From an optimization exercise on the open Yosys and OpenROAD flow, aimed at a short achievable clock period and few clock cycles; shortcuts taken in it are not production practice. In this exercise RTL edits were held to simulation tests only and were not proved equivalent to the original. The series may have gaps, and a smaller design here may also do less where the tests do not look. Power is estimated from default activity; no workload was simulated.

**Run 1: clock wires, drivers and flops**

Drawn at 1.5 px/um.
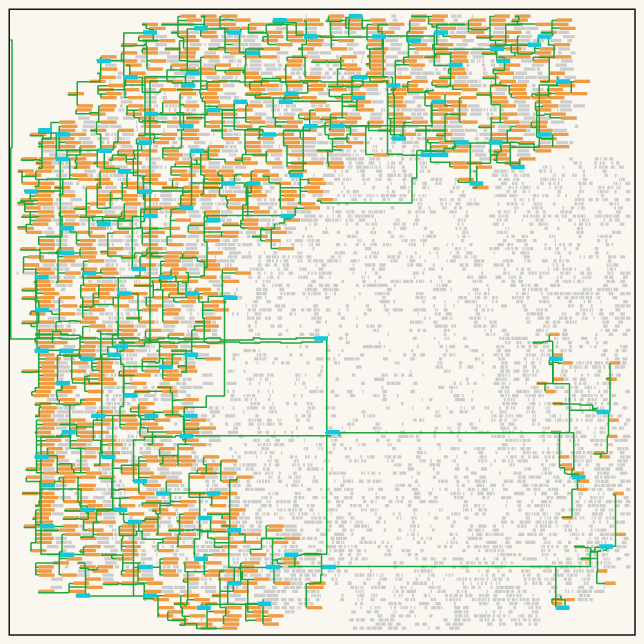
**Run 1: M1 wires**

Drawn at 1 px/um. Supply wires on this layer in gray.
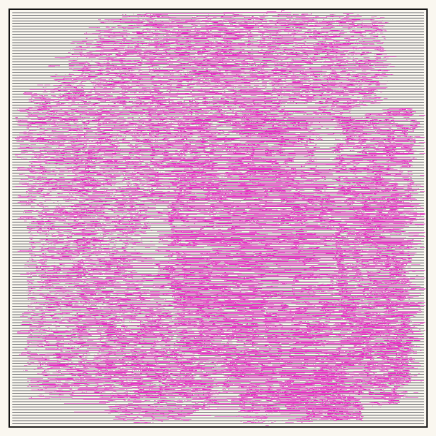
**Run 1: wires at chosen ports, followed through buffers**

Drawn at 1.5 px/um.
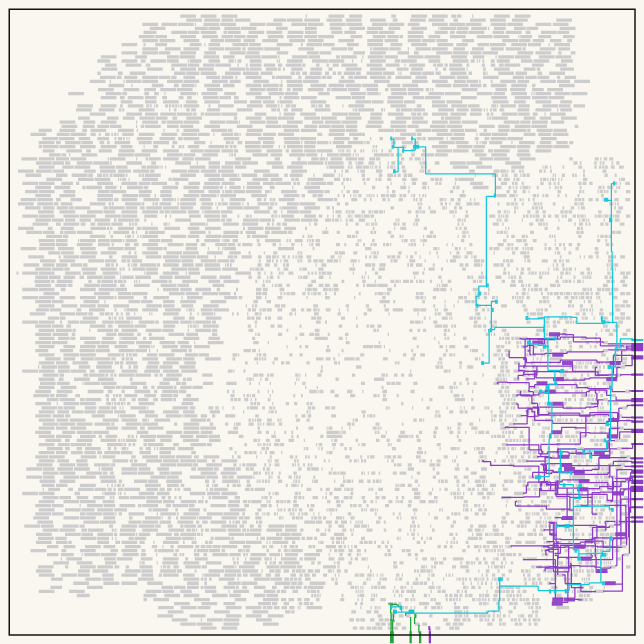
===== design/flow/design.v =====
module alu(
    input [5:0] op,        
    input [31:0] rv1,      
    input [31:0] rv2,      
    output reg [31:0] rvout,   
    input [31:0] drdata,   
    output reg [31:0] dwdata,  
    output reg [3:0] dwe,      
    input [31:0] daddr,     
    input [31:0] iaddr,
    input [31:0] instr
);
    always @* begin
	case(op)
        0  : begin rvout = rv1 + rv2;                   dwe=0;dwdata = 0;end					     
        1  : begin rvout = $signed(rv1) < $signed(rv2); dwe=0;dwdata = 0; end	     
        2  : begin rvout = rv1 < rv2;                   dwe=0;dwdata = 0;end				             
		3  : begin rvout = rv1 ^ rv2;                   dwe=0;dwdata = 0;end					         
		4  : begin rvout = rv1 | rv2;                   dwe=0;dwdata = 0;end					         
		5  : begin rvout = rv1 & rv2;                   dwe=0;dwdata = 0;end					         
        6  : begin rvout = rv1 << rv2[4:0];             dwe=0;dwdata = 0;end				     
        7  : begin rvout = $signed(rv1) >>> rv2[4:0];   dwe=0;dwdata = 0;end			 
        8  : begin rvout = rv1 >> rv2[4:0];             dwe=0;dwdata = 0;end				     
		9  : begin rvout = rv1 - rv2;                   dwe=0;dwdata = 0;end					         
		10 : begin rvout = rv1 + rv2;                   dwe=0;dwdata = 0;end					         
        11 : begin rvout = rv1 << rv2[4:0];             dwe=0;dwdata = 0;end				     
        12 : begin rvout = $signed(rv1) < $signed(rv2); dwe=0;dwdata = 0;end	     
		13 : begin rvout = rv1 < rv2;                   dwe=0;dwdata = 0;end				             
		14 : begin rvout = rv1 ^ rv2;                   dwe=0;dwdata = 0;end					         
        15 : begin rvout = $signed(rv1) >>> rv2[4:0];   dwe=0;dwdata = 0;end			 
        16 : begin rvout = rv1 >> rv2[4:0];             dwe=0;dwdata = 0;end				     
		17 : begin rvout = rv1 | rv2;                   dwe=0;dwdata = 0;end					         
        18 : begin rvout = rv1 & rv2;                   dwe=0;dwdata = 0;end					         
        19 : begin dwe = 0;dwdata = 0;                                              
            case (daddr[1:0])
                2'b00: rvout = {{24{drdata[7]}}, drdata[7:0]};
                2'b01: rvout = {{24{drdata[15]}}, drdata[15:8]};
                2'b10: rvout = {{24{drdata[23]}}, drdata[23:16]};
                2'b11: rvout = {{24{drdata[31]}}, drdata[31:24]};
                default: rvout = {{24{drdata[7]}}, drdata[7:0]};
            endcase
                end                                                    
        20 : begin  dwe = 0;dwdata = 0;                                               
            case (daddr[1:0])
                2'b00: rvout = {{16{drdata[15]}}, drdata[15:0]};
                2'b10: rvout = {{16{drdata[31]}}, drdata[31:16]};
                default:rvout = {{16{drdata[15]}}, drdata[15:0]};
            endcase
                end                                                     
        21 : begin rvout = drdata; dwe = 0;dwdata = 0; end                            
        22 : begin dwe = 0;dwdata = 0;                                                
            case (daddr[1:0])
                2'b00: rvout = {{24{1'b0}}, drdata[7:0]};
                2'b01: rvout = {{24{1'b0}}, drdata[15:8]};
                2'b10: rvout = {{24{1'b0}}, drdata[23:16]};
                2'b11: rvout = {{24{1'b0}}, drdata[31:24]};
                default: rvout = {{24{1'b0}}, drdata[7:0]};
            endcase
                end                                                     
        23 : begin dwe = 0;dwdata = 0;                                                 
            case (daddr[1:0])
                2'b00: rvout = {{16{1'b0}}, drdata[15:0]};
                2'b10: rvout = {{16{1'b0}}, drdata[31:16]};
                default:rvout = {{16{1'b0}}, drdata[15:0]};
            endcase
                end                                                   
        24 : begin dwdata = {4{rv2[7:0]}};rvout=0;                                            
            case(daddr[1:0])
                2'b00: dwe = 4'b0001;
                2'b01: dwe = 4'b0010;
                2'b10: dwe = 4'b0100;
                2'b11: dwe = 4'b1000;
                default:dwe = 4'b0001;
            endcase 
        end                                                            
        25 : begin dwdata = {2{rv2[15:0]}};rvout=0;                                             
            case(daddr[1:0])
                2'b00: dwe = 4'b0011;
                2'b10: dwe = 4'b1100;
                default:dwe = 4'b0011;
            endcase
        end                                                            
        26 : begin dwdata = rv2; dwe = 4'b1111;rvout=0; end                          
        27 : begin dwe = 0;dwdata = 0;rvout=0; end                                              
        28 : begin dwe = 0;dwdata = 0;rvout=0; end                                              
        29 : begin dwe = 0;dwdata = 0;rvout=0; end                                              
        30 : begin dwe = 0;dwdata = 0;rvout=0; end                                              
        31 : begin dwe = 0;dwdata = 0;rvout=0; end                                              
        32 : begin dwe = 0;dwdata = 0;rvout=0; end                                              
        33 : begin rvout = iaddr + 4; dwe = 0;dwdata = 0;end                            
        34 : begin rvout = iaddr + 4; dwe = 0;dwdata = 0;end                            
        35 : begin rvout = {instr[31:12],{12{1'b0}}}; dwe = 0;dwdata = 0;end            
        36 : begin rvout = iaddr + {instr[31:12],{12{1'b0}}}; dwe = 0;dwdata = 0;end    
        default : begin rvout = 0;dwdata=0;dwe=0;end
	endcase
    end
endmodule
module regfile(
    input [4:0] rs1,       
    input [4:0] rs2,       
    input [4:0] rd,        
    input we,              
    input [31:0] wdata,    
    output reg [31:0] rv1,     
    output reg [31:0] rv2,     
    input clk,             
    input [5:0] op,        
    input [31:0] instr,    
    output reg [31:0] daddr 
);
        integer i;
    reg [31:0] Reg [0:31];
    always @* begin
		rv1 = (rs1 == 0) ? 32'd0 : Reg[rs1];   
		rv2 = (rs2 == 0) ? 32'd0 : Reg[rs2]; 
        case (op)
            19,20,21,22,
            23: daddr = rv1 + {{20{instr[31]}},instr[31:20]};  
            24,25,
            26: daddr = rv1 + {{20{instr[31]}},instr[31:25], instr[11:7]};  
            default: daddr =0;
        endcase 
        end
    always @(posedge clk)begin
		if (we == 1)begin
            if (rd != 0)begin             
                Reg[rd] <= wdata;
            end
		end
    end   
endmodule
module dummydecoder(
    input [31:0] instr,       
    output reg [5:0] op,      
    output reg [4:0] rs1,     
    output reg [4:0] rs2,     
    output reg [4:0] rd,      
    input  [31:0] r_rv2,      
    output reg [31:0] rv2,    
    output reg we             
);
    always @* begin
        case({instr[14:12], instr[6:0]})
            10'b0000010011 : begin op = 0; rv2 = {{20{instr[31]}},instr[31:20]}; we = 1;end			 
            10'b0100010011 : begin op = 1; rv2 = {{20{instr[31]}},instr[31:20]}; we = 1;end			 
            10'b0110010011 : begin op = 2; rv2 = {{20{instr[31]}},instr[31:20]}; we = 1;end			 
            10'b1000010011 : begin op = 3; rv2 = {{20{instr[31]}},instr[31:20]}; we = 1;end			 
            10'b1100010011 : begin op = 4; rv2 = {{20{instr[31]}},instr[31:20]}; we = 1;end			 
            10'b1110010011 : begin op = 5; rv2 = {{20{instr[31]}},instr[31:20]}; we = 1;end			 
            10'b0010010011 : begin op = 6; rv2 = {{20{instr[31]}},instr[31:20]}; we = 1;end			 
            10'b1010010011 : begin op = instr[30] ? 7 : 8;  rv2 = instr[24:20]; we = 1;end	 
            10'b0000110011 : begin op = instr[30] ? 9 : 10; rv2 = r_rv2; we = 1;end	 
		    10'b0010110011 : begin op = 11; rv2 = r_rv2; we = 1;end			    
		    10'b0100110011 : begin op = 12; rv2 = r_rv2; we = 1;end			    
		    10'b0110110011 : begin op = 13; rv2 = r_rv2; we = 1;end			    
		    10'b1000110011 : begin op = 14; rv2 = r_rv2; we = 1;end			    
            10'b1010110011 : begin op = instr[30] ? 15 : 16; rv2 = r_rv2; we = 1;end	 
		    10'b1100110011 : begin op = 17; rv2 = r_rv2; we = 1;end			    
		    10'b1110110011 : begin op = 18; rv2 = r_rv2; we = 1;end			    
            10'b0000000011 : begin op = 19; rv2 = r_rv2; we = 1;end             
            10'b0010000011 : begin op = 20; rv2 = r_rv2; we = 1;end             
            10'b0100000011 : begin op = 21; rv2 = r_rv2; we = 1;end             
            10'b1000000011 : begin op = 22; rv2 = r_rv2; we = 1;end             
            10'b1010000011 : begin op = 23; rv2 = r_rv2; we = 1;end             
            10'b0000100011 : begin op = 24; rv2 = r_rv2; we = 0;end             
            10'b0010100011 : begin op = 25; rv2 = r_rv2; we = 0;end             
            10'b0100100011 : begin op = 26; rv2 = r_rv2; we = 0;end             
            10'b0001100011 : begin op = 27; rv2 = r_rv2; we = 0;end             
            10'b0011100011 : begin op = 28; rv2 = r_rv2; we = 0;end             
            10'b1001100011 : begin op = 29; rv2 = r_rv2; we = 0;end             
            10'b1011100011 : begin op = 30; rv2 = r_rv2; we = 0;end             
            10'b1101100011 : begin op = 31; rv2 = r_rv2; we = 0;end             
            10'b1111100011 : begin op = 32; rv2 = r_rv2; we = 0;end             
            10'b0001100111 : begin op = 34; rv2 = r_rv2; we = 1;end             
            default:begin
                 case (instr[6:0])
            7'b1101111 : begin op = 33; rv2 = r_rv2; we = 1;end             
            7'b0110111 : begin op = 35; rv2 = r_rv2; we = 1;end             
            7'b0010111 : begin op = 36; rv2 = r_rv2; we = 1;end             
                     default:begin op = 0; we = 0;rv2=r_rv2; end
        endcase
            end
	endcase
     rs1 = instr [19:15];
     rs2 = instr [24:20];
     rd  = instr [11:7];
    end
endmodule
module cpu (
    input clk, 
    input reset,
    output reg [31:0] iaddr,
    input [31:0] idata,
    output reg [31:0] daddr,
    input [31:0] drdata,
    output reg [31:0] dwdata,
    output reg [3:0] dwe
);
    wire [31:0] daddr1, dwdata1, rv1, rv2, rvout, r_rv2, wdata;
    wire [3:0] dwe1;
    wire [5:0] op;
    wire [4:0] rs1, rs2, rd;
    wire we;
    alu u1(
        .op(op),              
        .rv1(rv1),            
        .rv2(rv2),
        .rvout(rvout),        
        .drdata(drdata),      
        .dwdata(dwdata1),     
        .dwe(dwe1),
        .daddr(daddr1),
        .iaddr(iaddr),        
        .instr(idata)         
    );
    regfile u2(
        .rs1(rs1),            
        .rs2(rs2),
        .rd(rd),
        .we(we),              
        .wdata(rvout),
        .rv1(rv1),
        .rv2(r_rv2),
        .clk(clk),
        .op(op),              
        .instr(idata),
        .daddr(daddr1)        
    );
    dummydecoder u3(
        .instr(idata),
        .op(op),
        .rs1(rs1),
        .rs2(rs2),
        .rd(rd),
        .r_rv2(r_rv2),
        .rv2(rv2),
        .we(we)
    );
    always @* begin
        if (reset) begin
            daddr = 0;
            dwdata = 0;
            dwe = 0;
        end
            else begin
        daddr = daddr1;
        dwdata = dwdata1;
        dwe = dwe1;
            end
    end
    always @(posedge clk) begin
        if (reset) begin
            iaddr <= 0;
        end else begin 
            case (op)
                27 : begin if (rv1 == rv2) iaddr <= iaddr + {{20{idata[31]}},idata[7],idata[30:25],idata[11:8],1'b0};
                else iaddr <= iaddr + 4;end                                                                  
                28 : begin if (rv1 != rv2) iaddr <= iaddr + {{20{idata[31]}},idata[7],idata[30:25],idata[11:8],1'b0};
                else iaddr <= iaddr + 4;end                                                                  
                29 : begin if ($signed(rv1) < $signed(rv2)) iaddr <= iaddr + {{20{idata[31]}},idata[7],idata[30:25],idata[11:8],1'b0};
                else iaddr <= iaddr + 4;end                                                                  
                30 : begin if ($signed(rv1) >= $signed(rv2)) iaddr <= iaddr + {{20{idata[31]}},idata[7],idata[30:25],idata[11:8],1'b0};
                else iaddr <= iaddr + 4;end                                                                  
                31 : begin if (rv1 < rv2) iaddr <= iaddr + {{20{idata[31]}},idata[7],idata[30:25],idata[11:8],1'b0};
                else iaddr <= iaddr + 4;end                                                                  
                32 : begin if (rv1 >= rv2) iaddr <= iaddr + {{20{idata[31]}},idata[7],idata[30:25],idata[11:8],1'b0};
                else iaddr <= iaddr + 4;end                                                                  
                33 : begin iaddr <= iaddr + {{12{idata[31]}},idata[19:12],idata[20],idata[30:21],1'b0}; end   
                34 : begin iaddr <= (rv1 + {{20{idata[31]}},idata[31:20]}) & 32'hFFFFFFFE; end                    
           default: iaddr <= iaddr + 4; 
            endcase
        end
    end
endmodule

===== design/flow/run.sh =====
#!/bin/bash
# synth_recipe.tcl (not shown) runs the flow's synth.tcl, then flattens the netlist and writes it again
# the make line also repeats each setting of config.mk as NAME=value (left out here)
make -C /OpenROAD-flow-scripts/flow DESIGN_CONFIG=/design/flow/config.mk WORK_HOME=/design/flow/orfs CLKGATE_MAP_FILE= SYNTH_SCRIPT=/design/flow/synth_recipe.tcl finish

===== design/flow/config.mk =====
export PLATFORM = sky130hd
export DESIGN_NAME = cpu
export DESIGN_NICKNAME = cpu
export VERILOG_FILES = /design/flow/design.v
export SDC_FILE = /design/flow/constraint.sdc
export NUM_CORES = 4
export LEC_CHECK = 0
export CAP_MARGIN = 20
export CORE_MARGIN = 2
export CORE_UTILIZATION = 40
export SLEW_MARGIN = 20

===== design/flow/constraint.sdc =====
create_clock -name core_clock -period 10.0 [get_ports {clk}]
set_input_delay 2.0000 -clock core_clock [delete_from_list [all_inputs] [get_ports {clk}]]
set_output_delay 2.0000 -clock core_clock [all_outputs]
set_load 0.01 [all_outputs]

==> flow_metrics.env, run 1 <==
export IMPL_outcome="finished clean"
export IMPL_nMultiInputCombCells=3906
export IMPL_htreeDepth=3
export IMPL_dominant_cell_class="multi-input combinational cells"
export IMPL_crit_type="in2out"
export IMPL_drcViolationCount=0
export IMPL_synth_largest_area_cell="edfxtp_1"
export IMPL_ant_nets=0
export IMPL_nNonClkInverters=146
export IMPL_dp_cells=7973
export IMPL_synth_seq_cells=1055
export IMPL_viasPerCell=6.86
export IMPL_worstHoldPathType="reg2reg"
export IMPL_clock_path_buffers=3
export IMPL_buffer_area_share_pct=7.33
export IMPL_core_region_area_um2=169000
export IMPL_wl_per_cell_um=39.4
export IMPL_finalPower_mw=15.2
export IMPL_slew_headroom_pct=10.2
export IMPL_synth_top_family_by_area="multiplexers"
export IMPL_globalRouteMet3Util_pct=7.58
export IMPL_synth_top_area_share_pct=45.3
export IMPL_cts_tree="yes"
export IMPL_n_tap_cell=2218
export IMPL_clock_sinks=1055
export IMPL_ir_drop_mv=0.179
export IMPL_cts_root_buf="clkbuf_16"
export IMPL_antenna_found_initial=13
export IMPL_post_place_ws_ns=0.168
export IMPL_end_kind="output pin"
export IMPL_syn_area_per_cell_um2=12.4
export IMPL_synthMuxAreaShare_pct=21.0
export IMPL_met2_usage_pct=56.8
export IMPL_seq_cells=1055
export IMPL_routabilityCongestion=1.05
export IMPL_period_share_pct=97.5
export IMPL_met1_length_um=123000
export IMPL_drv_slew=0
export IMPL_die_area_um2=173000
export IMPL_startpoint_type="input pin"
export IMPL_area_delta_synth_final_pct=15.8
export IMPL_overflow=0
export IMPL_top_layer_used="met5"
export IMPL_wl_met2_um=146000
export IMPL_n_fill_cell=15100
export IMPL_grt_pass1_wl_um=441000
export IMPL_place_hpwl_um=237000
export IMPL_route_met3_wl_um=31600
export IMPL_multi_input_area_share_pct=43.8
export IMPL_fin_crit_ns=9.75
export IMPL_finalSetupViolCount=0
export IMPL_synth_cell_types=134
export IMPL_hold_buffers=0
export IMPL_drv_cap=0
export IMPL_crit_buf_inv=8
export IMPL_grt_max_degree=65
export IMPL_slowest_stage="nor4_4"
export IMPL_numCtsBuffers=112
export IMPL_netlist_instances=5468
export IMPL_hold_depth=2
export IMPL_drive_above_1_share_pct=22.8
export IMPL_regArea_um2=31400
export IMPL_max_stage_delay_ns=0.63
export IMPL_min_to="iaddr[1]"
export IMPL_drt_pass1_iterations=9
export IMPL_grtUsageTotal_pct=36.5
export IMPL_synth_commonest_cells="edfxtp_1 (1024), mux4_2 (473), nand2_1 (421), a21oi_1 (347), nor2_1 (346)"
export IMPL_critPathRequiredTime_ns=8.00
export IMPL_hold_viol_final=0
export IMPL_path_common_cell="buf_4"
export IMPL_post_cts_buffers=0
export IMPL_cp_arrival_ns=7.75
export IMPL_clkCellAreaFrac_pct=4.74
export IMPL_synthAdderAreaFrac_pct=3.67
export IMPL_hold_path_startpoint="iaddr[1]"
export IMPL_diodes=5
export IMPL_powerDensity_nw_per_um2=193
export IMPL_synth_area_um2=68000
export IMPL_rows=151
export IMPL_async_flop_share_pct=0
Testbench counts for the RTL of run 1, summed over its fixed seeds: cycles 94,604.
## Picture notes: 'clock wires, drivers and flops'
- flip-flops: orange (count 1055)
- clock wires: green (length 13700 um)
- clock-net drivers: cyan (count 112)
- routed clock nets: 113
- flops lie: all over the die
Clock Power: 4.28 mW
Clock Skews: 0.0557 ns
clock latency (worst-skew pair): 0.80 ns
clock share of power: 28.2%

## Picture notes: 'M1 wires'
- wire length on this layer: 123 mm
- nets with wire on the layer: 5787
- main direction: horizontal
- share of all routed wire: 38%
- longest straight run: 114 um
final WL: 323000 um
GR Util met1: 47.2%
via count: 56200

## Picture notes: 'wires at chosen ports, followed through buffers'
- dwe: green (bits 4; direction output; edge south; end cells 4; buffers 4; wire 77.1 um)
- reset: cyan (bits 1; direction input; edge east; end cells 62; buffers 3; wire 1190 um)
- iaddr: purple (bits 32; direction output; edge 31 east, 1 south; end cells 32; buffers 31; wire 3620 um)
Ports: 166
number of I/O port buffers: 164

run 1: flip-flops by register name, indices dropped and copies added, names as in the netlist:
signal and cells:
iaddr 31, u2.Reg 1024
run 1: worst max path at each step:
stage                   start  slack [ns]  cells after the start       endpoint
floorplan           idata[20]        1.73                     23  u2.Reg[0][30]
global placement    idata[17]       -0.24                     20      daddr[28]
detailed placement  idata[17]        0.17                     20      daddr[28]
CTS                 idata[17]        0.15                     20      daddr[28]
global route        idata[17]         0.1                     20      daddr[28]
finish              idata[17]        0.25                     20      daddr[28]
run 1: cell usage in the layout, fill, tap and decap left out, drive strengths merged, types with 153 or more instances in the layout:
master            n
edfxtp         1024
buf             496
mux4            488
nand2           425
nor2            352
a21oi           350
o21ai           272
mux2i           251
ha              188
clkdlybuf4s50   153
run 1: power by group:
group          total (mW)  leakage (nW)  internal [mW]  switching (mW)
combinational        5.26          16.3           1.82            3.44
clock                4.28          1.80           2.41            1.87
sequential           5.65          9.48           5.48           0.165
total                15.2          27.6           9.71            5.48
--- run 2 (changed files replaced; the others as in run 1) ---
==> design/flow/design.v <==
module alu (
    input      [3:0]  op,
    input      [31:0] a,
    input      [31:0] b,
    output reg [31:0] y,
    output     [31:0] sum,       
    input      [2:0]  f3,        
    output reg        cond
);
    assign sum = a + b;
    wire lt  = $signed(a) < $signed(b);
    wire ltu = a < b;
    wire eq  = a == b;
    always @* begin
        case (op)
            4'd0: y = sum;
            4'd1: y = a - b;
            4'd2: y = {31'd0, lt};
            4'd3: y = {31'd0, ltu};
            4'd4: y = a ^ b;
            4'd5: y = a | b;
            4'd6: y = a & b;
            4'd7: y = a << b[4:0];
            4'd8: y = a >> b[4:0];
            default: y = $signed(a) >>> b[4:0];
        endcase
        case (f3)
            3'b000: cond = eq;
            3'b001: cond = !eq;
            3'b100: cond = lt;
            3'b101: cond = !lt;
            3'b110: cond = ltu;
            default: cond = !ltu;
        endcase
    end
endmodule
module regfile (
    input             clk,
    input      [4:0]  rs1,
    input      [4:0]  rs2,
    output     [31:0] rv1,
    output     [31:0] rv2,
    input             we,
    input      [4:0]  rd,
    input      [31:0] wdata
);
    reg [31:0] r [1:31];
    assign rv1 = (rs1 == 5'd0) ? 32'd0 : r[rs1];
    assign rv2 = (rs2 == 5'd0) ? 32'd0 : r[rs2];
    always @(posedge clk)
        if (we && rd != 5'd0)
            r[rd] <= wdata;
endmodule
module dummydecoder (
    input  [31:0] instr,
    output        is_lui,
    output        is_auipc,
    output        is_jal,
    output        is_jalr,
    output        is_branch,
    output        is_load,
    output        is_store,
    output        is_opimm,
    output        is_op,
    output        wen,         
    output        use_rs1,
    output        use_rs2,
    output        use_imm,     
    output [3:0]  aluop,       
    output [31:0] imm_i,
    output [31:0] imm_s,
    output [31:0] imm_b,
    output [31:0] imm_u,
    output [31:0] imm_j
);
    wire [6:0] opc = instr[6:0];
    wire [2:0] f3  = instr[14:12];
    wire [4:0] rd  = instr[11:7];
    assign is_lui    = opc == 7'b0110111;
    assign is_auipc  = opc == 7'b0010111;
    assign is_jal    = opc == 7'b1101111;
    assign is_jalr   = opc == 7'b1100111 && f3 == 3'b000;
    assign is_branch = opc == 7'b1100011 && f3[2:1] != 2'b01;
    assign is_load   = opc == 7'b0000011 && f3 != 3'b011 && f3 != 3'b110 && f3 != 3'b111;
    assign is_store  = opc == 7'b0100011 && f3[2] == 1'b0 && f3 != 3'b011;
    assign is_opimm  = opc == 7'b0010011;
    assign is_op     = opc == 7'b0110011;
    assign wen = (rd != 5'd0) && (is_lui | is_auipc | is_jal | is_jalr | is_load | is_opimm | is_op);
    assign use_rs1 = is_jalr | is_branch | is_load | is_store | is_opimm | is_op;
    assign use_rs2 = is_branch | is_store | is_op;
    assign use_imm = is_opimm | is_load | is_store | is_jalr;
    reg [3:0] op;
    always @* begin
        if (is_opimm | is_op) begin
            case (f3)
                3'b000: op = (is_op & instr[30]) ? 4'd1 : 4'd0;
                3'b001: op = 4'd7;
                3'b010: op = 4'd2;
                3'b011: op = 4'd3;
                3'b100: op = 4'd4;
                3'b101: op = instr[30] ? 4'd9 : 4'd8;
                3'b110: op = 4'd5;
                default: op = 4'd6;
            endcase
        end else
            op = 4'd0;                        
    end
    assign aluop = op;
    assign imm_i = {{20{instr[31]}}, instr[31:20]};
    assign imm_s = {{20{instr[31]}}, instr[31:25], instr[11:7]};
    assign imm_b = {{20{instr[31]}}, instr[7], instr[30:25], instr[11:8], 1'b0};
    assign imm_u = {instr[31:12], 12'd0};
    assign imm_j = {{12{instr[31]}}, instr[19:12], instr[20], instr[30:21], 1'b0};
endmodule
module cpu (
    input         clk,
    input         reset,
    output [31:0] iaddr,
    input  [31:0] idata,
    output [31:0] daddr,
    input  [31:0] drdata,
    output [31:0] dwdata,
    output [3:0]  dwe
);
    reg  [31:0] pc;
    reg         e_valid;
    reg  [31:0] e_pc, e_pc4, e_target, e_aux, e_rv1, e_rv2, e_imm;
    reg  [4:0]  e_rs1, e_rs2, e_rd;
    reg  [3:0]  e_aluop;
    reg  [2:0]  e_f3;
    reg         e_use_imm, e_use_aux, e_is_branch, e_is_jalr, e_is_load, e_is_store, e_wen;
    reg         e_pred, e_hit;
    reg  [1:0]  e_ctr;
    reg         m_wen, m_is_load;
    reg  [4:0]  m_rd;
    reg  [2:0]  m_f3;
    reg  [31:0] m_val, m_daddr, m_dwdata;
    reg  [3:0]  m_dwe;
    reg         w_wen;
    reg  [4:0]  w_rd;
    reg  [31:0] w_val;
    reg         pht_v   [0:15];
    reg  [25:0] pht_tag [0:15];
    reg  [1:0]  pht_ctr [0:15];
    wire f_lui, f_auipc, f_jal, f_jalr, f_branch, f_load, f_store, f_opimm, f_op;
    wire f_wen, f_use_rs1, f_use_rs2, f_use_imm;
    wire [3:0]  f_aluop;
    wire [31:0] imm_i, imm_s, imm_b, imm_u, imm_j;
    dummydecoder dec (
        .instr(idata), .is_lui(f_lui), .is_auipc(f_auipc), .is_jal(f_jal), .is_jalr(f_jalr),
        .is_branch(f_branch), .is_load(f_load), .is_store(f_store), .is_opimm(f_opimm),
        .is_op(f_op), .wen(f_wen), .use_rs1(f_use_rs1), .use_rs2(f_use_rs2),
        .use_imm(f_use_imm), .aluop(f_aluop),
        .imm_i(imm_i), .imm_s(imm_s), .imm_b(imm_b), .imm_u(imm_u), .imm_j(imm_j)
    );
    wire [4:0] f_rs1 = idata[19:15];
    wire [4:0] f_rs2 = idata[24:20];
    wire [4:0] f_rd  = idata[11:7];
    wire [31:0] f_pc4    = pc + 32'd4;
    wire [31:0] f_target = pc + (f_jal ? imm_j : f_auipc ? imm_u : imm_b);
    wire [31:0] f_aux    = f_lui ? imm_u : f_auipc ? f_target : f_pc4;
    wire [3:0]  p_idx = pc[5:2];
    wire        p_hit = pht_v[p_idx] && pht_tag[p_idx] == pc[31:6];
    wire [1:0]  p_ctr = pht_ctr[p_idx];
    wire        f_pred = f_jal | (f_branch & (p_hit ? p_ctr[1] : idata[31]));
    wire [31:0] f_rv1, f_rv2;
    wire        m_we;
    wire [31:0] m_wdata;
    regfile rf (
        .clk(clk), .rs1(f_rs1), .rs2(f_rs2), .rv1(f_rv1), .rv2(f_rv2),
        .we(m_we), .rd(m_rd), .wdata(m_wdata)
    );
    wire stall = e_valid & e_is_load & e_wen &
                 ((f_use_rs1 & (f_rs1 == e_rd)) | (f_use_rs2 & (f_rs2 == e_rd)));
    wire [31:0] fa = (m_wen && m_rd == e_rs1) ? m_val :
                     (w_wen && w_rd == e_rs1) ? w_val : e_rv1;
    wire [31:0] fb = (m_wen && m_rd == e_rs2) ? m_val :
                     (w_wen && w_rd == e_rs2) ? w_val : e_rv2;
    wire [31:0] opb = e_use_imm ? e_imm : fb;
    wire [31:0] alu_y, alu_sum;
    wire        cond;
    alu ex (.op(e_aluop), .a(fa), .b(opb), .y(alu_y), .sum(alu_sum), .f3(e_f3), .cond(cond));
    wire        redirect = e_valid & (e_is_jalr | (e_is_branch & (cond != e_pred)));
    wire [31:0] rpc = e_is_jalr ? {alu_sum[31:1], 1'b0} : cond ? e_target : e_pc4;
    wire [31:0] e_result = e_use_aux ? e_aux : alu_y;
    reg  [3:0]  st_mask;
    reg  [31:0] st_data;
    always @* begin
        case (e_f3[1:0])
            2'b00: begin
                st_data = {4{fb[7:0]}};
                st_mask = 4'b0001 << alu_sum[1:0];
            end
            2'b01: begin
                st_data = {2{fb[15:0]}};
                st_mask = (alu_sum[1:0] == 2'b10) ? 4'b1100 : 4'b0011;
            end
            default: begin
                st_data = fb;
                st_mask = 4'b1111;
            end
        endcase
    end
    reg [31:0] ld;
    always @* begin
        case (m_f3)
            3'b000: case (m_daddr[1:0])
                        2'b00: ld = {{24{drdata[7]}},  drdata[7:0]};
                        2'b01: ld = {{24{drdata[15]}}, drdata[15:8]};
                        2'b10: ld = {{24{drdata[23]}}, drdata[23:16]};
                        default: ld = {{24{drdata[31]}}, drdata[31:24]};
                    endcase
            3'b001: ld = (m_daddr[1:0] == 2'b10) ? {{16{drdata[31]}}, drdata[31:16]}
                                                 : {{16{drdata[15]}}, drdata[15:0]};
            3'b100: case (m_daddr[1:0])
                        2'b00: ld = {24'd0, drdata[7:0]};
                        2'b01: ld = {24'd0, drdata[15:8]};
                        2'b10: ld = {24'd0, drdata[23:16]};
                        default: ld = {24'd0, drdata[31:24]};
                    endcase
            3'b101: ld = (m_daddr[1:0] == 2'b10) ? {16'd0, drdata[31:16]} : {16'd0, drdata[15:0]};
            default: ld = drdata;
        endcase
    end
    assign m_we    = m_wen;
    assign m_wdata = m_is_load ? ld : m_val;
    assign iaddr  = pc;
    assign daddr  = m_daddr;
    assign dwdata = m_dwdata;
    assign dwe    = reset ? 4'b0000 : m_dwe;
    always @(posedge clk) begin
        if (reset)
            pc <= 32'd0;
        else if (redirect)
            pc <= rpc;
        else if (!stall)
            pc <= f_pred ? f_target : f_pc4;
    end
    always @(posedge clk) begin
        if (reset || redirect || stall)
            e_valid <= 1'b0;
        else
            e_valid <= 1'b1;
        e_pc      <= pc;
        e_pc4     <= f_pc4;
        e_target  <= f_target;
        e_aux     <= f_aux;
        e_rv1     <= f_rv1;
        e_rv2     <= f_rv2;
        e_imm     <= f_store ? imm_s : imm_i;
        e_rs1     <= f_rs1;
        e_rs2     <= f_rs2;
        e_rd      <= f_rd;
        e_aluop   <= f_aluop;
        e_f3      <= idata[14:12];
        e_use_imm <= f_use_imm;
        e_use_aux <= f_lui | f_auipc | f_jal | f_jalr;
        e_is_branch <= f_branch;
        e_is_jalr <= f_jalr;
        e_is_load <= f_load;
        e_is_store <= f_store;
        e_wen     <= f_wen;
        e_pred    <= f_pred;
        e_hit     <= p_hit;
        e_ctr     <= p_ctr;
    end
    always @(posedge clk) begin
        if (reset) begin
            m_wen     <= 1'b0;
            m_is_load <= 1'b0;
            m_dwe     <= 4'b0000;
            w_wen     <= 1'b0;
        end else begin
            m_wen     <= e_valid & e_wen;
            m_is_load <= e_valid & e_is_load;
            m_dwe     <= (e_valid & e_is_store) ? st_mask : 4'b0000;
            w_wen     <= m_wen;
        end
        m_rd     <= e_rd;
        m_f3     <= e_f3;
        m_val    <= e_result;
        m_daddr  <= alu_sum;
        m_dwdata <= st_data;
        w_rd     <= m_rd;
        w_val    <= m_wdata;
    end
    integer k;
    always @(posedge clk) begin
        if (reset) begin
            for (k = 0; k < 16; k = k + 1)
                pht_v[k] <= 1'b0;
        end else if (e_valid && e_is_branch) begin
            pht_v[e_pc[5:2]]   <= 1'b1;
            pht_tag[e_pc[5:2]] <= e_pc[31:6];
            if (!e_hit)
                pht_ctr[e_pc[5:2]] <= cond ? 2'b10 : 2'b01;
            else if (cond)
                pht_ctr[e_pc[5:2]] <= (e_ctr == 2'b11) ? 2'b11 : e_ctr + 2'b01;
            else
                pht_ctr[e_pc[5:2]] <= (e_ctr == 2'b00) ? 2'b00 : e_ctr - 2'b01;
        end
    end
endmodule
==> flow_metrics.env, run 2 <==
export IMPL_worstHoldPathType="reg2reg"
export IMPL_largest_reg_flops=992
export IMPL_grt_pass1_wl_um=468000
export IMPL_clock_path_buffers=3
export IMPL_overflow=0
export IMPL_clkCellAreaFrac_pct=6.40
export IMPL_drv_slew=0
export IMPL_min_to="pht_v[12]"
export IMPL_wl_per_cell_um=34.5
export IMPL_crit_chain="xnor2_1 -> nand4_1 -> nor2_4 -> buf_4 -> nor2_1 -> a21oi_1 -> nor2_1 -> nor2_1 -> ha_1 -> nand4bb_1 -> nor4_1 -> nand4_1 -> or2_2 -> a32oi_1 -> nor4_1 -> or3b_2 -> o211ai_1 -> o41ai_1 -> nor4_1"
export IMPL_dominant_cell_class="flip-flops and latches"
export IMPL_synth_edf_count=1440
export IMPL_critPathRequiredTime_ns=10.74
export IMPL_cp_arrival_ns=8.18
export IMPL_synth_area_um2=90800
export IMPL_crit_type="reg2reg"
export IMPL_startpoint_type="flop"
export IMPL_htreeDepth=4
export IMPL_hold_buffers=0
export IMPL_place_hpwl_um=221000
export IMPL_syn_area_per_cell_um2=14.1
export IMPL_end_kind="flop"
export IMPL_final_cell_area_um2=104000
export IMPL_cts_tree="yes"
export IMPL_synth_top_area_share_pct=47.6
export IMPL_rows=174
export IMPL_n_fill_cell=19600
export IMPL_crit_cells=19
export IMPL_seq_share_pct=50.2
export IMPL_die_w_um=480
export IMPL_slowest_stage="or3b_2"
export IMPL_drt_pass1_iterations=6
export IMPL_finalPower_mw=21.7
export IMPL_antenna_found_initial=27
export IMPL_max_stage_delay_ns=0.84
export IMPL_regArea_um2=52000
export IMPL_seq_cells=1875
export IMPL_powerDensity_nw_per_um2=210
export IMPL_hold_path_startpoint="pht_v[12]"
export IMPL_nMultiInputCombCells=3898
export IMPL_final_cell_mix="edfxtp_1 (1440), mux4_2 (658), nor2_1 (483)"
export IMPL_hold_viol_final=0
export IMPL_top_register="rf.r"
export IMPL_synth_most_common_cell="edfxtp_1"
export IMPL_drive_above_1_share_pct=21.0
export IMPL_crit_buf_inv=1
export IMPL_diodes=9
export IMPL_area_delta_synth_final_pct=14.0
export IMPL_grt_max_degree=137
export IMPL_ir_drop_mv=0.157
export IMPL_nNonClkInverters=184
export IMPL_async_flop_share_pct=0
export IMPL_die_area_um2=231000
export IMPL_ant_nets=0
export IMPL_viasPerCell=6.35
export IMPL_drv_cap=0
export IMPL_finalSetupViolCount=0
export IMPL_synth_commonest_cells="edfxtp_1 (1440), mux4_2 (658), nor2_1 (533), dfxtp_1 (435), a21oi_1 (392)"
export IMPL_io_buffers=165
export IMPL_grtUsageTotal_pct=28.7
export IMPL_ys_flop_type="edfxtp_1"
export IMPL_grt_pass1_vias=59500
export IMPL_crit_path_start="m_rd[3]"
export IMPL_fin_crit_ns=7.44
export IMPL_hold_depth=1
export IMPL_dp_cells=9359
export IMPL_n_tap_cell=2992
export IMPL_synth_cell_types=90
export IMPL_cts_root_buf="clkbuf_16"
export IMPL_io_pins=166
export IMPL_drcViolationCount=0
export IMPL_period_share_pct=74.4
export IMPL_place_area_um2=96800
export IMPL_outcome="finished clean"
export IMPL_final_common_cell="edfxtp_1"
export IMPL_netlist_instances=6431
export IMPL_synth_largest_area_cell="edfxtp_1"
export IMPL_buffer_area_share_pct=3.44
export IMPL_synth_seq_cells=1875
export IMPL_post_cts_buffers=0
export IMPL_clock_sinks=1875
Testbench counts for the RTL of run 2, summed over its fixed seeds: cycles 98,960.
## run 2: changes by cell type after synthesis, moves of 116 or more
cell,before,now
edfxtp_1,1024,1440
dfxtp_1,31,435
nor2_1,346,533
mux4_2,473,658
nand2_1,421,257
clkbuf_1,194,344
mux2i_1,250,366
## run 2: cells by family (layout without fill, tap and decap cells)
group	count (synthesis)	in the layout	share of synthesized area, %
flip-flops	1875	1875	57.2
buffers and inverters	658	954	2.89
AO/OA/AOI/OAI	1277	1277	9.21
multiplexers	1072	1072	21.0
AND/OR/NAND/NOR	1243	1243	6.19
other	0	9	0
adder cells (fa/ha/maj)	131	131	1.83
XOR/XNOR	175	175	1.69
## run 2: metal layers
layer	track usage, %	routed length (um)
met5	0	38
met1	39.9	138000
met2	44.5	154000
met4	12.7	16700
met3	4.53	27200
## run 2: per-stage QoR
step,utilization [%],setup slack [ns],hold slack (ns)
after floorplan,-,3.76,0.329
after global placement,43.0,2.27,0.427
after detailed placement,43.0,2.13,0.434
after CTS,45.9,2.86,0.443
after global routing,46.0,2.20,0.460
final,46.0,2.56,0.446
## run 2: power by group
group,internal (mW),switching (mW)
logic,1.50,3.24
clock network,4.26,3.17
registers,9.27,0.267
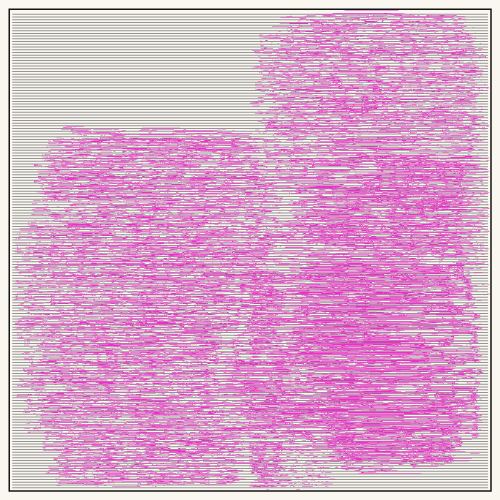
**Above:** run 2 (M1 wires).
Drawn at 1 px/um. Supply wires on this layer in gray.
- longest straight run: 127 um
- wire length on this layer: 138 mm
final WL: 336000 um
GR Util met1: 39.9%
via count: 61800

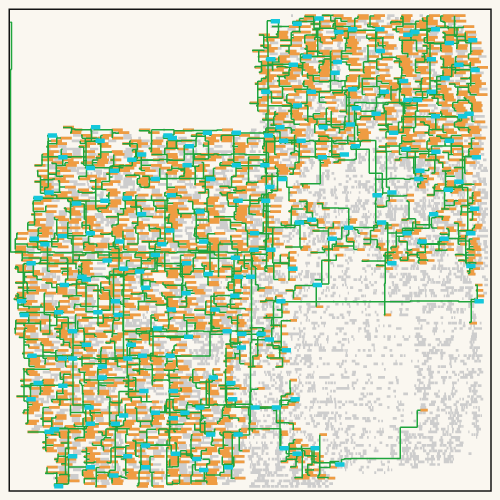
**Above:** run 2 (clock wires, drivers and flops).
Drawn at 1 px/um.
- clock wires: green (length 22.5 mm)
- flip-flops: orange (count 1875)
- clock-net drivers: cyan (count 194)
- routed clock nets: 195
- flops lie: all over the die
clock share of power: 34.2%
clock latency (worst-skew pair): 0.85 ns
Clock Power: 7.43 mW
Clock Skews: 0.0698 ns

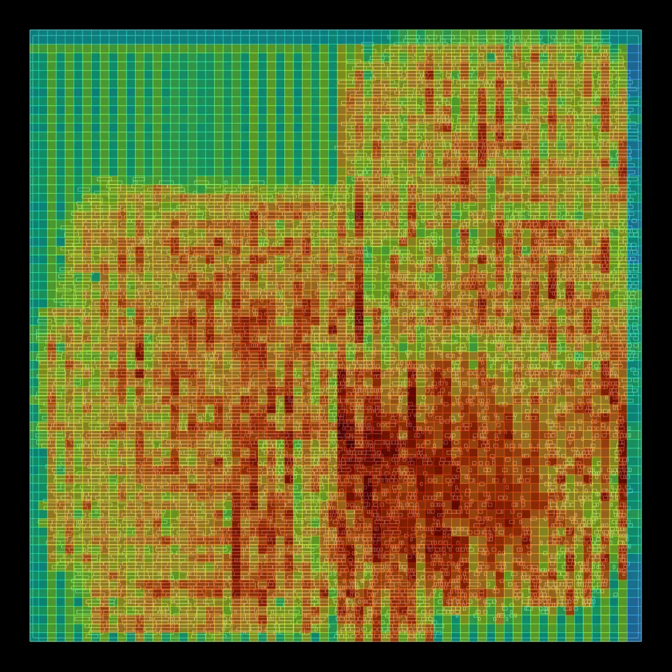
**Above:** run 2 (routing congestion).
GRT busiest layer: met2
met2 Usage GRT: 44.5%
final core occ: 46.0%

## Run 3: what changed since run 2
--- a/design/flow/design.v
+++ b/design/flow/design.v
@@ -133,3 +133,3 @@
     reg  [1:0]  e_ctr;
-    reg         m_wen, m_is_load;
+    reg         m_wen, m_is_load, m_aux;
     reg  [4:0]  m_rd;
@@ -164,3 +164,10 @@
     wire [1:0]  p_ctr = pht_ctr[p_idx];
-    wire        f_pred = f_jal | (f_branch & (p_hit ? p_ctr[1] : idata[31]));
+    wire        f_pred_br = f_jal | (f_branch & (p_hit ? p_ctr[1] : idata[31]));
+    wire        e_fuse = e_valid & e_use_aux & e_wen & (f_rs1 == e_rd);
+    wire        m_fuse = m_aux & (f_rs1 == m_rd);
+    wire        e_hits = e_valid & e_wen & (f_rs1 == e_rd);
+    wire        f_jfuse = f_jalr & (e_fuse | (~e_hits & m_fuse));
+    wire [31:0] f_jbase = e_hits ? e_aux : m_val;
+    wire [31:0] f_jsum  = f_jbase + imm_i;
+    wire        f_pred = f_pred_br | f_jfuse;
     wire [31:0] f_rv1, f_rv2;
@@ -182,3 +189,3 @@
     alu ex (.op(e_aluop), .a(fa), .b(opb), .y(alu_y), .sum(alu_sum), .f3(e_f3), .cond(cond));
-    wire        redirect = e_valid & (e_is_jalr | (e_is_branch & (cond != e_pred)));
+    wire        redirect = e_valid & ((e_is_jalr & ~e_pred) | (e_is_branch & (cond != e_pred)));
     wire [31:0] rpc = e_is_jalr ? {alu_sum[31:1], 1'b0} : cond ? e_target : e_pc4;
@@ -236,3 +243,3 @@
         else if (!stall)
-            pc <= f_pred ? f_target : f_pc4;
+            pc <= f_jfuse ? {f_jsum[31:1], 1'b0} : f_pred_br ? f_target : f_pc4;
     end
@@ -270,2 +277,3 @@
             m_is_load <= 1'b0;
+            m_aux     <= 1'b0;
             m_dwe     <= 4'b0000;
@@ -275,2 +283,3 @@
             m_is_load <= e_valid & e_is_load;
+            m_aux     <= e_valid & e_wen & e_use_aux;
             m_dwe     <= (e_valid & e_is_store) ? st_mask : 4'b0000;
--- a/design/flow/config.mk
+++ b/design/flow/config.mk
@@ -7,2 +7,3 @@
 export LEC_CHECK = 0
+export ABC_CLOCK_PERIOD_IN_PS = 3500
 export CAP_MARGIN = 20
@@ -10,2 +11,4 @@
 export CORE_UTILIZATION = 40
+export SETUP_SLACK_MARGIN = 5
 export SLEW_MARGIN = 20
+export TNS_END_PERCENT = 100
==> flow_metrics.env, run 3 <==
export IMPL_hold_depth=0
export IMPL_period_share_pct=56.1
export IMPL_io_pins=166
export IMPL_synth_most_common_cell="edfxtp_1"
export IMPL_drcViolationCount=0
export IMPL_multi_input_area_share_pct=37.6
export IMPL_area_delta_synth_final_pct=21.2
export IMPL_async_flop_share_pct=0
export IMPL_viasPerCell=6.56
export IMPL_regArea_um2=52000
export IMPL_dominant_cell_class="flip-flops and latches"
export IMPL_numCtsBuffers=199
export IMPL_top_layer_used="met5"
export IMPL_synth_top_family_by_area="multiplexers"
export IMPL_synth_edf_count=1440
export IMPL_syn_area_per_cell_um2=13.8
export IMPL_synth_top_area_share_pct=46.5
export IMPL_met2_usage_pct=47.7
export IMPL_synth_area_um2=92900
export IMPL_startpoint_type="flop"
export IMPL_grt_pass1_vias=65800
export IMPL_powerDensity_nw_per_um2=208
export IMPL_synth_compound_area_share_pct=9.53
export IMPL_fin_ws_ns=4.39
export IMPL_ys_flop_type="edfxtp_1"
export IMPL_outcome="finished clean"
export IMPL_synth_xor_area_share_pct=1.73
export IMPL_grt_max_degree=118
export IMPL_dp_cells=9720
export IMPL_die_w_um=486
export IMPL_seq_share_pct=46.2
export IMPL_post_cts_buffers=198
export IMPL_finalSetupViolCount=0
export IMPL_htreeDepth=4
export IMPL_hold_buffers=0
export IMPL_final_common_cell="edfxtp_1"
export IMPL_end_kind="flop"
export IMPL_buffer_area_share_pct=6.12
export IMPL_final_cell_mix="edfxtp_1 (1440), mux4_2 (660), buf_4 (439)"
export IMPL_final_util_pct=48.9
export IMPL_drt_pass1_iterations=6
export IMPL_fin_crit_ns=5.61
export IMPL_drv_slew=0
export IMPL_slew_headroom_pct=14.6
export IMPL_seq_cells=1876
export IMPL_clock_path_buffers=3
export IMPL_clkCellAreaFrac_pct=6.10
export IMPL_synth_cell_types=102
export IMPL_synth_simple_area_share_pct=7.15
export IMPL_cp_arrival_ns=6.34
export IMPL_drv_cap=0
export IMPL_route_met3_wl_um=36400
export IMPL_largest_reg_flops=992
export IMPL_synth_seq_cells=1876
export IMPL_max_stage_delay_ns=0.51
export IMPL_n_fill_cell=19600
Testbench counts for the RTL of run 3, summed over its fixed seeds: cycles 98,185.
==> run 3: cell types whose count changed after synthesis, sizes merged, moves of 21 or more <==
cell	delta
a211oi	-59
a21oi	+25
ha	+30
inv	-21
mux2	+33
mux2i	-45
nand2	+56
nand3	+72
o211ai	+24
o21ai	+78
==> run 3: power by group <==
| part | switching [mW] | internal [mW] |
|---|---|---|
| registers | 0.434 | 9.23 |
| clock network | 3.33 | 4.38 |
| logic | 3.87 | 2.19 |
| total | 7.64 | 15.8 |
==> run 3: worst reg2reg max path, stage by stage, from the launching register on <==
cell,delay [ns]
dfxtp_2,0.34
xnor2_2,0.17
nand4_1,0.19
buf_4,0.20
nor2_4,0.19
buf_12,0.17
buf_6,0.11
mux2i_2,0.21
nor2_1,0.08
a21oi_2,0.26
inv_2,0.11
a21oi_4,0.20
ha_4,0.17
and3_4,0.19
and4_4,0.27
nand3_4,0.09
a2111oi_4,0.32
buf_4,0.21
o211ai_1,0.13
a211oi_2,0.37
nor3_4,0.08
buf_4,0.15
buf_6,0.12
o211ai_4,0.31
or3_4,0.27
a21oi_1,0.06
or4_4,0.51
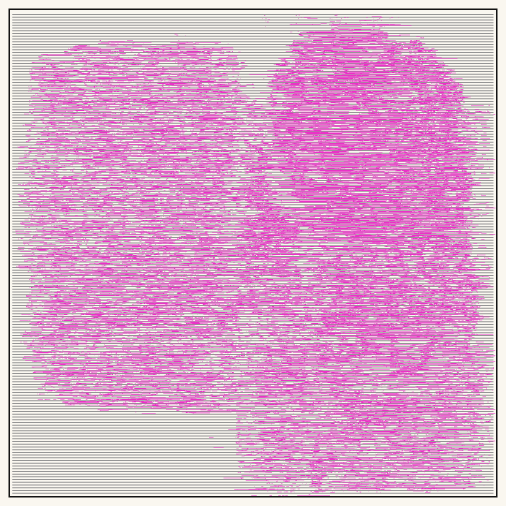
**Above:** run 3 (M1 wires).
Drawn at 1 px/um. Supply wires on this layer in gray.
- nets with wire on the layer: 7033
- wire length on this layer: 147 mm
final WL: 382000 um
via count: 68300
GR Util met1: 41.9%

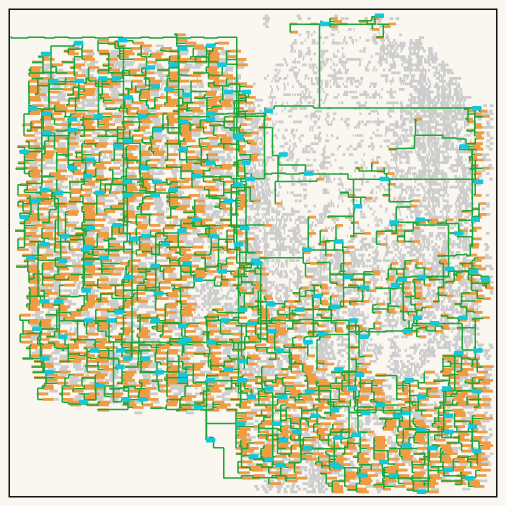
**Above:** run 3 (clock wires, drivers and flops).
Drawn at 1 px/um.
- flip-flops: orange (count 1876)
- clock-net drivers: cyan (count 199)
- clock wires: green (length 23.8 mm)
- routed clock nets: 200
- flops lie: all over the die
clock latency (worst-skew pair): 0.90 ns
clock share of power: 32.9%
Clock Power: 7.71 mW
Clock Skews: 0.0841 ns

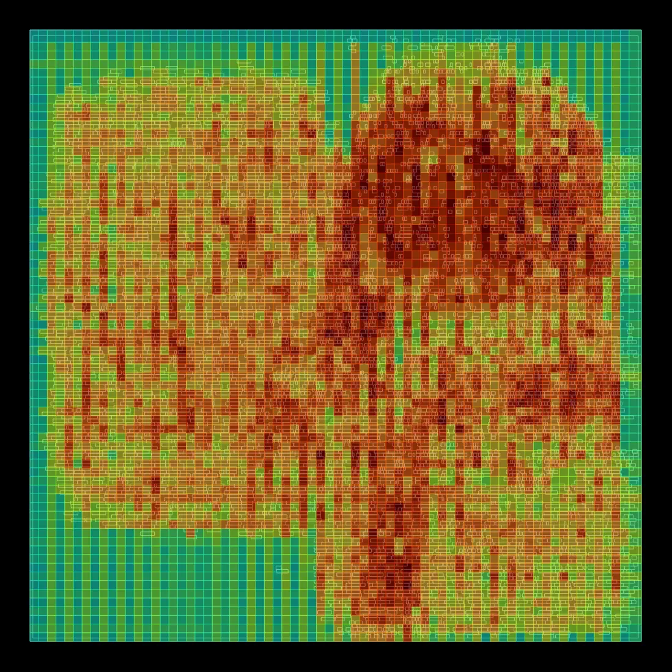
**Above:** run 3 (routing congestion).
GRT met3 Usage: 6.38%
DR WL/cell: 36.7 um

==> run 4: a larger rewrite; changed files in full <==
removed: design/flow/run.sh
==> design/flow/design.v <==
module alu (
    input      [31:0] a,
    input      [31:0] b,         
    input             sub,
    input             b31,       
    input      [31:0] aux,       
    input             sel_sum,
    input             sel_slt,
    input             sel_sltu,
    input             sel_xor,
    input             sel_or,
    input             sel_and,
    input             sel_sll,
    input             sel_srl,
    input             sel_aux,
    input             sra,
    output     [31:0] y,
    output     [31:0] sum
);
    wire [32:0] s33 = {1'b0, a} + {1'b0, b} + {32'd0, sub};
    assign sum = s33[31:0];
    wire lt  = (a[31] ^ b31) ? a[31] : s33[31];
    wire ltu = ~s33[32];
    wire [31:0] shl = a << b[4:0];
    wire [32:0] sr  = $signed({sra & a[31], a}) >>> b[4:0];
    wire [31:0] shr = sr[31:0];
    assign y = ({32{sel_sum}}  & sum)
             | ({32{sel_slt}}  & {31'd0, lt})
             | ({32{sel_sltu}} & {31'd0, ltu})
             | ({32{sel_xor}}  & (a ^ b))
             | ({32{sel_or}}   & (a | b))
             | ({32{sel_and}}  & (a & b))
             | ({32{sel_sll}}  & shl)
             | ({32{sel_srl}}  & shr)
             | ({32{sel_aux}}  & aux);
endmodule
module zdet (
    input      [31:0] a,
    input      [31:0] b,
    input             cin,
    output            z
);
    assign z = &(~(a ^ b ^ {a[30:0] | b[30:0], cin}));
endmodule
module bcmp (
    input      [31:0] a,
    input      [31:0] b,
    input      [2:0]  f3,
    output reg        cond
);
    wire eq  = a == b;
    wire lt  = $signed(a) < $signed(b);
    wire ltu = a < b;
    always @* begin
        case (f3)
            3'b000: cond = eq;
            3'b001: cond = !eq;
            3'b100: cond = lt;
            3'b101: cond = !lt;
            3'b110: cond = ltu;
            default: cond = !ltu;
        endcase
    end
endmodule
module add_c #(parameter W = 13) (
    input      [W-1:0] a,
    input      [W-1:0] b,
    output     [W-1:0] s,
    output             co
);
    assign {co, s} = {1'b0, a} + {1'b0, b};
endmodule
module incdec #(parameter W = 19) (
    input      [W-1:0] x,
    output     [W-1:0] p,
    output     [W-1:0] m
);
    assign p = x + 1'b1;
    assign m = x - 1'b1;
endmodule
module csel #(parameter W = 19) (
    input              c,
    input              sgn,
    input      [W-1:0] h,
    input      [W-1:0] hp,
    input      [W-1:0] hm,
    output     [W-1:0] y
);
    wire same = c ~^ sgn;
    wire up   = c & ~sgn;
    wire down = ~c & sgn;
    assign y = ({W{same}} & h) | ({W{up}} & hp) | ({W{down}} & hm);
endmodule
module aor3 (
    input             s0, s1, s2,
    input      [31:0] d0, d1, d2,
    output     [31:0] q
);
    assign q = ({32{s0}} & d0) | ({32{s1}} & d1) | ({32{s2}} & d2);
endmodule
module aor4 (
    input             s0, s1, s2, s3,
    input      [31:0] d0, d1, d2, d3,
    output     [31:0] q
);
    assign q = ({32{s0}} & d0) | ({32{s1}} & d1) | ({32{s2}} & d2) | ({32{s3}} & d3);
endmodule
module aor6 (
    input             s0, s1, s2, s3, s4, s5,
    input      [31:0] d0, d1, d2, d3, d4, d5,
    output     [31:0] q
);
    assign q = ({32{s0}} & d0) | ({32{s1}} & d1) | ({32{s2}} & d2)
             | ({32{s3}} & d3) | ({32{s4}} & d4) | ({32{s5}} & d5);
endmodule
module ldalign (
    input      [31:0] drdata,
    input      [2:0]  f3,
    input      [1:0]  a,
    input             is_load,
    input      [31:0] val,
    output     [31:0] wdata
);
    reg [31:0] ld;
    always @* begin
        case (f3)
            3'b000: case (a)
                        2'b00: ld = {{24{drdata[7]}},  drdata[7:0]};
                        2'b01: ld = {{24{drdata[15]}}, drdata[15:8]};
                        2'b10: ld = {{24{drdata[23]}}, drdata[23:16]};
                        default: ld = {{24{drdata[31]}}, drdata[31:24]};
                    endcase
            3'b001: ld = (a == 2'b10) ? {{16{drdata[31]}}, drdata[31:16]}
                                      : {{16{drdata[15]}}, drdata[15:0]};
            3'b100: case (a)
                        2'b00: ld = {24'd0, drdata[7:0]};
                        2'b01: ld = {24'd0, drdata[15:8]};
                        2'b10: ld = {24'd0, drdata[23:16]};
                        default: ld = {24'd0, drdata[31:24]};
                    endcase
            3'b101: ld = (a == 2'b10) ? {16'd0, drdata[31:16]} : {16'd0, drdata[15:0]};
            default: ld = drdata;
        endcase
    end
    assign wdata = is_load ? ld : val;
endmodule
module rdec5 (
    input      [4:0]  a,
    output     [31:0] sel
);
    assign sel = 32'd1 << a;
endmodule
module rsel32 (
    input      [31:0]   sel,
    input      [1023:0] words,      
    output     [31:0]   q
);
    genvar b, w;
    generate
        for (b = 0; b < 32; b = b + 1) begin : col
            wire [31:0] bits;
            assign bits[0] = 1'b0;
            for (w = 1; w < 32; w = w + 1) begin : word
                assign bits[w] = words[32 * w + b];
            end
            assign q[b] = |(sel & bits);
        end
    endgenerate
endmodule
module dummydecoder (
    input  [31:0] instr,
    output        is_lui,
    output        is_auipc,
    output        is_jal,
    output        is_jalr,
    output        is_branch,
    output        is_load,
    output        is_store,
    output        is_opimm,
    output        is_op,
    output        wen,         
    output        use_rs1,
    output        use_rs2,
    output        use_imm,     
    output [3:0]  aluop,       
    output [31:0] imm_i,
    output [31:0] imm_s,
    output [31:0] imm_b,
    output [31:0] imm_u,
    output [31:0] imm_j
);
    wire [6:0] opc = instr[6:0];
    wire [2:0] f3  = instr[14:12];
    wire [4:0] rd  = instr[11:7];
    assign is_lui    = opc == 7'b0110111;
    assign is_auipc  = opc == 7'b0010111;
    assign is_jal    = opc == 7'b1101111;
    assign is_jalr   = opc == 7'b1100111 && f3 == 3'b000;
    assign is_branch = opc == 7'b1100011 && f3[2:1] != 2'b01;
    assign is_load   = opc == 7'b0000011 && f3 != 3'b011 && f3 != 3'b110 && f3 != 3'b111;
    assign is_store  = opc == 7'b0100011 && f3[2] == 1'b0 && f3 != 3'b011;
    assign is_opimm  = opc == 7'b0010011;
    assign is_op     = opc == 7'b0110011;
    assign wen = (rd != 5'd0) && (is_lui | is_auipc | is_jal | is_jalr | is_load | is_opimm | is_op);
    assign use_rs1 = is_jalr | is_branch | is_load | is_store | is_opimm | is_op;
    assign use_rs2 = is_branch | is_store | is_op;
    assign use_imm = is_opimm | is_load | is_store | is_jalr;
    reg [3:0] op;
    always @* begin
        if (is_opimm | is_op) begin
            case (f3)
                3'b000: op = (is_op & instr[30]) ? 4'd1 : 4'd0;
                3'b001: op = 4'd7;
                3'b010: op = 4'd2;
                3'b011: op = 4'd3;
                3'b100: op = 4'd4;
                3'b101: op = instr[30] ? 4'd9 : 4'd8;
                3'b110: op = 4'd5;
                default: op = 4'd6;
            endcase
        end else
            op = 4'd0;                        
    end
    assign aluop = op;
    assign imm_i = {{20{instr[31]}}, instr[31:20]};
    assign imm_s = {{20{instr[31]}}, instr[31:25], instr[11:7]};
    assign imm_b = {{20{instr[31]}}, instr[7], instr[30:25], instr[11:8], 1'b0};
    assign imm_u = {instr[31:12], 12'd0};
    assign imm_j = {{12{instr[31]}}, instr[19:12], instr[20], instr[30:21], 1'b0};
endmodule
module cpu (
    input         clk,
    input         reset,
    output [31:0] iaddr,
    input  [31:0] idata,
    output [31:0] daddr,
    input  [31:0] drdata,
    output [31:0] dwdata,
    output [3:0]  dwe
);
    reg  [31:0] pc;
    reg  [31:0] r [1:31];            
    reg         e_valid;
    reg  [31:0] e_pc, e_pc4, e_target, e_aux, e_rv1, e_rv2, e_opb;
    reg  [4:0]  e_rd;
    reg  [2:0]  e_f3;
    reg         e_sub, e_b31, e_sra;
    reg         e_sel_sum, e_sel_slt, e_sel_sltu, e_sel_xor, e_sel_or, e_sel_and;
    reg         e_sel_sll, e_sel_srl, e_use_aux, e_sumres;
    reg         e_is_branch, e_is_jalr, e_is_load, e_is_store, e_wen;
    reg         e_pred, e_hit;
    reg  [1:0]  e_ctr;
    reg         m_wen, m_is_load;
    reg  [4:0]  m_rd;
    reg  [2:0]  m_f3;
    reg  [31:0] m_val, m_daddr, m_dwdata;
    reg  [3:0]  m_dwe;
    reg         pht_v   [0:15];
    reg  [25:0] pht_tag [0:15];
    reg  [1:0]  pht_ctr [0:15];
    wire f_lui, f_auipc, f_jal, f_jalr, f_branch, f_load, f_store, f_opimm, f_op;
    wire f_wen, f_use_rs1, f_use_rs2, f_use_imm;
    wire [3:0]  f_aluop;
    wire [31:0] imm_i, imm_s, imm_b, imm_u, imm_j;
    dummydecoder dec (
        .instr(idata), .is_lui(f_lui), .is_auipc(f_auipc), .is_jal(f_jal), .is_jalr(f_jalr),
        .is_branch(f_branch), .is_load(f_load), .is_store(f_store), .is_opimm(f_opimm),
        .is_op(f_op), .wen(f_wen), .use_rs1(f_use_rs1), .use_rs2(f_use_rs2),
        .use_imm(f_use_imm), .aluop(f_aluop),
        .imm_i(imm_i), .imm_s(imm_s), .imm_b(imm_b), .imm_u(imm_u), .imm_j(imm_j)
    );
    wire [4:0] f_rs1 = idata[19:15];
    wire [4:0] f_rs2 = idata[24:20];
    wire [4:0] f_rd  = idata[11:7];
    wire [31:0] f_pc4 = pc + 32'd4;
    wire [12:0] tb_lo;
    wire        tb_c;
    wire [18:0] tb_hp, tb_hm, tb_hi;
    add_c  #(13) tb_add (.a(pc[12:0]), .b(imm_b[12:0]), .s(tb_lo), .co(tb_c));
    incdec #(19) tb_inc (.x(pc[31:13]), .p(tb_hp), .m(tb_hm));
    csel   #(19) tb_sel (.c(tb_c), .sgn(imm_b[31]), .h(pc[31:13]), .hp(tb_hp), .hm(tb_hm), .y(tb_hi));
    wire [31:0] f_tgt_b = {tb_hi, tb_lo};
    wire [20:0] tj_lo;
    wire        tj_c;
    wire [10:0] tj_hp, tj_hm, tj_hi;
    add_c  #(21) tj_add (.a(pc[20:0]), .b(imm_j[20:0]), .s(tj_lo), .co(tj_c));
    incdec #(11) tj_inc (.x(pc[31:21]), .p(tj_hp), .m(tj_hm));
    csel   #(11) tj_sel (.c(tj_c), .sgn(imm_j[31]), .h(pc[31:21]), .hp(tj_hp), .hm(tj_hm), .y(tj_hi));
    wire [31:0] f_tgt_j = {tj_hi, tj_lo};
    wire [11:0] tr_lo;
    wire        tr_c;
    wire [19:0] tr_hp, tr_hm, tr_hi;
    add_c  #(12) tr_add (.a(e_aux[11:0]), .b(imm_i[11:0]), .s(tr_lo), .co(tr_c));
    incdec #(20) tr_inc (.x(e_aux[31:12]), .p(tr_hp), .m(tr_hm));
    csel   #(20) tr_sel (.c(tr_c), .sgn(imm_i[31]), .h(e_aux[31:12]), .hp(tr_hp), .hm(tr_hm), .y(tr_hi));
    wire [31:0] f_tgt_r = {tr_hi, tr_lo[11:1], 1'b0};
    wire [31:0] f_tgt_u = {pc[31:12] + imm_u[31:12], pc[11:0]};
    wire [31:0] f_aux   = f_lui ? imm_u : f_auipc ? f_tgt_u : f_pc4;
    wire        e_hits1 = e_valid & e_wen & (f_rs1 == e_rd);
    wire        e_hits2 = e_valid & e_wen & (f_rs2 == e_rd);
    wire        m_hits1 = m_wen & (f_rs1 == m_rd);
    wire        m_hits2 = m_wen & (f_rs2 == m_rd);
    wire [3:0]  p_idx = pc[5:2];
    wire        p_hit = pht_v[p_idx] && pht_tag[p_idx] == pc[31:6];
    wire [1:0]  p_ctr = pht_ctr[p_idx];
    wire        z;
    zdet zd (.a(e_rv1), .b(e_opb), .cin(e_sub), .z(z));
    wire        f_zb = (idata[14:13] == 2'b00) & e_valid & e_wen & e_sumres &
                       (((f_rs2 == 5'd0) & (f_rs1 == e_rd)) | ((f_rs1 == 5'd0) & (f_rs2 == e_rd)));
    wire        f_pred_br = f_branch & (f_zb ? (z ^ idata[12]) : p_hit ? p_ctr[1] : idata[31]);
    wire        f_jfuse   = f_jalr & e_hits1 & e_use_aux;
    wire stall = e_valid & e_is_load & e_wen &
                 ((f_use_rs1 & (f_rs1 == e_rd)) | (f_use_rs2 & (f_rs2 == e_rd)));
    wire [1023:0] words;
    genvar gw;
    generate
        assign words[31:0] = 32'd0;
        for (gw = 1; gw < 32; gw = gw + 1) begin : rw
            assign words[32 * gw + 31 : 32 * gw] = r[gw];
        end
    endgenerate
    wire [31:0] sel1, sel2, f_rv1, f_rv2;
    rdec5  rd1 (.a(f_rs1), .sel(sel1));
    rdec5  rd2 (.a(f_rs2), .sel(sel2));
    rsel32 rp1 (.sel(sel1), .words(words), .q(f_rv1));
    rsel32 rp2 (.sel(sel2), .words(words), .q(f_rv2));
    wire [31:0] e_result, m_wdata;
    wire [31:0] f_op1, f_op2, f_b;
    aor3 byp1 (.s0(e_hits1), .s1(~e_hits1 & m_hits1), .s2(~e_hits1 & ~m_hits1),
               .d0(e_result), .d1(m_wdata), .d2(f_rv1), .q(f_op1));
    aor3 byp2 (.s0(e_hits2), .s1(~e_hits2 & m_hits2), .s2(~e_hits2 & ~m_hits2),
               .d0(e_result), .d1(m_wdata), .d2(f_rv2), .q(f_op2));
    aor4 bypb (.s0(f_use_imm), .s1(~f_use_imm & e_hits2), .s2(~f_use_imm & ~e_hits2 & m_hits2),
               .s3(~f_use_imm & ~e_hits2 & ~m_hits2),
               .d0(f_store ? imm_s : imm_i), .d1(e_result), .d2(m_wdata), .d3(f_rv2), .q(f_b));
    wire        f_sub = (f_op & idata[30] & (idata[14:12] == 3'b000)) |
                        ((f_op | f_opimm) & (idata[14:13] == 2'b01));
    wire        f_aux_op = f_lui | f_auipc | f_jal | f_jalr;
    wire [31:0] alu_y, alu_sum;
    alu ex (
        .a(e_rv1), .b(e_opb), .sub(e_sub), .b31(e_b31), .aux(e_aux),
        .sel_sum(e_sel_sum), .sel_slt(e_sel_slt), .sel_sltu(e_sel_sltu), .sel_xor(e_sel_xor),
        .sel_or(e_sel_or), .sel_and(e_sel_and), .sel_sll(e_sel_sll), .sel_srl(e_sel_srl),
        .sel_aux(e_use_aux), .sra(e_sra), .y(alu_y), .sum(alu_sum)
    );
    assign e_result = alu_y;
    wire cond;
    bcmp bc (.a(e_rv1), .b(e_rv2), .f3(e_f3), .cond(cond));
    wire        redirect = e_valid & ((e_is_jalr & ~e_pred) | (e_is_branch & (cond ^ e_pred)));
    wire [31:0] rpc = e_is_jalr ? {alu_sum[31:1], 1'b0} : cond ? e_target : e_pc4;
    reg  [3:0]  st_mask;
    reg  [31:0] st_data;
    always @* begin
        case (e_f3[1:0])
            2'b00: begin
                st_data = {4{e_rv2[7:0]}};
                st_mask = 4'b0001 << alu_sum[1:0];
            end
            2'b01: begin
                st_data = {2{e_rv2[15:0]}};
                st_mask = (alu_sum[1:0] == 2'b10) ? 4'b1100 : 4'b0011;
            end
            default: begin
                st_data = e_rv2;
                st_mask = 4'b1111;
            end
        endcase
    end
    ldalign la (.drdata(drdata), .f3(m_f3), .a(m_daddr[1:0]), .is_load(m_is_load),
                .val(m_val), .wdata(m_wdata));
    assign iaddr  = pc;
    assign daddr  = m_daddr;
    assign dwdata = m_dwdata;
    assign dwe    = reset ? 4'b0000 : m_dwe;
    wire        f_go   = ~reset & ~redirect & ~stall;
    wire [31:0] pc_next;
    aor6 pcsel (
        .s0(f_go & f_jfuse), .s1(f_go & f_jal), .s2(f_go & f_pred_br),
        .s3(f_go & ~f_jfuse & ~f_jal & ~f_pred_br),
        .s4(~reset & redirect), .s5(~reset & ~redirect & stall),
        .d0(f_tgt_r), .d1(f_tgt_j), .d2(f_tgt_b), .d3(f_pc4), .d4(rpc), .d5(pc),
        .q(pc_next)
    );
    always @(posedge clk)
        pc <= pc_next;
    always @(posedge clk)
        if (m_wen)
            r[m_rd] <= m_wdata;
    always @(posedge clk) begin
        if (reset || redirect || stall)
            e_valid <= 1'b0;
        else
            e_valid <= 1'b1;
        e_pc        <= pc;
        e_pc4       <= f_pc4;
        e_target    <= f_tgt_b;
        e_aux       <= f_aux;
        e_rv1       <= f_op1;
        e_rv2       <= f_op2;
        e_opb       <= f_b ^ {32{f_sub}};
        e_sub       <= f_sub;
        e_b31       <= f_b[31];
        e_sra       <= idata[30];
        e_sel_sum   <= (f_aluop == 4'd0 || f_aluop == 4'd1) && !f_aux_op;
        e_sel_slt   <= f_aluop == 4'd2;
        e_sel_sltu  <= f_aluop == 4'd3;
        e_sel_xor   <= f_aluop == 4'd4;
        e_sel_or    <= f_aluop == 4'd5;
        e_sel_and   <= f_aluop == 4'd6;
        e_sel_sll   <= f_aluop == 4'd7;
        e_sel_srl   <= f_aluop == 4'd8 || f_aluop == 4'd9;
        e_sumres    <= (f_op | f_opimm) & (f_aluop == 4'd0 || f_aluop == 4'd1);
        e_rd        <= f_rd;
        e_f3        <= idata[14:12];
        e_use_aux   <= f_aux_op;
        e_is_branch <= f_branch;
        e_is_jalr   <= f_jalr;
        e_is_load   <= f_load;
        e_is_store  <= f_store;
        e_wen       <= f_wen;
        e_pred      <= f_jalr ? f_jfuse : f_pred_br;
        e_hit       <= p_hit;
        e_ctr       <= p_ctr;
    end
    always @(posedge clk) begin
        if (reset) begin
            m_wen     <= 1'b0;
            m_is_load <= 1'b0;
            m_dwe     <= 4'b0000;
        end else begin
            m_wen     <= e_valid & e_wen;
            m_is_load <= e_valid & e_is_load;
            m_dwe     <= (e_valid & e_is_store) ? st_mask : 4'b0000;
        end
        m_rd     <= e_rd;
        m_f3     <= e_f3;
        m_val    <= e_result;
        m_daddr  <= alu_sum;
        m_dwdata <= st_data;
    end
    reg        u_valid, u_cond, u_hit;
    reg [1:0]  u_ctr;
    reg [31:0] u_pc;
    always @(posedge clk) begin
        if (reset)
            u_valid <= 1'b0;
        else
            u_valid <= e_valid & e_is_branch;
        u_cond <= cond;
        u_hit  <= e_hit;
        u_ctr  <= e_ctr;
        u_pc   <= e_pc;
    end
    integer k;
    always @(posedge clk) begin
        if (reset) begin
            for (k = 0; k < 16; k = k + 1)
                pht_v[k] <= 1'b0;
        end else if (u_valid) begin
            pht_v[u_pc[5:2]]   <= 1'b1;
            pht_tag[u_pc[5:2]] <= u_pc[31:6];
            if (!u_hit)
                pht_ctr[u_pc[5:2]] <= u_cond ? 2'b10 : 2'b01;
            else if (u_cond)
                pht_ctr[u_pc[5:2]] <= (u_ctr == 2'b11) ? 2'b11 : u_ctr + 2'b01;
            else
                pht_ctr[u_pc[5:2]] <= (u_ctr == 2'b00) ? 2'b00 : u_ctr - 2'b01;
        end
    end
endmodule
==> design/flow/flow/run.sh <==
#!/bin/bash
set -eo pipefail
bash standard.sh "BUFFER_PORTS_ARGS=-buffer_cell sky130_fd_sc_hd__buf_4" \
    SETUP_SLACK_MARGIN=5.8 finish > make.log 2>&1
==> design/flow/standard.sh <==
#!/bin/bash
# synth_recipe.tcl (not shown) runs the flow's synth.tcl, then flattens the netlist and writes it again
# the make line also repeats each setting of config.mk as NAME=value (left out here)
make -C /OpenROAD-flow-scripts/flow DESIGN_CONFIG=/design/flow/config.mk WORK_HOME=/design/flow/orfs CLKGATE_MAP_FILE= SYNTH_SCRIPT=/design/flow/synth_recipe.tcl "${@:-finish}"
==> design/flow/config.mk <==
export PLATFORM = sky130hd
export DESIGN_NAME = cpu
export DESIGN_NICKNAME = cpu
export VERILOG_FILES = /design/flow/design.v
export SDC_FILE = /design/flow/constraint.sdc
export NUM_CORES = 4
export LEC_CHECK = 0
export CAP_MARGIN = 20
export CORE_MARGIN = 2
export CORE_UTILIZATION = 40
export SLEW_MARGIN = 20
export SYNTH_HIERARCHICAL = 1
export SYNTH_MINIMUM_KEEP_SIZE = 0
export TNS_END_PERCENT = 100
==> flow_metrics.env, run 4 <==
export IMPL_outcome="finished clean"
export IMPL_worstHoldPathType="reg2reg"
export IMPL_critPathRequiredTime_ns=8.00
export IMPL_switchingPower_mw=7.34
export IMPL_cp_arrival_ns=2.50
export IMPL_crit_type="in2out"
export IMPL_dp_cells=10100
export IMPL_power_group_top="registers"
export IMPL_drt_initial_drc_count=11800
export IMPL_synth_area_um2=91700
export IMPL_drv_slew=0
export IMPL_syn_area_per_cell_um2=12.6
export IMPL_drv_cap=0
export IMPL_grt_max_degree=65
export IMPL_fin_crit_ns=4.50
export IMPL_pwr_share_seq_pct=42.0
export IMPL_drcViolationCount=0
export IMPL_numCtsBuffers=200
export IMPL_period_share_pct=45.0
export IMPL_final_cell_area_um2=106000
export IMPL_ir_drop_mv=0.190
export IMPL_hold_slack_ns=0.297
export IMPL_pwr_share_clk_pct=34.4
export IMPL_antenna_found_initial=71
export IMPL_final_cell_mix="edfxtp_1 (1440), a22oi_1 (905), dfxtp_1 (418)"
export IMPL_grt_pass1_wl_um=502000
export IMPL_max_freq_ghz=0.222
export IMPL_power_frac_comb_pct=23.6
export IMPL_cts_root_buf="clkbuf_16"
export IMPL_clock_sinks=1886
export IMPL_n_fill_cell=20200
export IMPL_fin_nets=7625
export IMPL_post_cts_buffers=43
export IMPL_crit_fanout=7
export IMPL_die_y_um=483
export IMPL_hold_buffers=0
export IMPL_rows=175
export IMPL_end_kind="output pin"
export IMPL_fin_ws_ns=5.50
export IMPL_start_util_pct=40.3
export IMPL_area_delta_synth_final_pct=15.2
export IMPL_clock_skew_ns=0.104
export IMPL_clkTransAtPathRegs_ns=0.06
export IMPL_drive_above_1_share_pct=20.4
export IMPL_viasPerCell=6.61
export IMPL_slew_headroom_pct=11.8
export IMPL_pg_seq_mw=9.61
export IMPL_place_hpwl_um=233000
export IMPL_rsz0062_at_grt="yes"
export IMPL_core_region_area_um2=228000
export IMPL_leakage_nw=37.5
export IMPL_place_area_um2=96100
export IMPL_io_pins=166
export IMPL_final_common_cell="edfxtp_1"
export IMPL_drt_pass1_iterations=11
export IMPL_clock_latency_ns=0.92
export IMPL_largest_reg_flops=992
export IMPL_p_comb_mw=5.41
export IMPL_finalSetupViolCount=0
export IMPL_post_place_ws_ns=4.32
export IMPL_internal_power_mw=15.5
export IMPL_overflow=0
export IMPL_top_register="r"
export IMPL_fin_tns_setup_ns=0
export IMPL_htreeDepth=4
export IMPL_switching_share_pct=32.1
export IMPL_netlist_instances=7258
export IMPL_powerDensity_nw_per_um2=217
export IMPL_die_area_um2=233000
export IMPL_hold_viol_final=0
export IMPL_grt_pass1_vias=65000
export IMPL_routabilityCongestion=1.00
export IMPL_powerClk_mw=7.87
export IMPL_finalPower_mw=22.9
export IMPL_startpoint_type="input pin"
export IMPL_fin_cells=10600
export IMPL_clock_path_buffers=3
export IMPL_cts_tree="yes"
export IMPL_die_w_um=483
export IMPL_ant_nets=0
Testbench counts for the RTL of run 4, summed over its fixed seeds: cycles 96,911.
==> run 4: path summary, 6_finish.rpt <==
| path | start | to | depth (start not counted) |
|---|---|---|---|
| setup reg to reg | e_opb[0] | e_rv1[6] | 10 |
| setup / recovery | reset | dwe[1] | 3 |
| hold / removal | e_pc[19] | u_pc[19] | 0 |
| hold reg to reg | e_pc[19] | u_pc[19] | 0 |
==> run 4: layout make-up <==
type                    count  area [um^2]  share of cell area, %
diodes                     32         80.1                 0.0758
clock buffers             247         5320                   5.04
clock inverters           130         1720                   1.63
inverters                 356         1350                   1.27
multi-input cells        4416        36600                   34.7
flip-flops and latches   1886        52200                   49.4
well taps                3009         3760                   3.56
repair buffers            487         4580                   4.34
==> run 4: per-layer routing <==
layer  vias up  track usage [%]  part of all wire, %
met1     34900             39.3                   37
met5         -                0                0.070
met2      5053             45.6                   44
li1      28800                -                    -
met3       985             7.72                   12
met4        38             17.7                  6.9
==> run 4: worst max-delay path, stage by stage <==
cell and delay [ns]:
buf_16 0.14, nor2b_4 0.20, buf_6 0.13
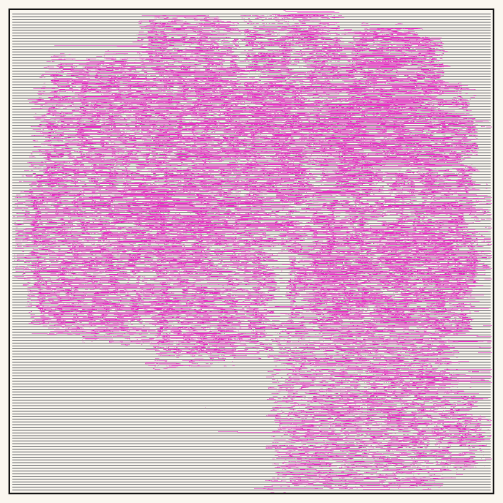
**Above:** run 4 (M1 wires).
Drawn at 1 px/um. Supply wires on this layer in gray.
- main direction: horizontal
- share of all routed wire: 37%
- longest straight run: 114 um
GR Util met1: 39.3%
final WL: 367000 um
via count: 69800

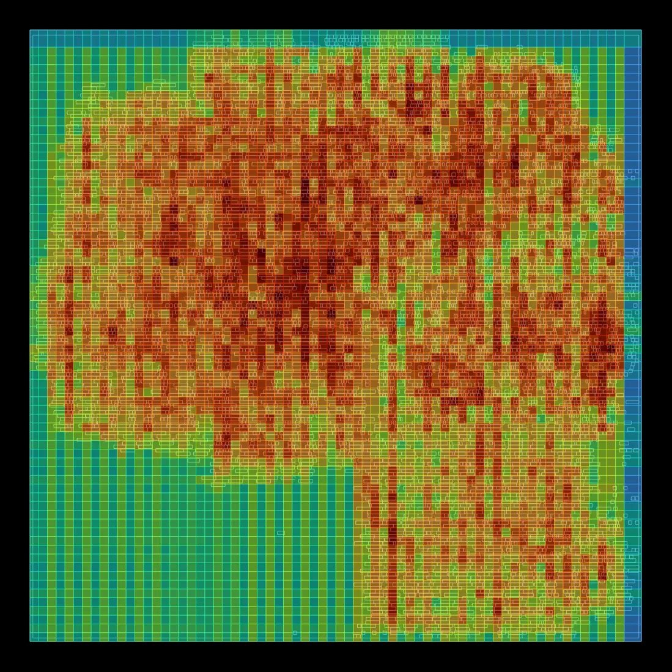
**Above:** run 4 (routing congestion).
final core occ: 46.4%
DR WL/cell: 34.7 um
met2 Usage GRT: 45.6%
Total Routing Usage GR: 30.2%

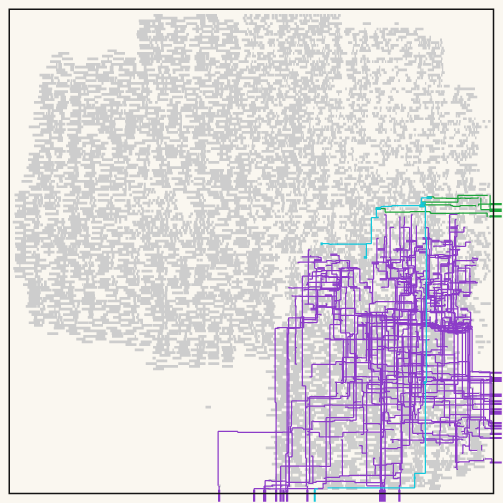
**Above:** run 4 (wires at chosen ports, followed through buffers).
Drawn at 1 px/um.
- reset: cyan (bits 1; direction input; edge south; end cells 8; buffers 2; wire 565 um)
- dwe: green (bits 4; direction output; edge east; end cells 4; buffers 4; wire 360 um)
- iaddr: purple (bits 32; direction output; edge 17 east, 15 south; end cells 32; buffers 59; wire 15500 um)
number of I/O port buffers: 165

## Run 5: what changed since run 4
--- a/design/flow/design.v
+++ b/design/flow/design.v
@@ -309,3 +309,4 @@
                        (((f_rs2 == 5'd0) & (f_rs1 == e_rd)) | ((f_rs1 == 5'd0) & (f_rs2 == e_rd)));
-    wire        f_pred_br = f_branch & (f_zb ? (z ^ idata[12]) : p_hit ? p_ctr[1] : idata[31]);
+    wire        f_static  = idata[31] | (idata[14:12] == 3'b001);
+    wire        f_pred_br = f_branch & (f_zb ? (z ^ idata[12]) : p_hit ? p_ctr[1] : f_static);
     wire        f_jfuse   = f_jalr & e_hits1 & e_use_aux;
--- a/design/flow/config.mk
+++ b/design/flow/config.mk
@@ -9,3 +9,3 @@
 export CORE_MARGIN = 2
-export CORE_UTILIZATION = 40
+export CORE_UTILIZATION = 55
 export SLEW_MARGIN = 20
==> flow_metrics.env, run 5 <==
export IMPL_slowest_stage="buf_4"
export IMPL_leakage_nw=38.0
export IMPL_critPathRequiredTime_ns=8.00
export IMPL_reg2reg_from="e_opb[1]"
export IMPL_power_group_top="registers"
export IMPL_area_delta_synth_final_pct=13.4
export IMPL_overflow=0
export IMPL_drt_initial_drc_count=12500
export IMPL_die_y_um=414
export IMPL_drv_slew=0
export IMPL_crit_chain="buf_16 -> nor2b_2 -> buf_4"
export IMPL_finalSetupViolCount=0
export IMPL_crit_path_start="reset"
export IMPL_min_to="u_pc[14]"
export IMPL_power_frac_comb_pct=22.3
export IMPL_cts_root_buf="clkbuf_16"
export IMPL_grt_max_degree=65
export IMPL_synth_area_um2=92400
export IMPL_final_common_cell="edfxtp_1"
export IMPL_outcome="finished clean"
export IMPL_syn_area_per_cell_um2=12.5
export IMPL_clock_skew_ns=0.0563
export IMPL_crit_type="in2out"
export IMPL_clock_path_buffers=3
export IMPL_grt_pass1_vias=66600
export IMPL_grt_pass1_wl_um=507000
export IMPL_cp_endpoint="dwe[0]"
export IMPL_largest_reg_flops=992
export IMPL_max_freq_ghz=0.229
export IMPL_ir_drop_mv=0.206
export IMPL_max_stage_delay_ns=0.13
export IMPL_crit_fanout=5
export IMPL_pwr_share_clk_pct=33.5
export IMPL_fin_crit_ns=4.36
export IMPL_io_buffers=165
export IMPL_powerClk_mw=7.32
export IMPL_die_area_um2=171000
export IMPL_hold_buffers=0
export IMPL_worstHoldPathType="reg2reg"
export IMPL_netlist_instances=7418
export IMPL_drive_above_1_share_pct=20.3
export IMPL_clock_latency_ns=0.89
export IMPL_pg_seq_mw=9.65
export IMPL_cts_tree="yes"
export IMPL_routabilityCongestion=1.04
export IMPL_r2r_cells=10
export IMPL_cp_arrival_ns=2.36
export IMPL_numCtsBuffers=191
export IMPL_switchingPower_mw=6.84
export IMPL_rows=150
export IMPL_p_comb_mw=4.86
export IMPL_antenna_found_initial=48
export IMPL_powerDensity_nw_per_um2=208
export IMPL_viasPerCell=7.25
export IMPL_hold_slack_ns=0.322
Testbench counts for the RTL of run 5, summed over its fixed seeds: cycles 96,386.
run 5: cell type report:
cell class | count | area (um^2)
clock buffer | 255 | 5320
tap | 2204 | 2760
sequential | 1886 | 52300
timing repair buffer | 510 | 4490
fill | 13000 | 62200
multi-input combinational | 4556 | 37500
inverter | 352 | 1330
clock inverter | 102 | 1060
antenna | 23 | 57.6
run 5: routing by layer:
| layer | GRT usage [%] | wire, um |
|---|---|---|
| met1 | 53.5 | 133000 |
| met2 | 61.8 | 160000 |
| met3 | 11.7 | 44200 |
| met4 | 31.8 | 33500 |
| met5 | 0 | 211 |
run 5: what timing repair did:
action,CTS,global route
buffers inserted,36,79
pin swaps,22,60
endpoints found under the setup margin,165,164
gates resized for setup,165,189
cloned,5,4
run 5: critical path, delay by kind of cell:
kind | cells | cell delay, ns
buf+inv | 2 | 0.25
simple gates | 1 | 0.11
run 5: through the flow:
stage                     instances  setup slack [ns]  util (%)  cell area (um^2)  total power, mW
after floorplan                7431              5.52         -             92700             12.0
after CTS                      9777              5.63      61.7            103000             21.4
after detailed placement       9379              4.24      57.3             95700             14.1
final                          9888              5.64      62.8            105000             21.8
after global placement         9376              4.29      57.2             95600             14.1
after global routing           9873              5.63      62.7            105000             22.3
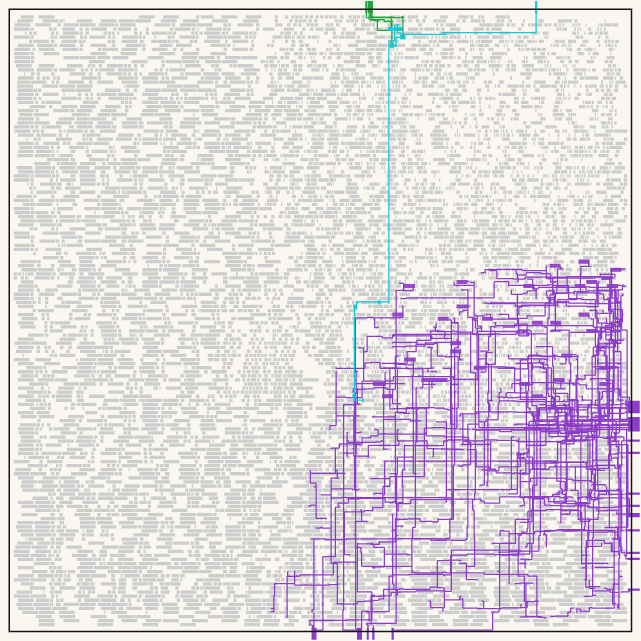
**Above:** run 5 (wires at chosen ports, followed through buffers).
Drawn at 1.5 px/um.
- iaddr: purple (bits 32; direction output; edge 23 east, 9 south; end cells 32; buffers 58; wire 15400 um)
- dwe: green (bits 4; direction output; edge north; end cells 4; buffers 4; wire 144 um)
- reset: cyan (bits 1; direction input; edge north; end cells 8; buffers 2; wire 427 um)

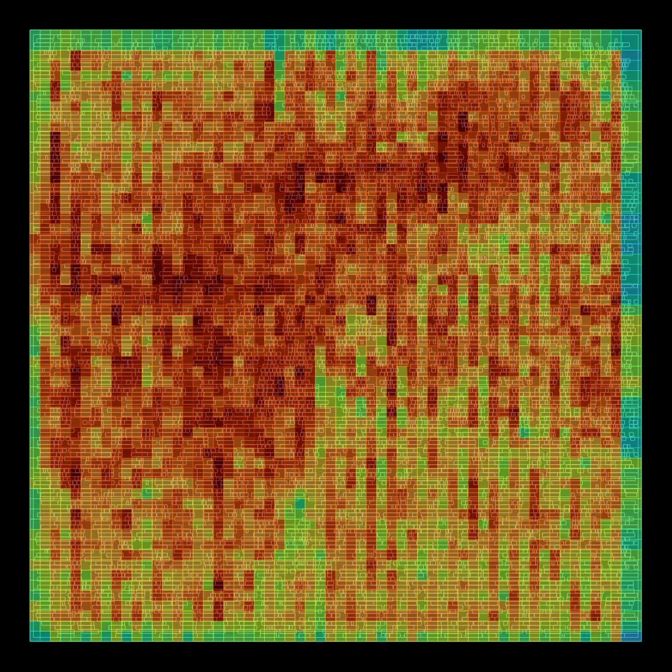
**Above:** run 5 (routing congestion).
met2 Usage GRT: 61.8%
Total Routing Usage GR: 42.2%
DR WL/cell: 37.5 um
GR Util met1: 53.5%
GRT met3 Usage: 11.7%

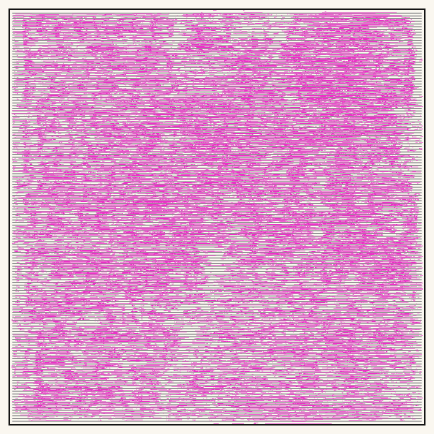
**Above:** run 5 (M1 wires).
Drawn at 1 px/um. Supply wires on this layer in gray.
- share of all routed wire: 36%
- nets with wire on the layer: 7307
- wire length on this layer: 133 mm
via count: 71700
final WL: 371000 um

## Run 6: what changed since run 5
==> design/flow/flow/run.sh (replaced) <==
#!/bin/bash
set -eo pipefail
bash standard.sh "BUFFER_PORTS_ARGS=-buffer_cell sky130_fd_sc_hd__buf_4" \
    SETUP_SLACK_MARGIN=5.8 "IO_CONSTRAINTS=$PWD/flow/io.tcl" finish > make.log 2>&1
==> design/flow/flow/io.tcl (new file) <==
# Place reset and the four dwe outputs next to each other, mid-way up the
# right edge of the die: dwe depends combinationally on reset.
set die [ord::get_die_area]
set x1 [lindex $die 2]
set ymid [expr { ([lindex $die 1] + [lindex $die 3]) / 2.0 }]
set i 0
foreach p {dwe[0] dwe[1] reset dwe[2] dwe[3]} {
  place_pin -pin_name $p -layer met3 -pin_size {0.8 0.3} -force_to_die_boundary \
    -location [list $x1 [expr { $ymid + ($i - 2) * 2.72 }]]
  incr i
}
==> flow_metrics.env, run 6 <==
export IMPL_outcome="finished clean"
export IMPL_cp_endpoint="e_rv1[13]"
export IMPL_powerClk_mw=7.44
export IMPL_overflow=0
export IMPL_grtUsageTotal_pct=41.6
export IMPL_area_delta_synth_final_pct=13.5
export IMPL_clock_latency_ns=0.88
export IMPL_ir_drop_mv=0.216
export IMPL_pwr_share_seq_pct=43.8
export IMPL_critPathRequiredTime_ns=10.71
export IMPL_clock_skew_ns=0.0653
export IMPL_grt_max_degree=65
export IMPL_timing_reg2reg_setup_slack_ns=5.71
export IMPL_slowest_stage="or4_4"
export IMPL_drive_above_1_share_pct=19.8
export IMPL_cts_root_buf="clkbuf_16"
export IMPL_final_util_pct=62.8
export IMPL_internal_power_mw=15.1
export IMPL_grt_pass1_vias=65700
export IMPL_core_region_area_um2=167000
export IMPL_pwr_share_clk_pct=34.0
export IMPL_rows=150
export IMPL_drt_initial_drc_count=12200
export IMPL_clock_path_buffers=3
export IMPL_switchingPower_mw=6.83
export IMPL_max_stage_delay_ns=0.74
export IMPL_viasPerCell=7.19
export IMPL_powerDensity_nw_per_um2=209
export IMPL_r2r_end="e_rv2[0]"
export IMPL_io_buffers=165
export IMPL_antenna_found_initial=43
export IMPL_synth_area_um2=92400
export IMPL_crit_type="in2reg"
export IMPL_place_hpwl_um=229000
export IMPL_yosysWarnings=10
export IMPL_htreeDepth=4
export IMPL_hold_depth=0
export IMPL_clkTransAtPathRegs_ns=0.06
export IMPL_drv_cap=0
export IMPL_pg_seq_mw=9.60
export IMPL_fin_nets=7759
export IMPL_hold_buffers=0
export IMPL_startpoint_type="input pin"
export IMPL_reg2reg_from="e_opb[4]"
export IMPL_netlist_instances=7418
export IMPL_rsz0062_at_grt="yes"
export IMPL_crit_chain="buf_4 -> nand2b_4 -> nor2_2 -> buf_6 -> a22oi_1 -> nand4_1 -> or4_4 -> a222oi_1 -> inv_1"
export IMPL_post_place_ws_ns=4.21
export IMPL_drcViolationCount=0
export IMPL_period_share_pct=43.7
export IMPL_cp_arrival_ns=5.08
export IMPL_worst_slew_pin_slew_ns=1.21
export IMPL_cts_tree="yes"
export IMPL_ant_nets=0
export IMPL_die_area_um2=171000
export IMPL_power_frac_comb_pct=22.2
export IMPL_top_register="r"
export IMPL_fin_crit_ns=4.37
export IMPL_r2r_cells=14
export IMPL_fin_tns_setup_ns=0
export IMPL_worstHoldPathType="reg2reg"
export IMPL_slew_headroom_pct=19.4
export IMPL_min_to="u_pc[26]"
export IMPL_hold_slack_ns=0.324
export IMPL_largest_reg_flops=992
export IMPL_routabilityCongestion=1.04
export IMPL_post_cts_buffers=35
export IMPL_clock_sinks=1886
export IMPL_drv_slew=0
export IMPL_cts_resized=157
export IMPL_crit_fanout=32
export IMPL_drt_pass1_iterations=13
export IMPL_power_group_top="registers"
export IMPL_finalSetupViolCount=0
export IMPL_end_kind="flop"
export IMPL_syn_area_per_cell_um2=12.5
export IMPL_start_util_pct=55.3
export IMPL_leakage_nw=37.9
export IMPL_die_y_um=414
export IMPL_crit_path_start="idata[17]"
export IMPL_numCtsBuffers=194
export IMPL_grt_pass1_wl_um=500000
export IMPL_hold_viol_final=0
export IMPL_p_comb_mw=4.86
export IMPL_die_w_um=414
export IMPL_final_cell_mix="edfxtp_1 (1440), a22oi_1 (946), dfxtp_1 (413)"
export IMPL_fin_ws_ns=5.63
export IMPL_max_freq_ghz=0.229
export IMPL_final_common_cell="edfxtp_1"
export IMPL_hold_path_startpoint="e_pc[26]"
export IMPL_switching_share_pct=31.2
run 6: changes by cell type in the layout (fill, tap and decap cells not counted), moves of 7 or more:
cell and change:
dfxtp_2 -14, dfxtp_1 +19, or4_4 +7, clkinvlp_4 +9
or4_1 -7, buf_6 +11, buf_4 -31
run 6: area by class of cell:
cell class                      count  area (um^2)
Multi-Input combinational cell   4558        37500
Antenna cell                       25         62.6
Timing Repair Buffer              489         4430
Sequential cell                  1886        52200
Fill cell                       13000        62100
Inverter                          352         1330
Tap cell                         2204         2760
Clock inverter                    111         1230
Clock buffer                      249         5330
run 6: through the flow:
step / cells / power (mW) / instance area (um^2)
global placement: 9377 / 14.1 / 95600
floorplan: 7431 / 12.0 / 92700
detailed placement: 9378 / 14.1 / 95700
CTS: 9780 / 21.5 / 103000
finish: 9874 / 21.9 / 105000
global route: 9864 / 22.4 / 105000
run 6: critical path: cells and delay by family:
family	cells	cell delay (ns)
simple gates	4	1.63
compound gates	2	0.82
buf+inv	3	0.57
run 6: routing by layer:
metal  wire, um  global-route usage [%]  up-vias
li1           -                       -    29300
met1     131000                    52.9    35300
met5        159                       0        -
met4      30600                    29.5       26
met2     160000                    61.5     5292
met3      43600                    11.3     1111
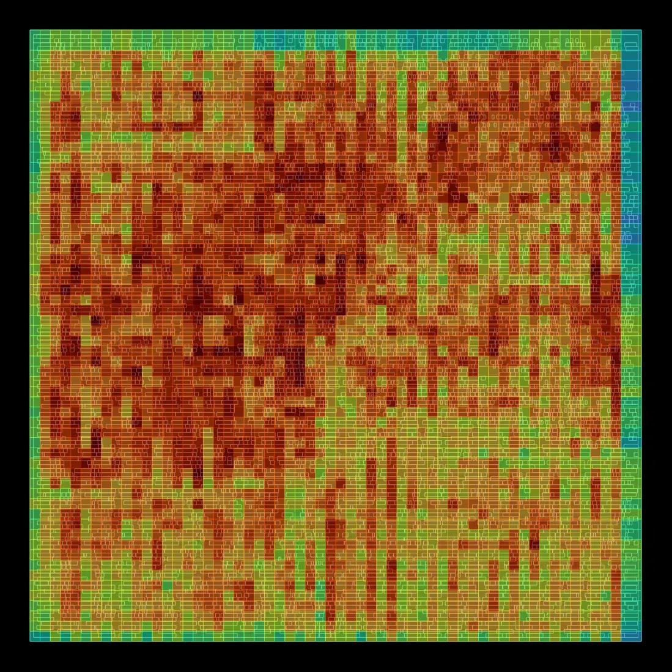
**Above:** run 6 (routing congestion).
GR Util met1: 52.9%
DR WL/cell: 37.0 um
GRT met3 Usage: 11.3%

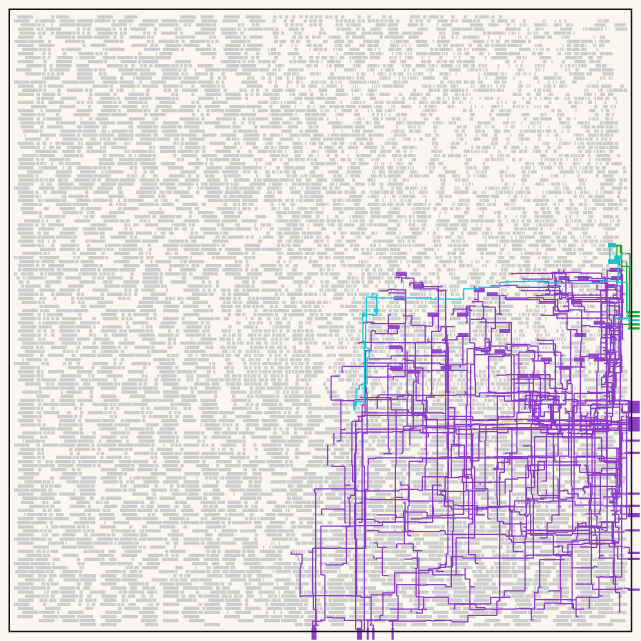
**Above:** run 6 (wires at chosen ports, followed through buffers).
Drawn at 1.5 px/um.
- dwe: green (bits 4; direction output; edge east; end cells 4; buffers 4; wire 220 um)
- iaddr: purple (bits 32; direction output; edge 23 east, 9 south; end cells 32; buffers 60; wire 15200 um)
- reset: cyan (bits 1; direction input; edge east; end cells 8; buffers 3; wire 443 um)
Ports: 161

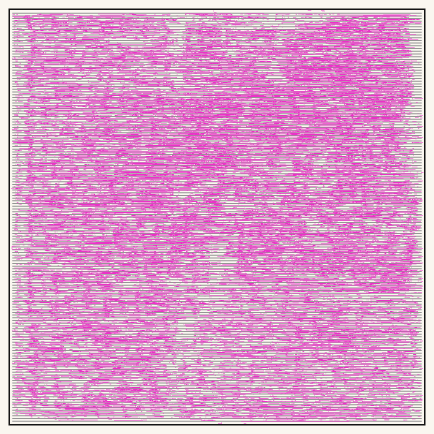
**Above:** run 6 (M1 wires).
Drawn at 1 px/um. Supply wires on this layer in gray.
- nets with wire on the layer: 7303
- share of all routed wire: 36%
- wire length on this layer: 131 mm
via count: 71000
final WL: 366000 um

## Run 7: what changed since run 6
--- a/design/flow/design.v
+++ b/design/flow/design.v
@@ -157,11 +157,24 @@
 );
-    genvar b, w;
+    genvar b, k;
     generate
         for (b = 0; b < 32; b = b + 1) begin : col
-            wire [31:0] bits;
-            assign bits[0] = 1'b0;
-            for (w = 1; w < 32; w = w + 1) begin : word
-                assign bits[w] = words[32 * w + b];
+            wire [15:0] t_n;             
+            wire [7:0]  p;               
+            wire [3:0]  u_n;             
+            wire [1:0]  v;               
+            g_nand2 t0 (.a(sel[1]), .b(words[32 + b]), .y(t_n[0]));
+            for (k = 1; k < 16; k = k + 1) begin : l1
+                g_aoi22 t (.a(sel[2 * k]), .b(words[64 * k + b]),
+                           .c(sel[2 * k + 1]), .d(words[64 * k + 32 + b]), .y(t_n[k]));
             end
-            assign q[b] = |(sel & bits);
+            for (k = 0; k < 8; k = k + 1) begin : l2
+                g_nand2 g (.a(t_n[2 * k]), .b(t_n[2 * k + 1]), .y(p[k]));
+            end
+            for (k = 0; k < 4; k = k + 1) begin : l3
+                g_nor2 g (.a(p[2 * k]), .b(p[2 * k + 1]), .y(u_n[k]));
+            end
+            for (k = 0; k < 2; k = k + 1) begin : l4
+                g_nand2 g (.a(u_n[2 * k]), .b(u_n[2 * k + 1]), .y(v[k]));
+            end
+            g_or2 o (.a(v[0]), .b(v[1]), .y(q[b]));
         end
@@ -169,2 +182,14 @@
 endmodule
+module g_aoi22 (input a, input b, input c, input d, output y);
+    assign y = ~((a & b) | (c & d));
+endmodule
+module g_nand2 (input a, input b, output y);
+    assign y = ~(a & b);
+endmodule
+module g_nor2 (input a, input b, output y);
+    assign y = ~(a | b);
+endmodule
+module g_or2 (input a, input b, output y);
+    assign y = a | b;
+endmodule
 module dummydecoder (
==> flow_metrics.env, run 7 <==
export IMPL_outcome="finished clean"
export IMPL_leakage_nw=40.5
export IMPL_drv_slew=0
export IMPL_core_region_area_um2=176000
export IMPL_die_area_um2=180000
export IMPL_area_delta_synth_final_pct=13.5
export IMPL_hold_slack_ns=0.321
export IMPL_switchingPower_mw=6.84
export IMPL_drcViolationCount=0
export IMPL_rsz0062_at_grt="yes"
export IMPL_final_cell_area_um2=110000
export IMPL_hold_buffers=0
export IMPL_path_common_cell="ha_1"
export IMPL_yosysWarnings=10
export IMPL_critical_path_top_delay_family="compound AO/OA/AOI/OAI gates"
export IMPL_met1_length_um=142000
export IMPL_ant_nets=0
export IMPL_clock_path_buffers=3
export IMPL_internal_power_mw=14.9
export IMPL_wl_met2_um=153000
export IMPL_netlist_instances=7799
export IMPL_power_group_top="registers"
export IMPL_route_met3_wl_um=42600
export IMPL_period_share_pct=44.0
export IMPL_switching_share_pct=31.4
export IMPL_cp_arrival_ns=5.12
export IMPL_cts_tree="yes"
export IMPL_start_util_pct=55.3
export IMPL_ir_drop_mv=0.205
export IMPL_startpoint_type="input pin"
export IMPL_overflow=0
export IMPL_final_common_cell="edfxtp_1"
export IMPL_clock_latency_ns=0.87
export IMPL_vias=71400
export IMPL_die_w_um=424
export IMPL_critPathRequiredTime_ns=10.73
export IMPL_fin_nets=8322
export IMPL_clkTransAtPathRegs_ns=0.06
export IMPL_cts_root_buf="clkbuf_16"
export IMPL_die_y_um=424
export IMPL_numCtsBuffers=193
export IMPL_slew_headroom_pct=17.1
export IMPL_io_buffers=165
export IMPL_crit_type="in2reg"
export IMPL_synth_area_um2=97100
export IMPL_power_frac_comb_pct=22.2
export IMPL_viasPerCell=6.76
export IMPL_routabilityCongestion=0.999
export IMPL_wl_per_cell_um=34.0
export IMPL_finalSetupViolCount=0
export IMPL_drv_cap=0
export IMPL_largest_reg_flops=992
export IMPL_fin_ws_ns=5.60
export IMPL_worst_slew_pin_slew_ns=1.22
export IMPL_fin_cells=10600
export IMPL_max_stage_delay_ns=0.43
export IMPL_antenna_found_initial=37
export IMPL_p_comb_mw=4.83
export IMPL_grt_pass1_vias=67600
export IMPL_top_layer_used="met5"
export IMPL_fin_tns_setup_ns=0
export IMPL_top_register="r"
export IMPL_slowest_stage="nor3b_1"
export IMPL_drt_wl_total_um=359000
export IMPL_dp_cells=10100
export IMPL_crit_chain="buf_4 -> ha_1 -> a21o_2 -> a21oi_1 -> nor3b_1 -> a221oi_4 -> ha_1 -> a222oi_1 -> inv_1 -> a22oi_1 -> nand3_1"
export IMPL_place_area_um2=102000
export IMPL_worstHoldPathType="reg2reg"
export IMPL_max_freq_ghz=0.228
export IMPL_drive_above_1_share_pct=28.8
export IMPL_rows=154
export IMPL_fin_crit_ns=4.40
export IMPL_syn_area_per_cell_um2=12.5
export IMPL_final_cell_mix="edfxtp_1 (1440), nand2_1 (1058), a22oi_2 (991)"
Testbench counts for the RTL of run 7, summed over its fixed seeds: cycles 96,386.
run 7: routing by layer:
| layer | up-vias | global-route usage [%] |
|---|---|---|
| li1 | 30200 | - |
| met4 | 22 | 19.7 |
| met2 | 4243 | 56.4 |
| met5 | - | 0 |
| met3 | 931 | 11.2 |
| met1 | 36100 | 53.5 |
run 7: final timing paths:
| kind | from | to | slack (ns) | cells after the start |
|---|---|---|---|---|
| min reg2reg | e_pc[27] | u_pc[27] | 0.32 | 0 |
| max | idata[18] | pc[21] | 5.60 | 11 |
| min | e_pc[27] | u_pc[27] | 0.32 | 0 |
| max reg2reg | pc[2] | pc[4] | 5.65 | 14 |
run 7: what timing repair did:
item | CTS | global route
pin swaps | 24 | 42
setup endpoints to repair | 134 | 89
setup buffers | 42 | 27
cloned | 7 | 3
resized for setup | 106 | 119
run 7: cell type report:
type | count | area, um^2
Antenna cell | 14 | 35.0
Clock buffer | 259 | 5320
Clock inverter | 103 | 1090
Fill cell | 13600 | 65500
Inverter | 350 | 1320
Multi-Input combinational cell | 5139 | 43000
Sequential cell | 1886 | 52200
Tap cell | 2340 | 2930
Timing Repair Buffer | 474 | 4270
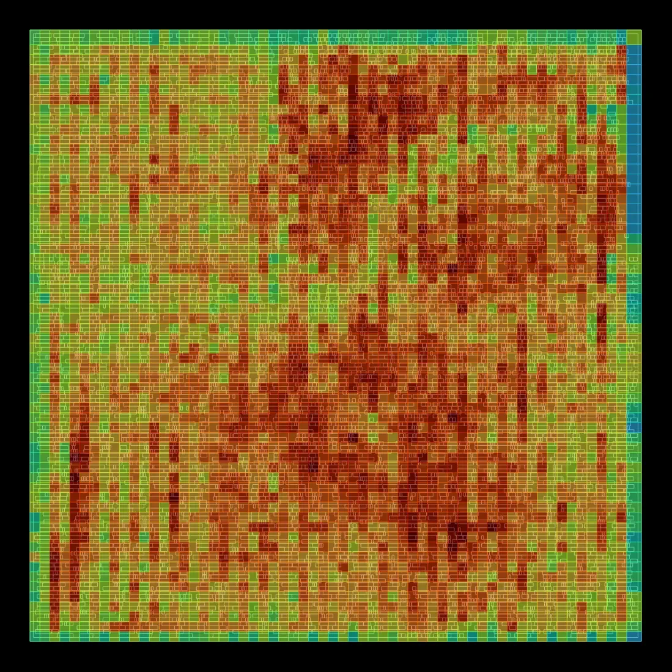
**Above:** run 7 (routing congestion).
final core occ: 62.7%
GR Util met1: 53.5%
Total Routing Usage GR: 38.9%
met2 Usage GRT: 56.4%
GRT met3 Usage: 11.2%

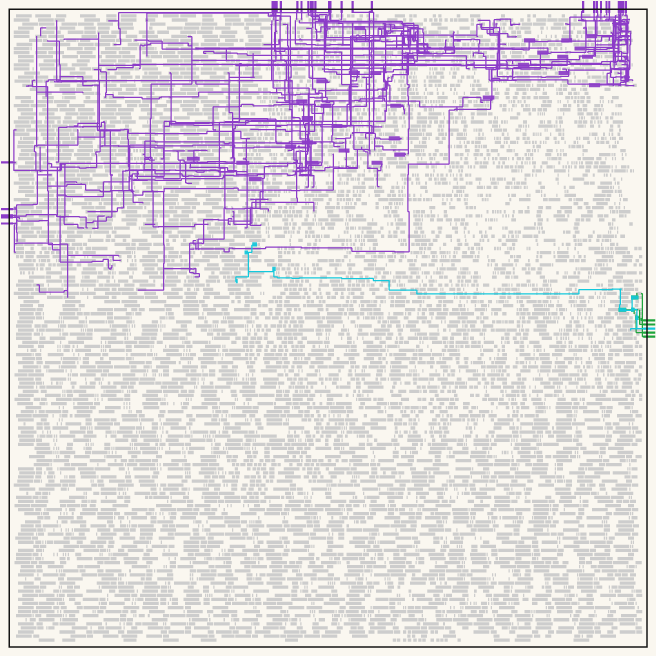
**Above:** run 7 (wires at chosen ports, followed through buffers).
Drawn at 1.5 px/um.
- dwe: green (bits 4; direction output; edge east; end cells 4; buffers 4; wire 85.4 um)
- reset: cyan (bits 1; direction input; edge east; end cells 8; buffers 2; wire 369 um)
- iaddr: purple (bits 32; direction output; edge 27 north, 5 west; end cells 32; buffers 55; wire 13000 um)

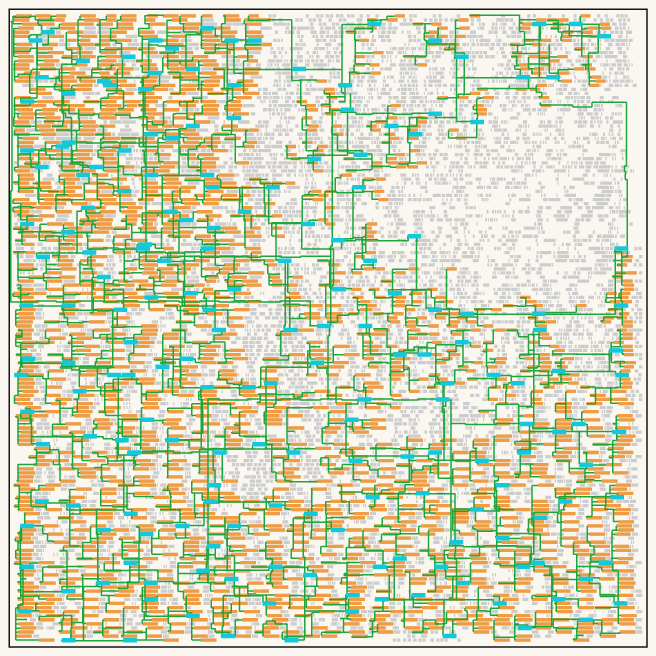
**Above:** run 7 (clock wires, drivers and flops).
Drawn at 1.5 px/um.
- flip-flops: orange (count 1886)
- clock-net drivers: cyan (count 193)
- clock wires: green (length 22.5 mm)
- flops lie: all over the die
- routed clock nets: 194
clock share of power: 33.8%
Clock Skews: 0.0478 ns
Clock Power: 7.35 mW

## Run 8: what changed since run 7
--- a/design/flow/config.mk
+++ b/design/flow/config.mk
@@ -9,3 +9,3 @@
 export CORE_MARGIN = 2
-export CORE_UTILIZATION = 55
+export CORE_UTILIZATION = 65
 export SLEW_MARGIN = 20
==> flow_metrics.env, run 8 <==
export IMPL_ir_drop_mv=0.238
export IMPL_overflow=0
export IMPL_rsz0062_at_grt="yes"
export IMPL_final_cell_mix="edfxtp_1 (1440), nand2_1 (1061), a22oi_2 (999)"
export IMPL_slowest_stage="mux4_2"
export IMPL_hold_buffers=0
export IMPL_final_common_cell="edfxtp_1"
export IMPL_fin_crit_ns=4.58
export IMPL_place_hpwl_um=215000
export IMPL_critPathRequiredTime_ns=10.77
export IMPL_route_met3_wl_um=49100
export IMPL_cts_root_buf="clkbuf_16"
export IMPL_crit_fanout=13
export IMPL_cp_arrival_ns=5.35
export IMPL_outcome="finished clean"
export IMPL_vias=72900
export IMPL_viasPerCell=7.21
export IMPL_crit_chain="buf_12 -> bufbuf_16 -> mux4_2 -> mux4_2 -> xnor2_1 -> nand2_1 -> a211oi_1 -> nand4b_1 -> buf_4 -> or4b_1 -> nand4_1 -> and4_4 -> bufbuf_16 -> a22oi_1 -> nand3_1"
export IMPL_max_freq_ghz=0.218
export IMPL_leakage_nw=40.3
export IMPL_max_stage_delay_ns=0.57
export IMPL_end_kind="flop"
export IMPL_largest_reg_flops=992
export IMPL_drt_pass1_iterations=14
export IMPL_yosysWarnings=10
export IMPL_io_pins=161
export IMPL_period_share_pct=45.8
export IMPL_cp_endpoint="pc[26]"
export IMPL_clock_sinks=1886
export IMPL_grt_max_degree=65
export IMPL_clock_path_buffers=3
export IMPL_numCtsBuffers=186
export IMPL_multi_input_area_um2=42800
export IMPL_hold_viol_final=0
export IMPL_r2r_end="pc[26]"
export IMPL_drcViolationCount=0
export IMPL_wl_met2_um=151000
export IMPL_grt_pass1_vias=68800
export IMPL_startpoint_type="flop"
export IMPL_min_to="u_pc[29]"
export IMPL_start_util_pct=65.6
export IMPL_rows=141
export IMPL_drive_above_1_share_pct=28.2
export IMPL_regArea_um2=52200
export IMPL_hold_depth=0
[run 8: repair_timing]
item / 4_1_cts / 5_1_grt
cloned: 13 / 2
setup endpoints to repair: 140 / 105
setup buffers: 37 / 23
hold endpoints to repair: 0 / 0
resized for setup: 115 / 50
pin swaps: 33 / 21
[run 8: area by class of cell]
class / instances / area share [%]
Tap cell: 1930 / 2.21
Antenna cell: 14 / 0.0320
Multi-Input combinational cell: 5139 / 39.1
Timing Repair Buffer: 449 / 3.90
Clock buffer: 252 / 4.72
Clock inverter: 93 / 1.03
Sequential cell: 1886 / 47.7
Timing Repair inverter: 2 / 0.00915
Inverter: 350 / 1.21
[run 8: power by group]
group          switching [mW]  total (mW)  internal [mW]
Combinational            3.32        4.83           1.51
Sequential              0.314        9.59           9.28
Clock                    3.18        7.18           4.00
Total                    6.81        21.6           14.8
[run 8: through the flow]
stage	utilization, %	total power, mW	hold WS, ns	setup slack, ns
final	73.9	21.6	0.302	5.42
after detailed placement	68.3	14.0	0.312	4.48
after CTS	73.3	21.2	0.300	5.65
after global placement	68.3	14.0	0.310	4.59
after floorplan	-	12.0	0.310	5.52
after global routing	73.9	22.0	0.313	5.26
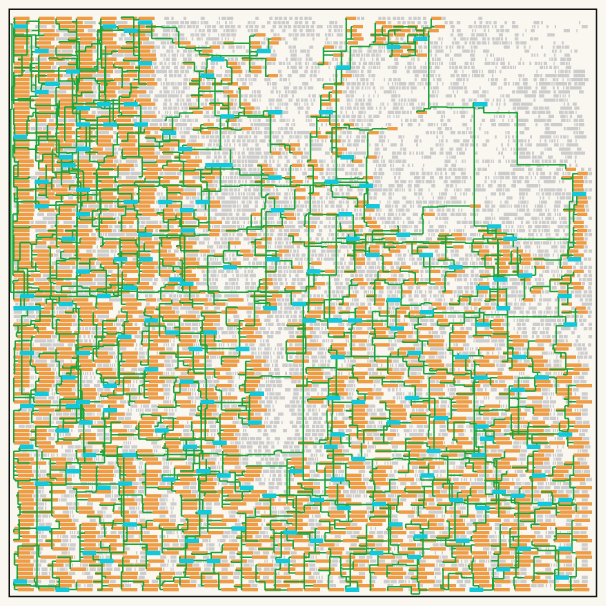
**Above:** run 8 (clock wires, drivers and flops).
Drawn at 1.5 px/um.
- flip-flops: orange (count 1886)
- clock-net drivers: cyan (count 186)
- clock wires: green (length 21.4 mm)
- routed clock nets: 187
- flops lie: all over the die
clock latency (worst-skew pair): 0.88 ns
clock share of power: 33.2%
Clock Power: 7.18 mW

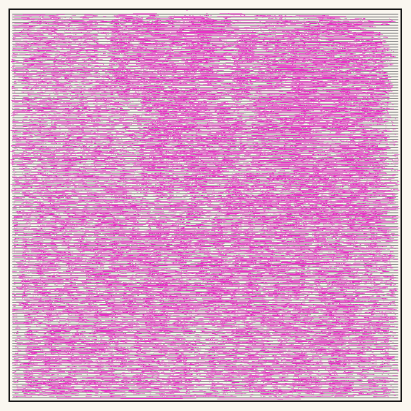
**Above:** run 8 (M1 wires).
Drawn at 1 px/um. Supply wires on this layer in gray.
- longest straight run: 166 um
- nets with wire on the layer: 7900
- share of all routed wire: 36%
- wire length on this layer: 123 mm
GR Util met1: 59.1%
final WL: 346000 um

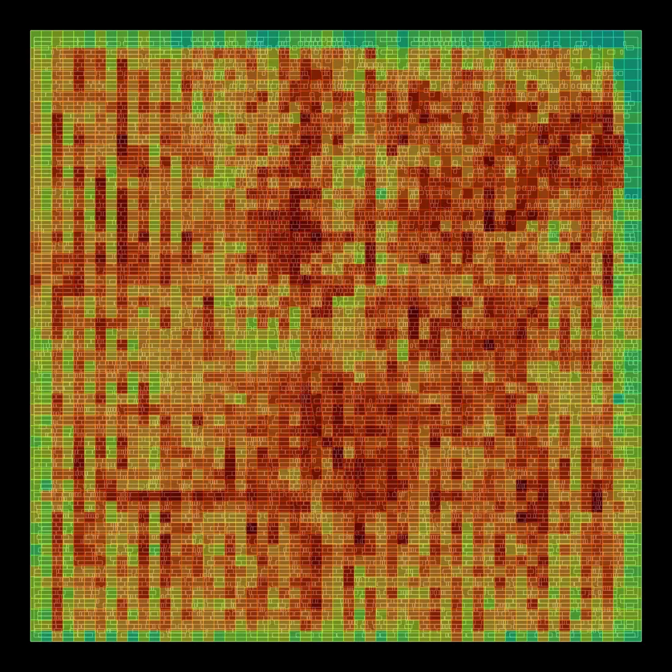
**Above:** run 8 (routing congestion).
final core occ: 73.9%
met2 Usage GRT: 65.4%
DR WL/cell: 34.2 um
GRT met3 Usage: 13.6%

## Run 9: what changed since run 8
==> design/flow/flow/run.sh (replaced) <==
#!/bin/bash
set -eo pipefail
bash standard.sh "BUFFER_PORTS_ARGS=-buffer_cell sky130_fd_sc_hd__buf_4" \
    SETUP_SLACK_MARGIN=6.2 "IO_CONSTRAINTS=$PWD/flow/io.tcl" finish > make.log 2>&1
--- a/design/flow/config.mk
+++ b/design/flow/config.mk
@@ -9,3 +9,3 @@
 export CORE_MARGIN = 2
-export CORE_UTILIZATION = 65
+export CORE_UTILIZATION = 55
 export SLEW_MARGIN = 20
==> flow_metrics.env, run 9 <==
export IMPL_outcome="finished clean"
export IMPL_routabilityCongestion=1.01
export IMPL_top_layer_used="met5"
export IMPL_wl_met2_um=155000
export IMPL_hold_viol_final=0
export IMPL_drv_slew=0
export IMPL_worstHoldPathType="reg2reg"
export IMPL_wl_per_cell_um=33.6
export IMPL_cts_root_buf="clkbuf_16"
export IMPL_core_region_area_um2=176000
export IMPL_power_group_top="registers"
export IMPL_crit_path_start="pc[2]"
export IMPL_drcViolationCount=0
export IMPL_slew_headroom_pct=8.85
export IMPL_clock_path_buffers=3
export IMPL_die_y_um=424
export IMPL_drv_cap=0
export IMPL_fin_cells=10700
export IMPL_rows=154
export IMPL_crit_fanout=7
export IMPL_clock_sinks=1886
export IMPL_grt_pass1_vias=68200
export IMPL_hold_slack_ns=0.322
export IMPL_max_freq_ghz=0.231
export IMPL_viasPerCell=6.76
export IMPL_clkTransAtPathRegs_ns=0.07
export IMPL_worst_slew_pin_slew_ns=1.35
export IMPL_place_hpwl_um=226000
export IMPL_critical_path_top_delay_family="simple AND/OR/NAND/NOR gates"
export IMPL_r2r_cells=14
export IMPL_netlist_instances=7799
export IMPL_fin_tns_setup_ns=0
export IMPL_pwr_share_seq_pct=42.9
export IMPL_fin_ws_ns=5.66
export IMPL_largest_reg_flops=992
export IMPL_io_pins=161
export IMPL_io_buffers=165
export IMPL_fin_crit_ns=4.34
export IMPL_reg2reg_from="pc[2]"
export IMPL_final_common_cell="edfxtp_1"
export IMPL_drive_above_1_share_pct=32.5
export IMPL_hold_path_startpoint="e_pc[17]"
export IMPL_leakage_nw=41.7
export IMPL_crit_type="reg2reg"
export IMPL_drt_pass1_iterations=14
export IMPL_n_fill_cell=13200
export IMPL_ir_drop_mv=0.195
export IMPL_drt_initial_drc_count=10400
export IMPL_switchingPower_mw=6.96
export IMPL_slowest_stage="mux4_2"
export IMPL_min_to="u_pc[17]"
export IMPL_die_area_um2=180000
export IMPL_syn_area_per_cell_um2=12.5
export IMPL_switching_share_pct=31.2
export IMPL_fin_nets=8423
export IMPL_max_stage_delay_ns=0.55
export IMPL_antenna_found_initial=34
export IMPL_met1_length_um=142000
export IMPL_multi_input_area_um2=44300
export IMPL_grtUsageTotal_pct=38.7
export IMPL_cts_tree="yes"
export IMPL_hold_buffers=0
export IMPL_timing_reg2reg_setup_slack_ns=5.66
export IMPL_p_comb_mw=5.23
export IMPL_numCtsBuffers=194
export IMPL_crit_chain="buf_16 -> mux4_2 -> mux4_2 -> xnor2_4 -> or4b_4 -> a2111o_1 -> or4b_1 -> nand4_1 -> buf_6 -> and4_4 -> buf_6 -> buf_12 -> a22oi_2 -> nand3_1"
export IMPL_r2r_end="pc[10]"
export IMPL_finalSetupViolCount=0
export IMPL_top_register="r"
export IMPL_die_w_um=424
export IMPL_dp_cells=10100
export IMPL_end_kind="flop"
export IMPL_final_cell_area_um2=113000
export IMPL_critPathRequiredTime_ns=10.76
export IMPL_area_delta_synth_final_pct=16.9
export IMPL_htreeDepth=4
export IMPL_hold_depth=0
export IMPL_post_place_ws_ns=4.20
export IMPL_regArea_um2=52300
export IMPL_start_util_pct=55.3
export IMPL_cp_arrival_ns=5.10
export IMPL_place_area_um2=102000
export IMPL_overflow=0
export IMPL_synth_area_um2=97100
export IMPL_powerDensity_nw_per_um2=197
export IMPL_pg_seq_mw=9.56
export IMPL_power_frac_comb_pct=23.5
export IMPL_finalPower_mw=22.3
export IMPL_grt_pass1_wl_um=499000
export IMPL_yosysWarnings=10
export IMPL_startpoint_type="flop"
export IMPL_final_util_pct=64.6
export IMPL_rsz0062_at_grt="yes"
export IMPL_ant_nets=0
export IMPL_route_met3_wl_um=39900
export IMPL_grt_max_degree=64
export IMPL_final_cell_mix="edfxtp_1 (1440), a22oi_2 (1051), nand2_1 (1012)"
export IMPL_internal_power_mw=15.3
export IMPL_period_share_pct=43.4
export IMPL_crit_buf_inv=4
run 9: final cells by class:
cell class,count,area share [%]
well taps,2340,2.58
clock buffers,258,4.65
inverters,350,1.17
repair buffers,573,5.27
clock inverters,110,1.20
flip-flops and latches,1886,46.1
diodes,13,0.0287
repair inverters,2,0.0110
multi-input cells,5138,39.0
run 9: how the worst max path moves through the flow:
stage | end | slack (ns) | cells past startpoint
after floorplan | pc[23] | 5.52 | 15
after global placement | e_opb[30] | 4.30 | 10
after detailed placement | e_opb[21] | 4.20 | 12
after CTS | dwe[0] | 5.67 | 3
after global routing | pc[7] | 5.60 | 17
final | pc[10] | 5.66 | 14
run 9: repair_timing:
action / 4_1_cts / 5_1_grt
buffers inserted: 107 / 52
resized for setup: 388 / 231
setup endpoints to repair: 208 / 145
pin swaps: 74 / 97
gates cloned: 15 / 9
endpoints found under the hold margin: 0 / 0
run 9: per-layer routing:
layer  up-vias  global-route usage [%]
li1      30400                       -
met1     36200                    53.4
met2      4578                    56.9
met3       911                    9.23
met4        10                    20.5
met5         -                       0
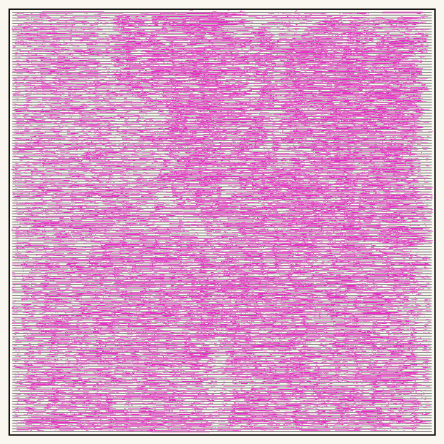
**Above:** run 9 (M1 wires).
Drawn at 1 px/um. Supply wires on this layer in gray.
- longest straight run: 224 um
- main direction: horizontal
via count: 72100
GR Util met1: 53.4%
final WL: 359000 um

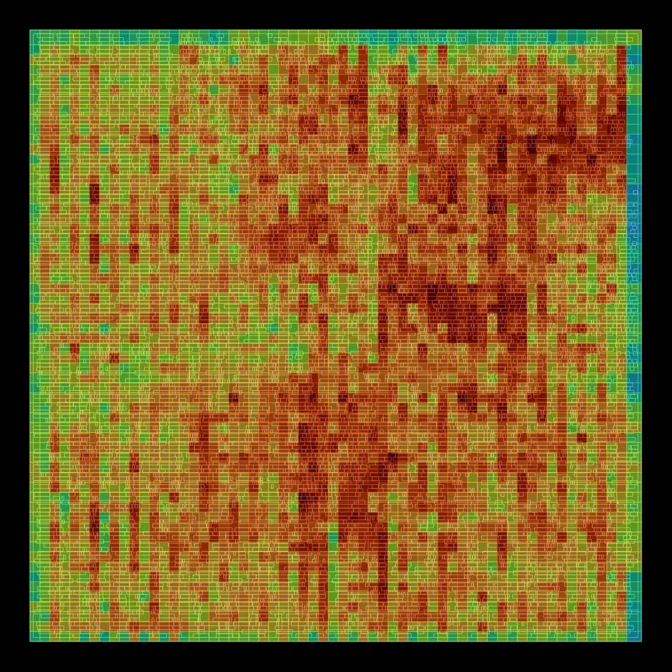
**Above:** run 9 (routing congestion).
GRT met3 Usage: 9.23%
met2 Usage GRT: 56.9%

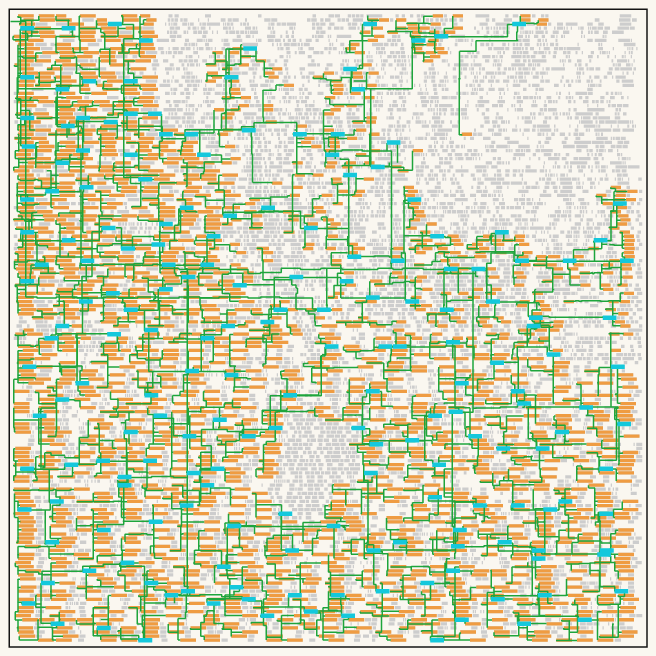
**Above:** run 9 (clock wires, drivers and flops).
Drawn at 1.5 px/um.
- clock-net drivers: cyan (count 194)
- clock wires: green (length 21.6 mm)
- flip-flops: orange (count 1886)
- flops lie: all over the die
- routed clock nets: 195
Clock Power: 7.50 mW
clock latency (worst-skew pair): 0.87 ns
clock share of power: 33.7%
Clock Skews: 0.0596 ns


==> layout pictures side by side <==
Clock wires, drivers and flops.
image #1
Drawn at 1.5 px/um.
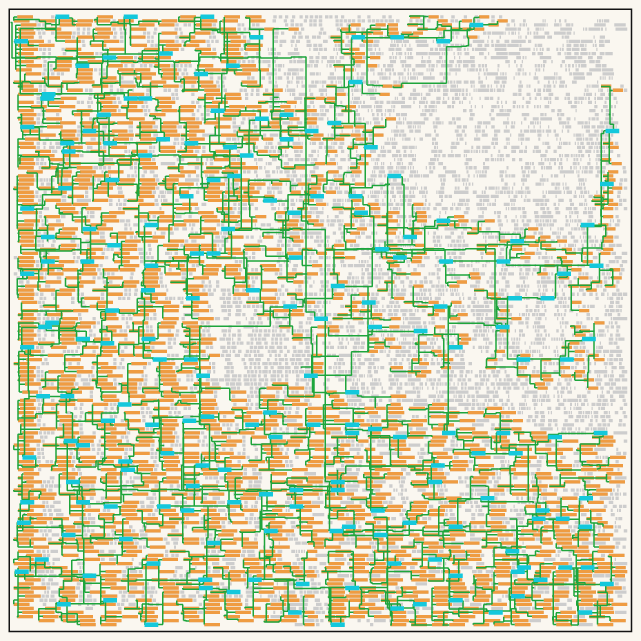
image #2
Drawn at 1 px/um.
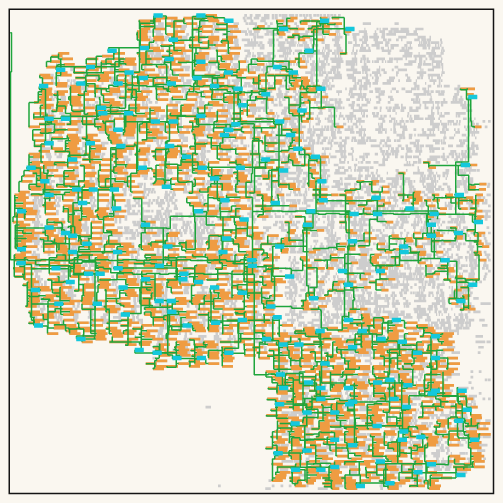
- largest die: image #2
image #1 -> run 6
image #2 -> run 4


==> screenshots <==
Wires at chosen ports, followed through buffers.
picture 1
Drawn at 1 px/um.
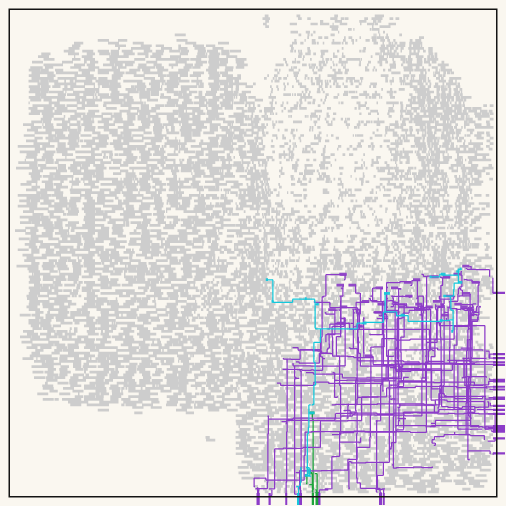
picture 2
Drawn at 1 px/um.
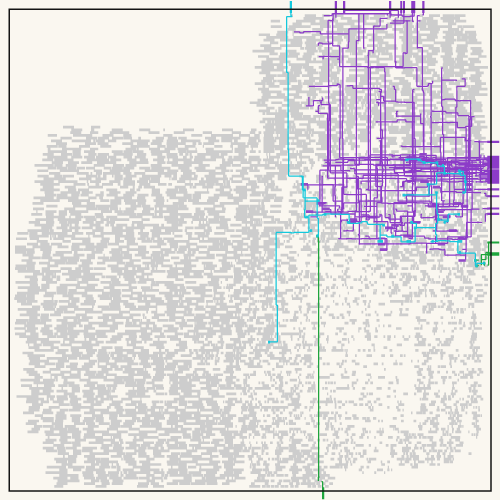
picture 3
Drawn at 1.5 px/um.
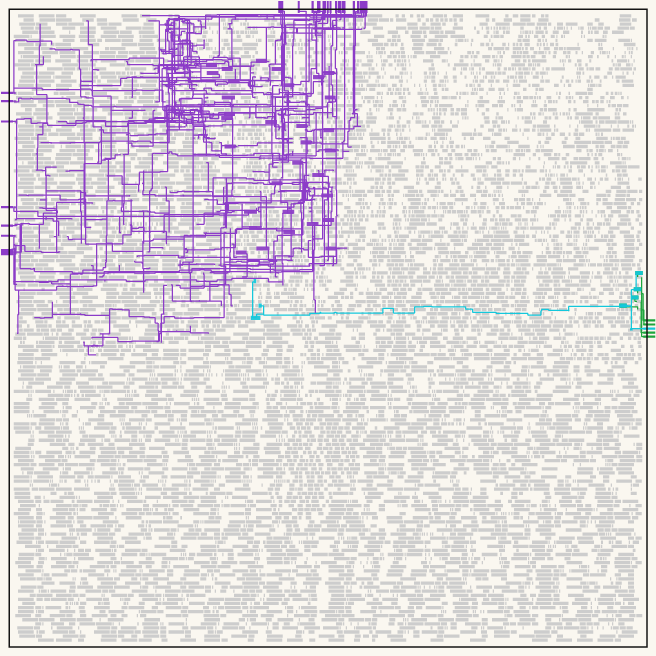
| from | picture |
|---|---|
| run 3 | picture 1 |
| run 9 | picture 3 |
| run 2 | picture 2 |
- smallest die: picture 3

Key to picture 2:
- reset: cyan (bits 1; direction input; edge north; end cells 37; buffers 2; wire 1040 um)
- iaddr: purple (bits 32; direction output; edge 24 east, 8 north; end cells 32; buffers 40; wire 9100 um)
- dwe: green (bits 4; direction output; edge 3 east, 1 south; end cells 4; buffers 4; wire 320 um)

## static timing again, ports no longer ideal
In the flow no input, the clock included, has a driving cell. The finished layouts below were timed again as built, in two steps.
Step 1 assumes that a clkbuf_16 drives the clock port and a buf_2 every other input.
Step 2 also shifts input and output timing later by t, the mid clock arrival at the registers, as if the neighbouring blocks saw the same clock.
Slacks: ideal / step 1 / step 2; pairs: ideal / step 1.
| run | t (ns) | setup WS [ns] | worst register clock-pin slew, ns | worst data-port slew with drivers (ns) |
|---|---|---|---|---|
| run 1 | 0.858 | 0.251 / 0.223 / 0.223 | 0.07 / 0.07 | 0.27 |
| run 2 | 0.915 | 2.560 / 2.560 / 1.860 | 0.08 / 0.08 | 0.25 |
| run 3 | 0.953 | 4.393 / 4.393 / 3.598 | 0.07 / 0.07 | 0.36 |
| run 4 | 0.959 | 5.503 / 5.443 / 4.693 | 0.07 / 0.07 | 0.28 |
| run 5 | 0.952 | 5.640 / 5.546 / 4.723 | 0.07 / 0.07 | 0.28 |
| run 6 | 0.939 | 5.629 / 5.580 / 4.743 | 0.07 / 0.07 | 0.27 |
| run 7 | 0.924 | 5.604 / 5.591 / 4.728 | 0.08 / 0.08 | 0.19 |
| run 8 | 0.933 | 5.418 / 5.418 / 4.738 | 0.08 / 0.08 | 0.19 |
| run 9 | 0.935 | 5.662 / 5.598 / 4.865 | 0.07 / 0.07 | 0.21 |
After both steps setup and hold are still met in every run listed. The setup slack of run 5, which loses most, moves by -0.094 ns with the drivers and by -0.917 ns with both steps.
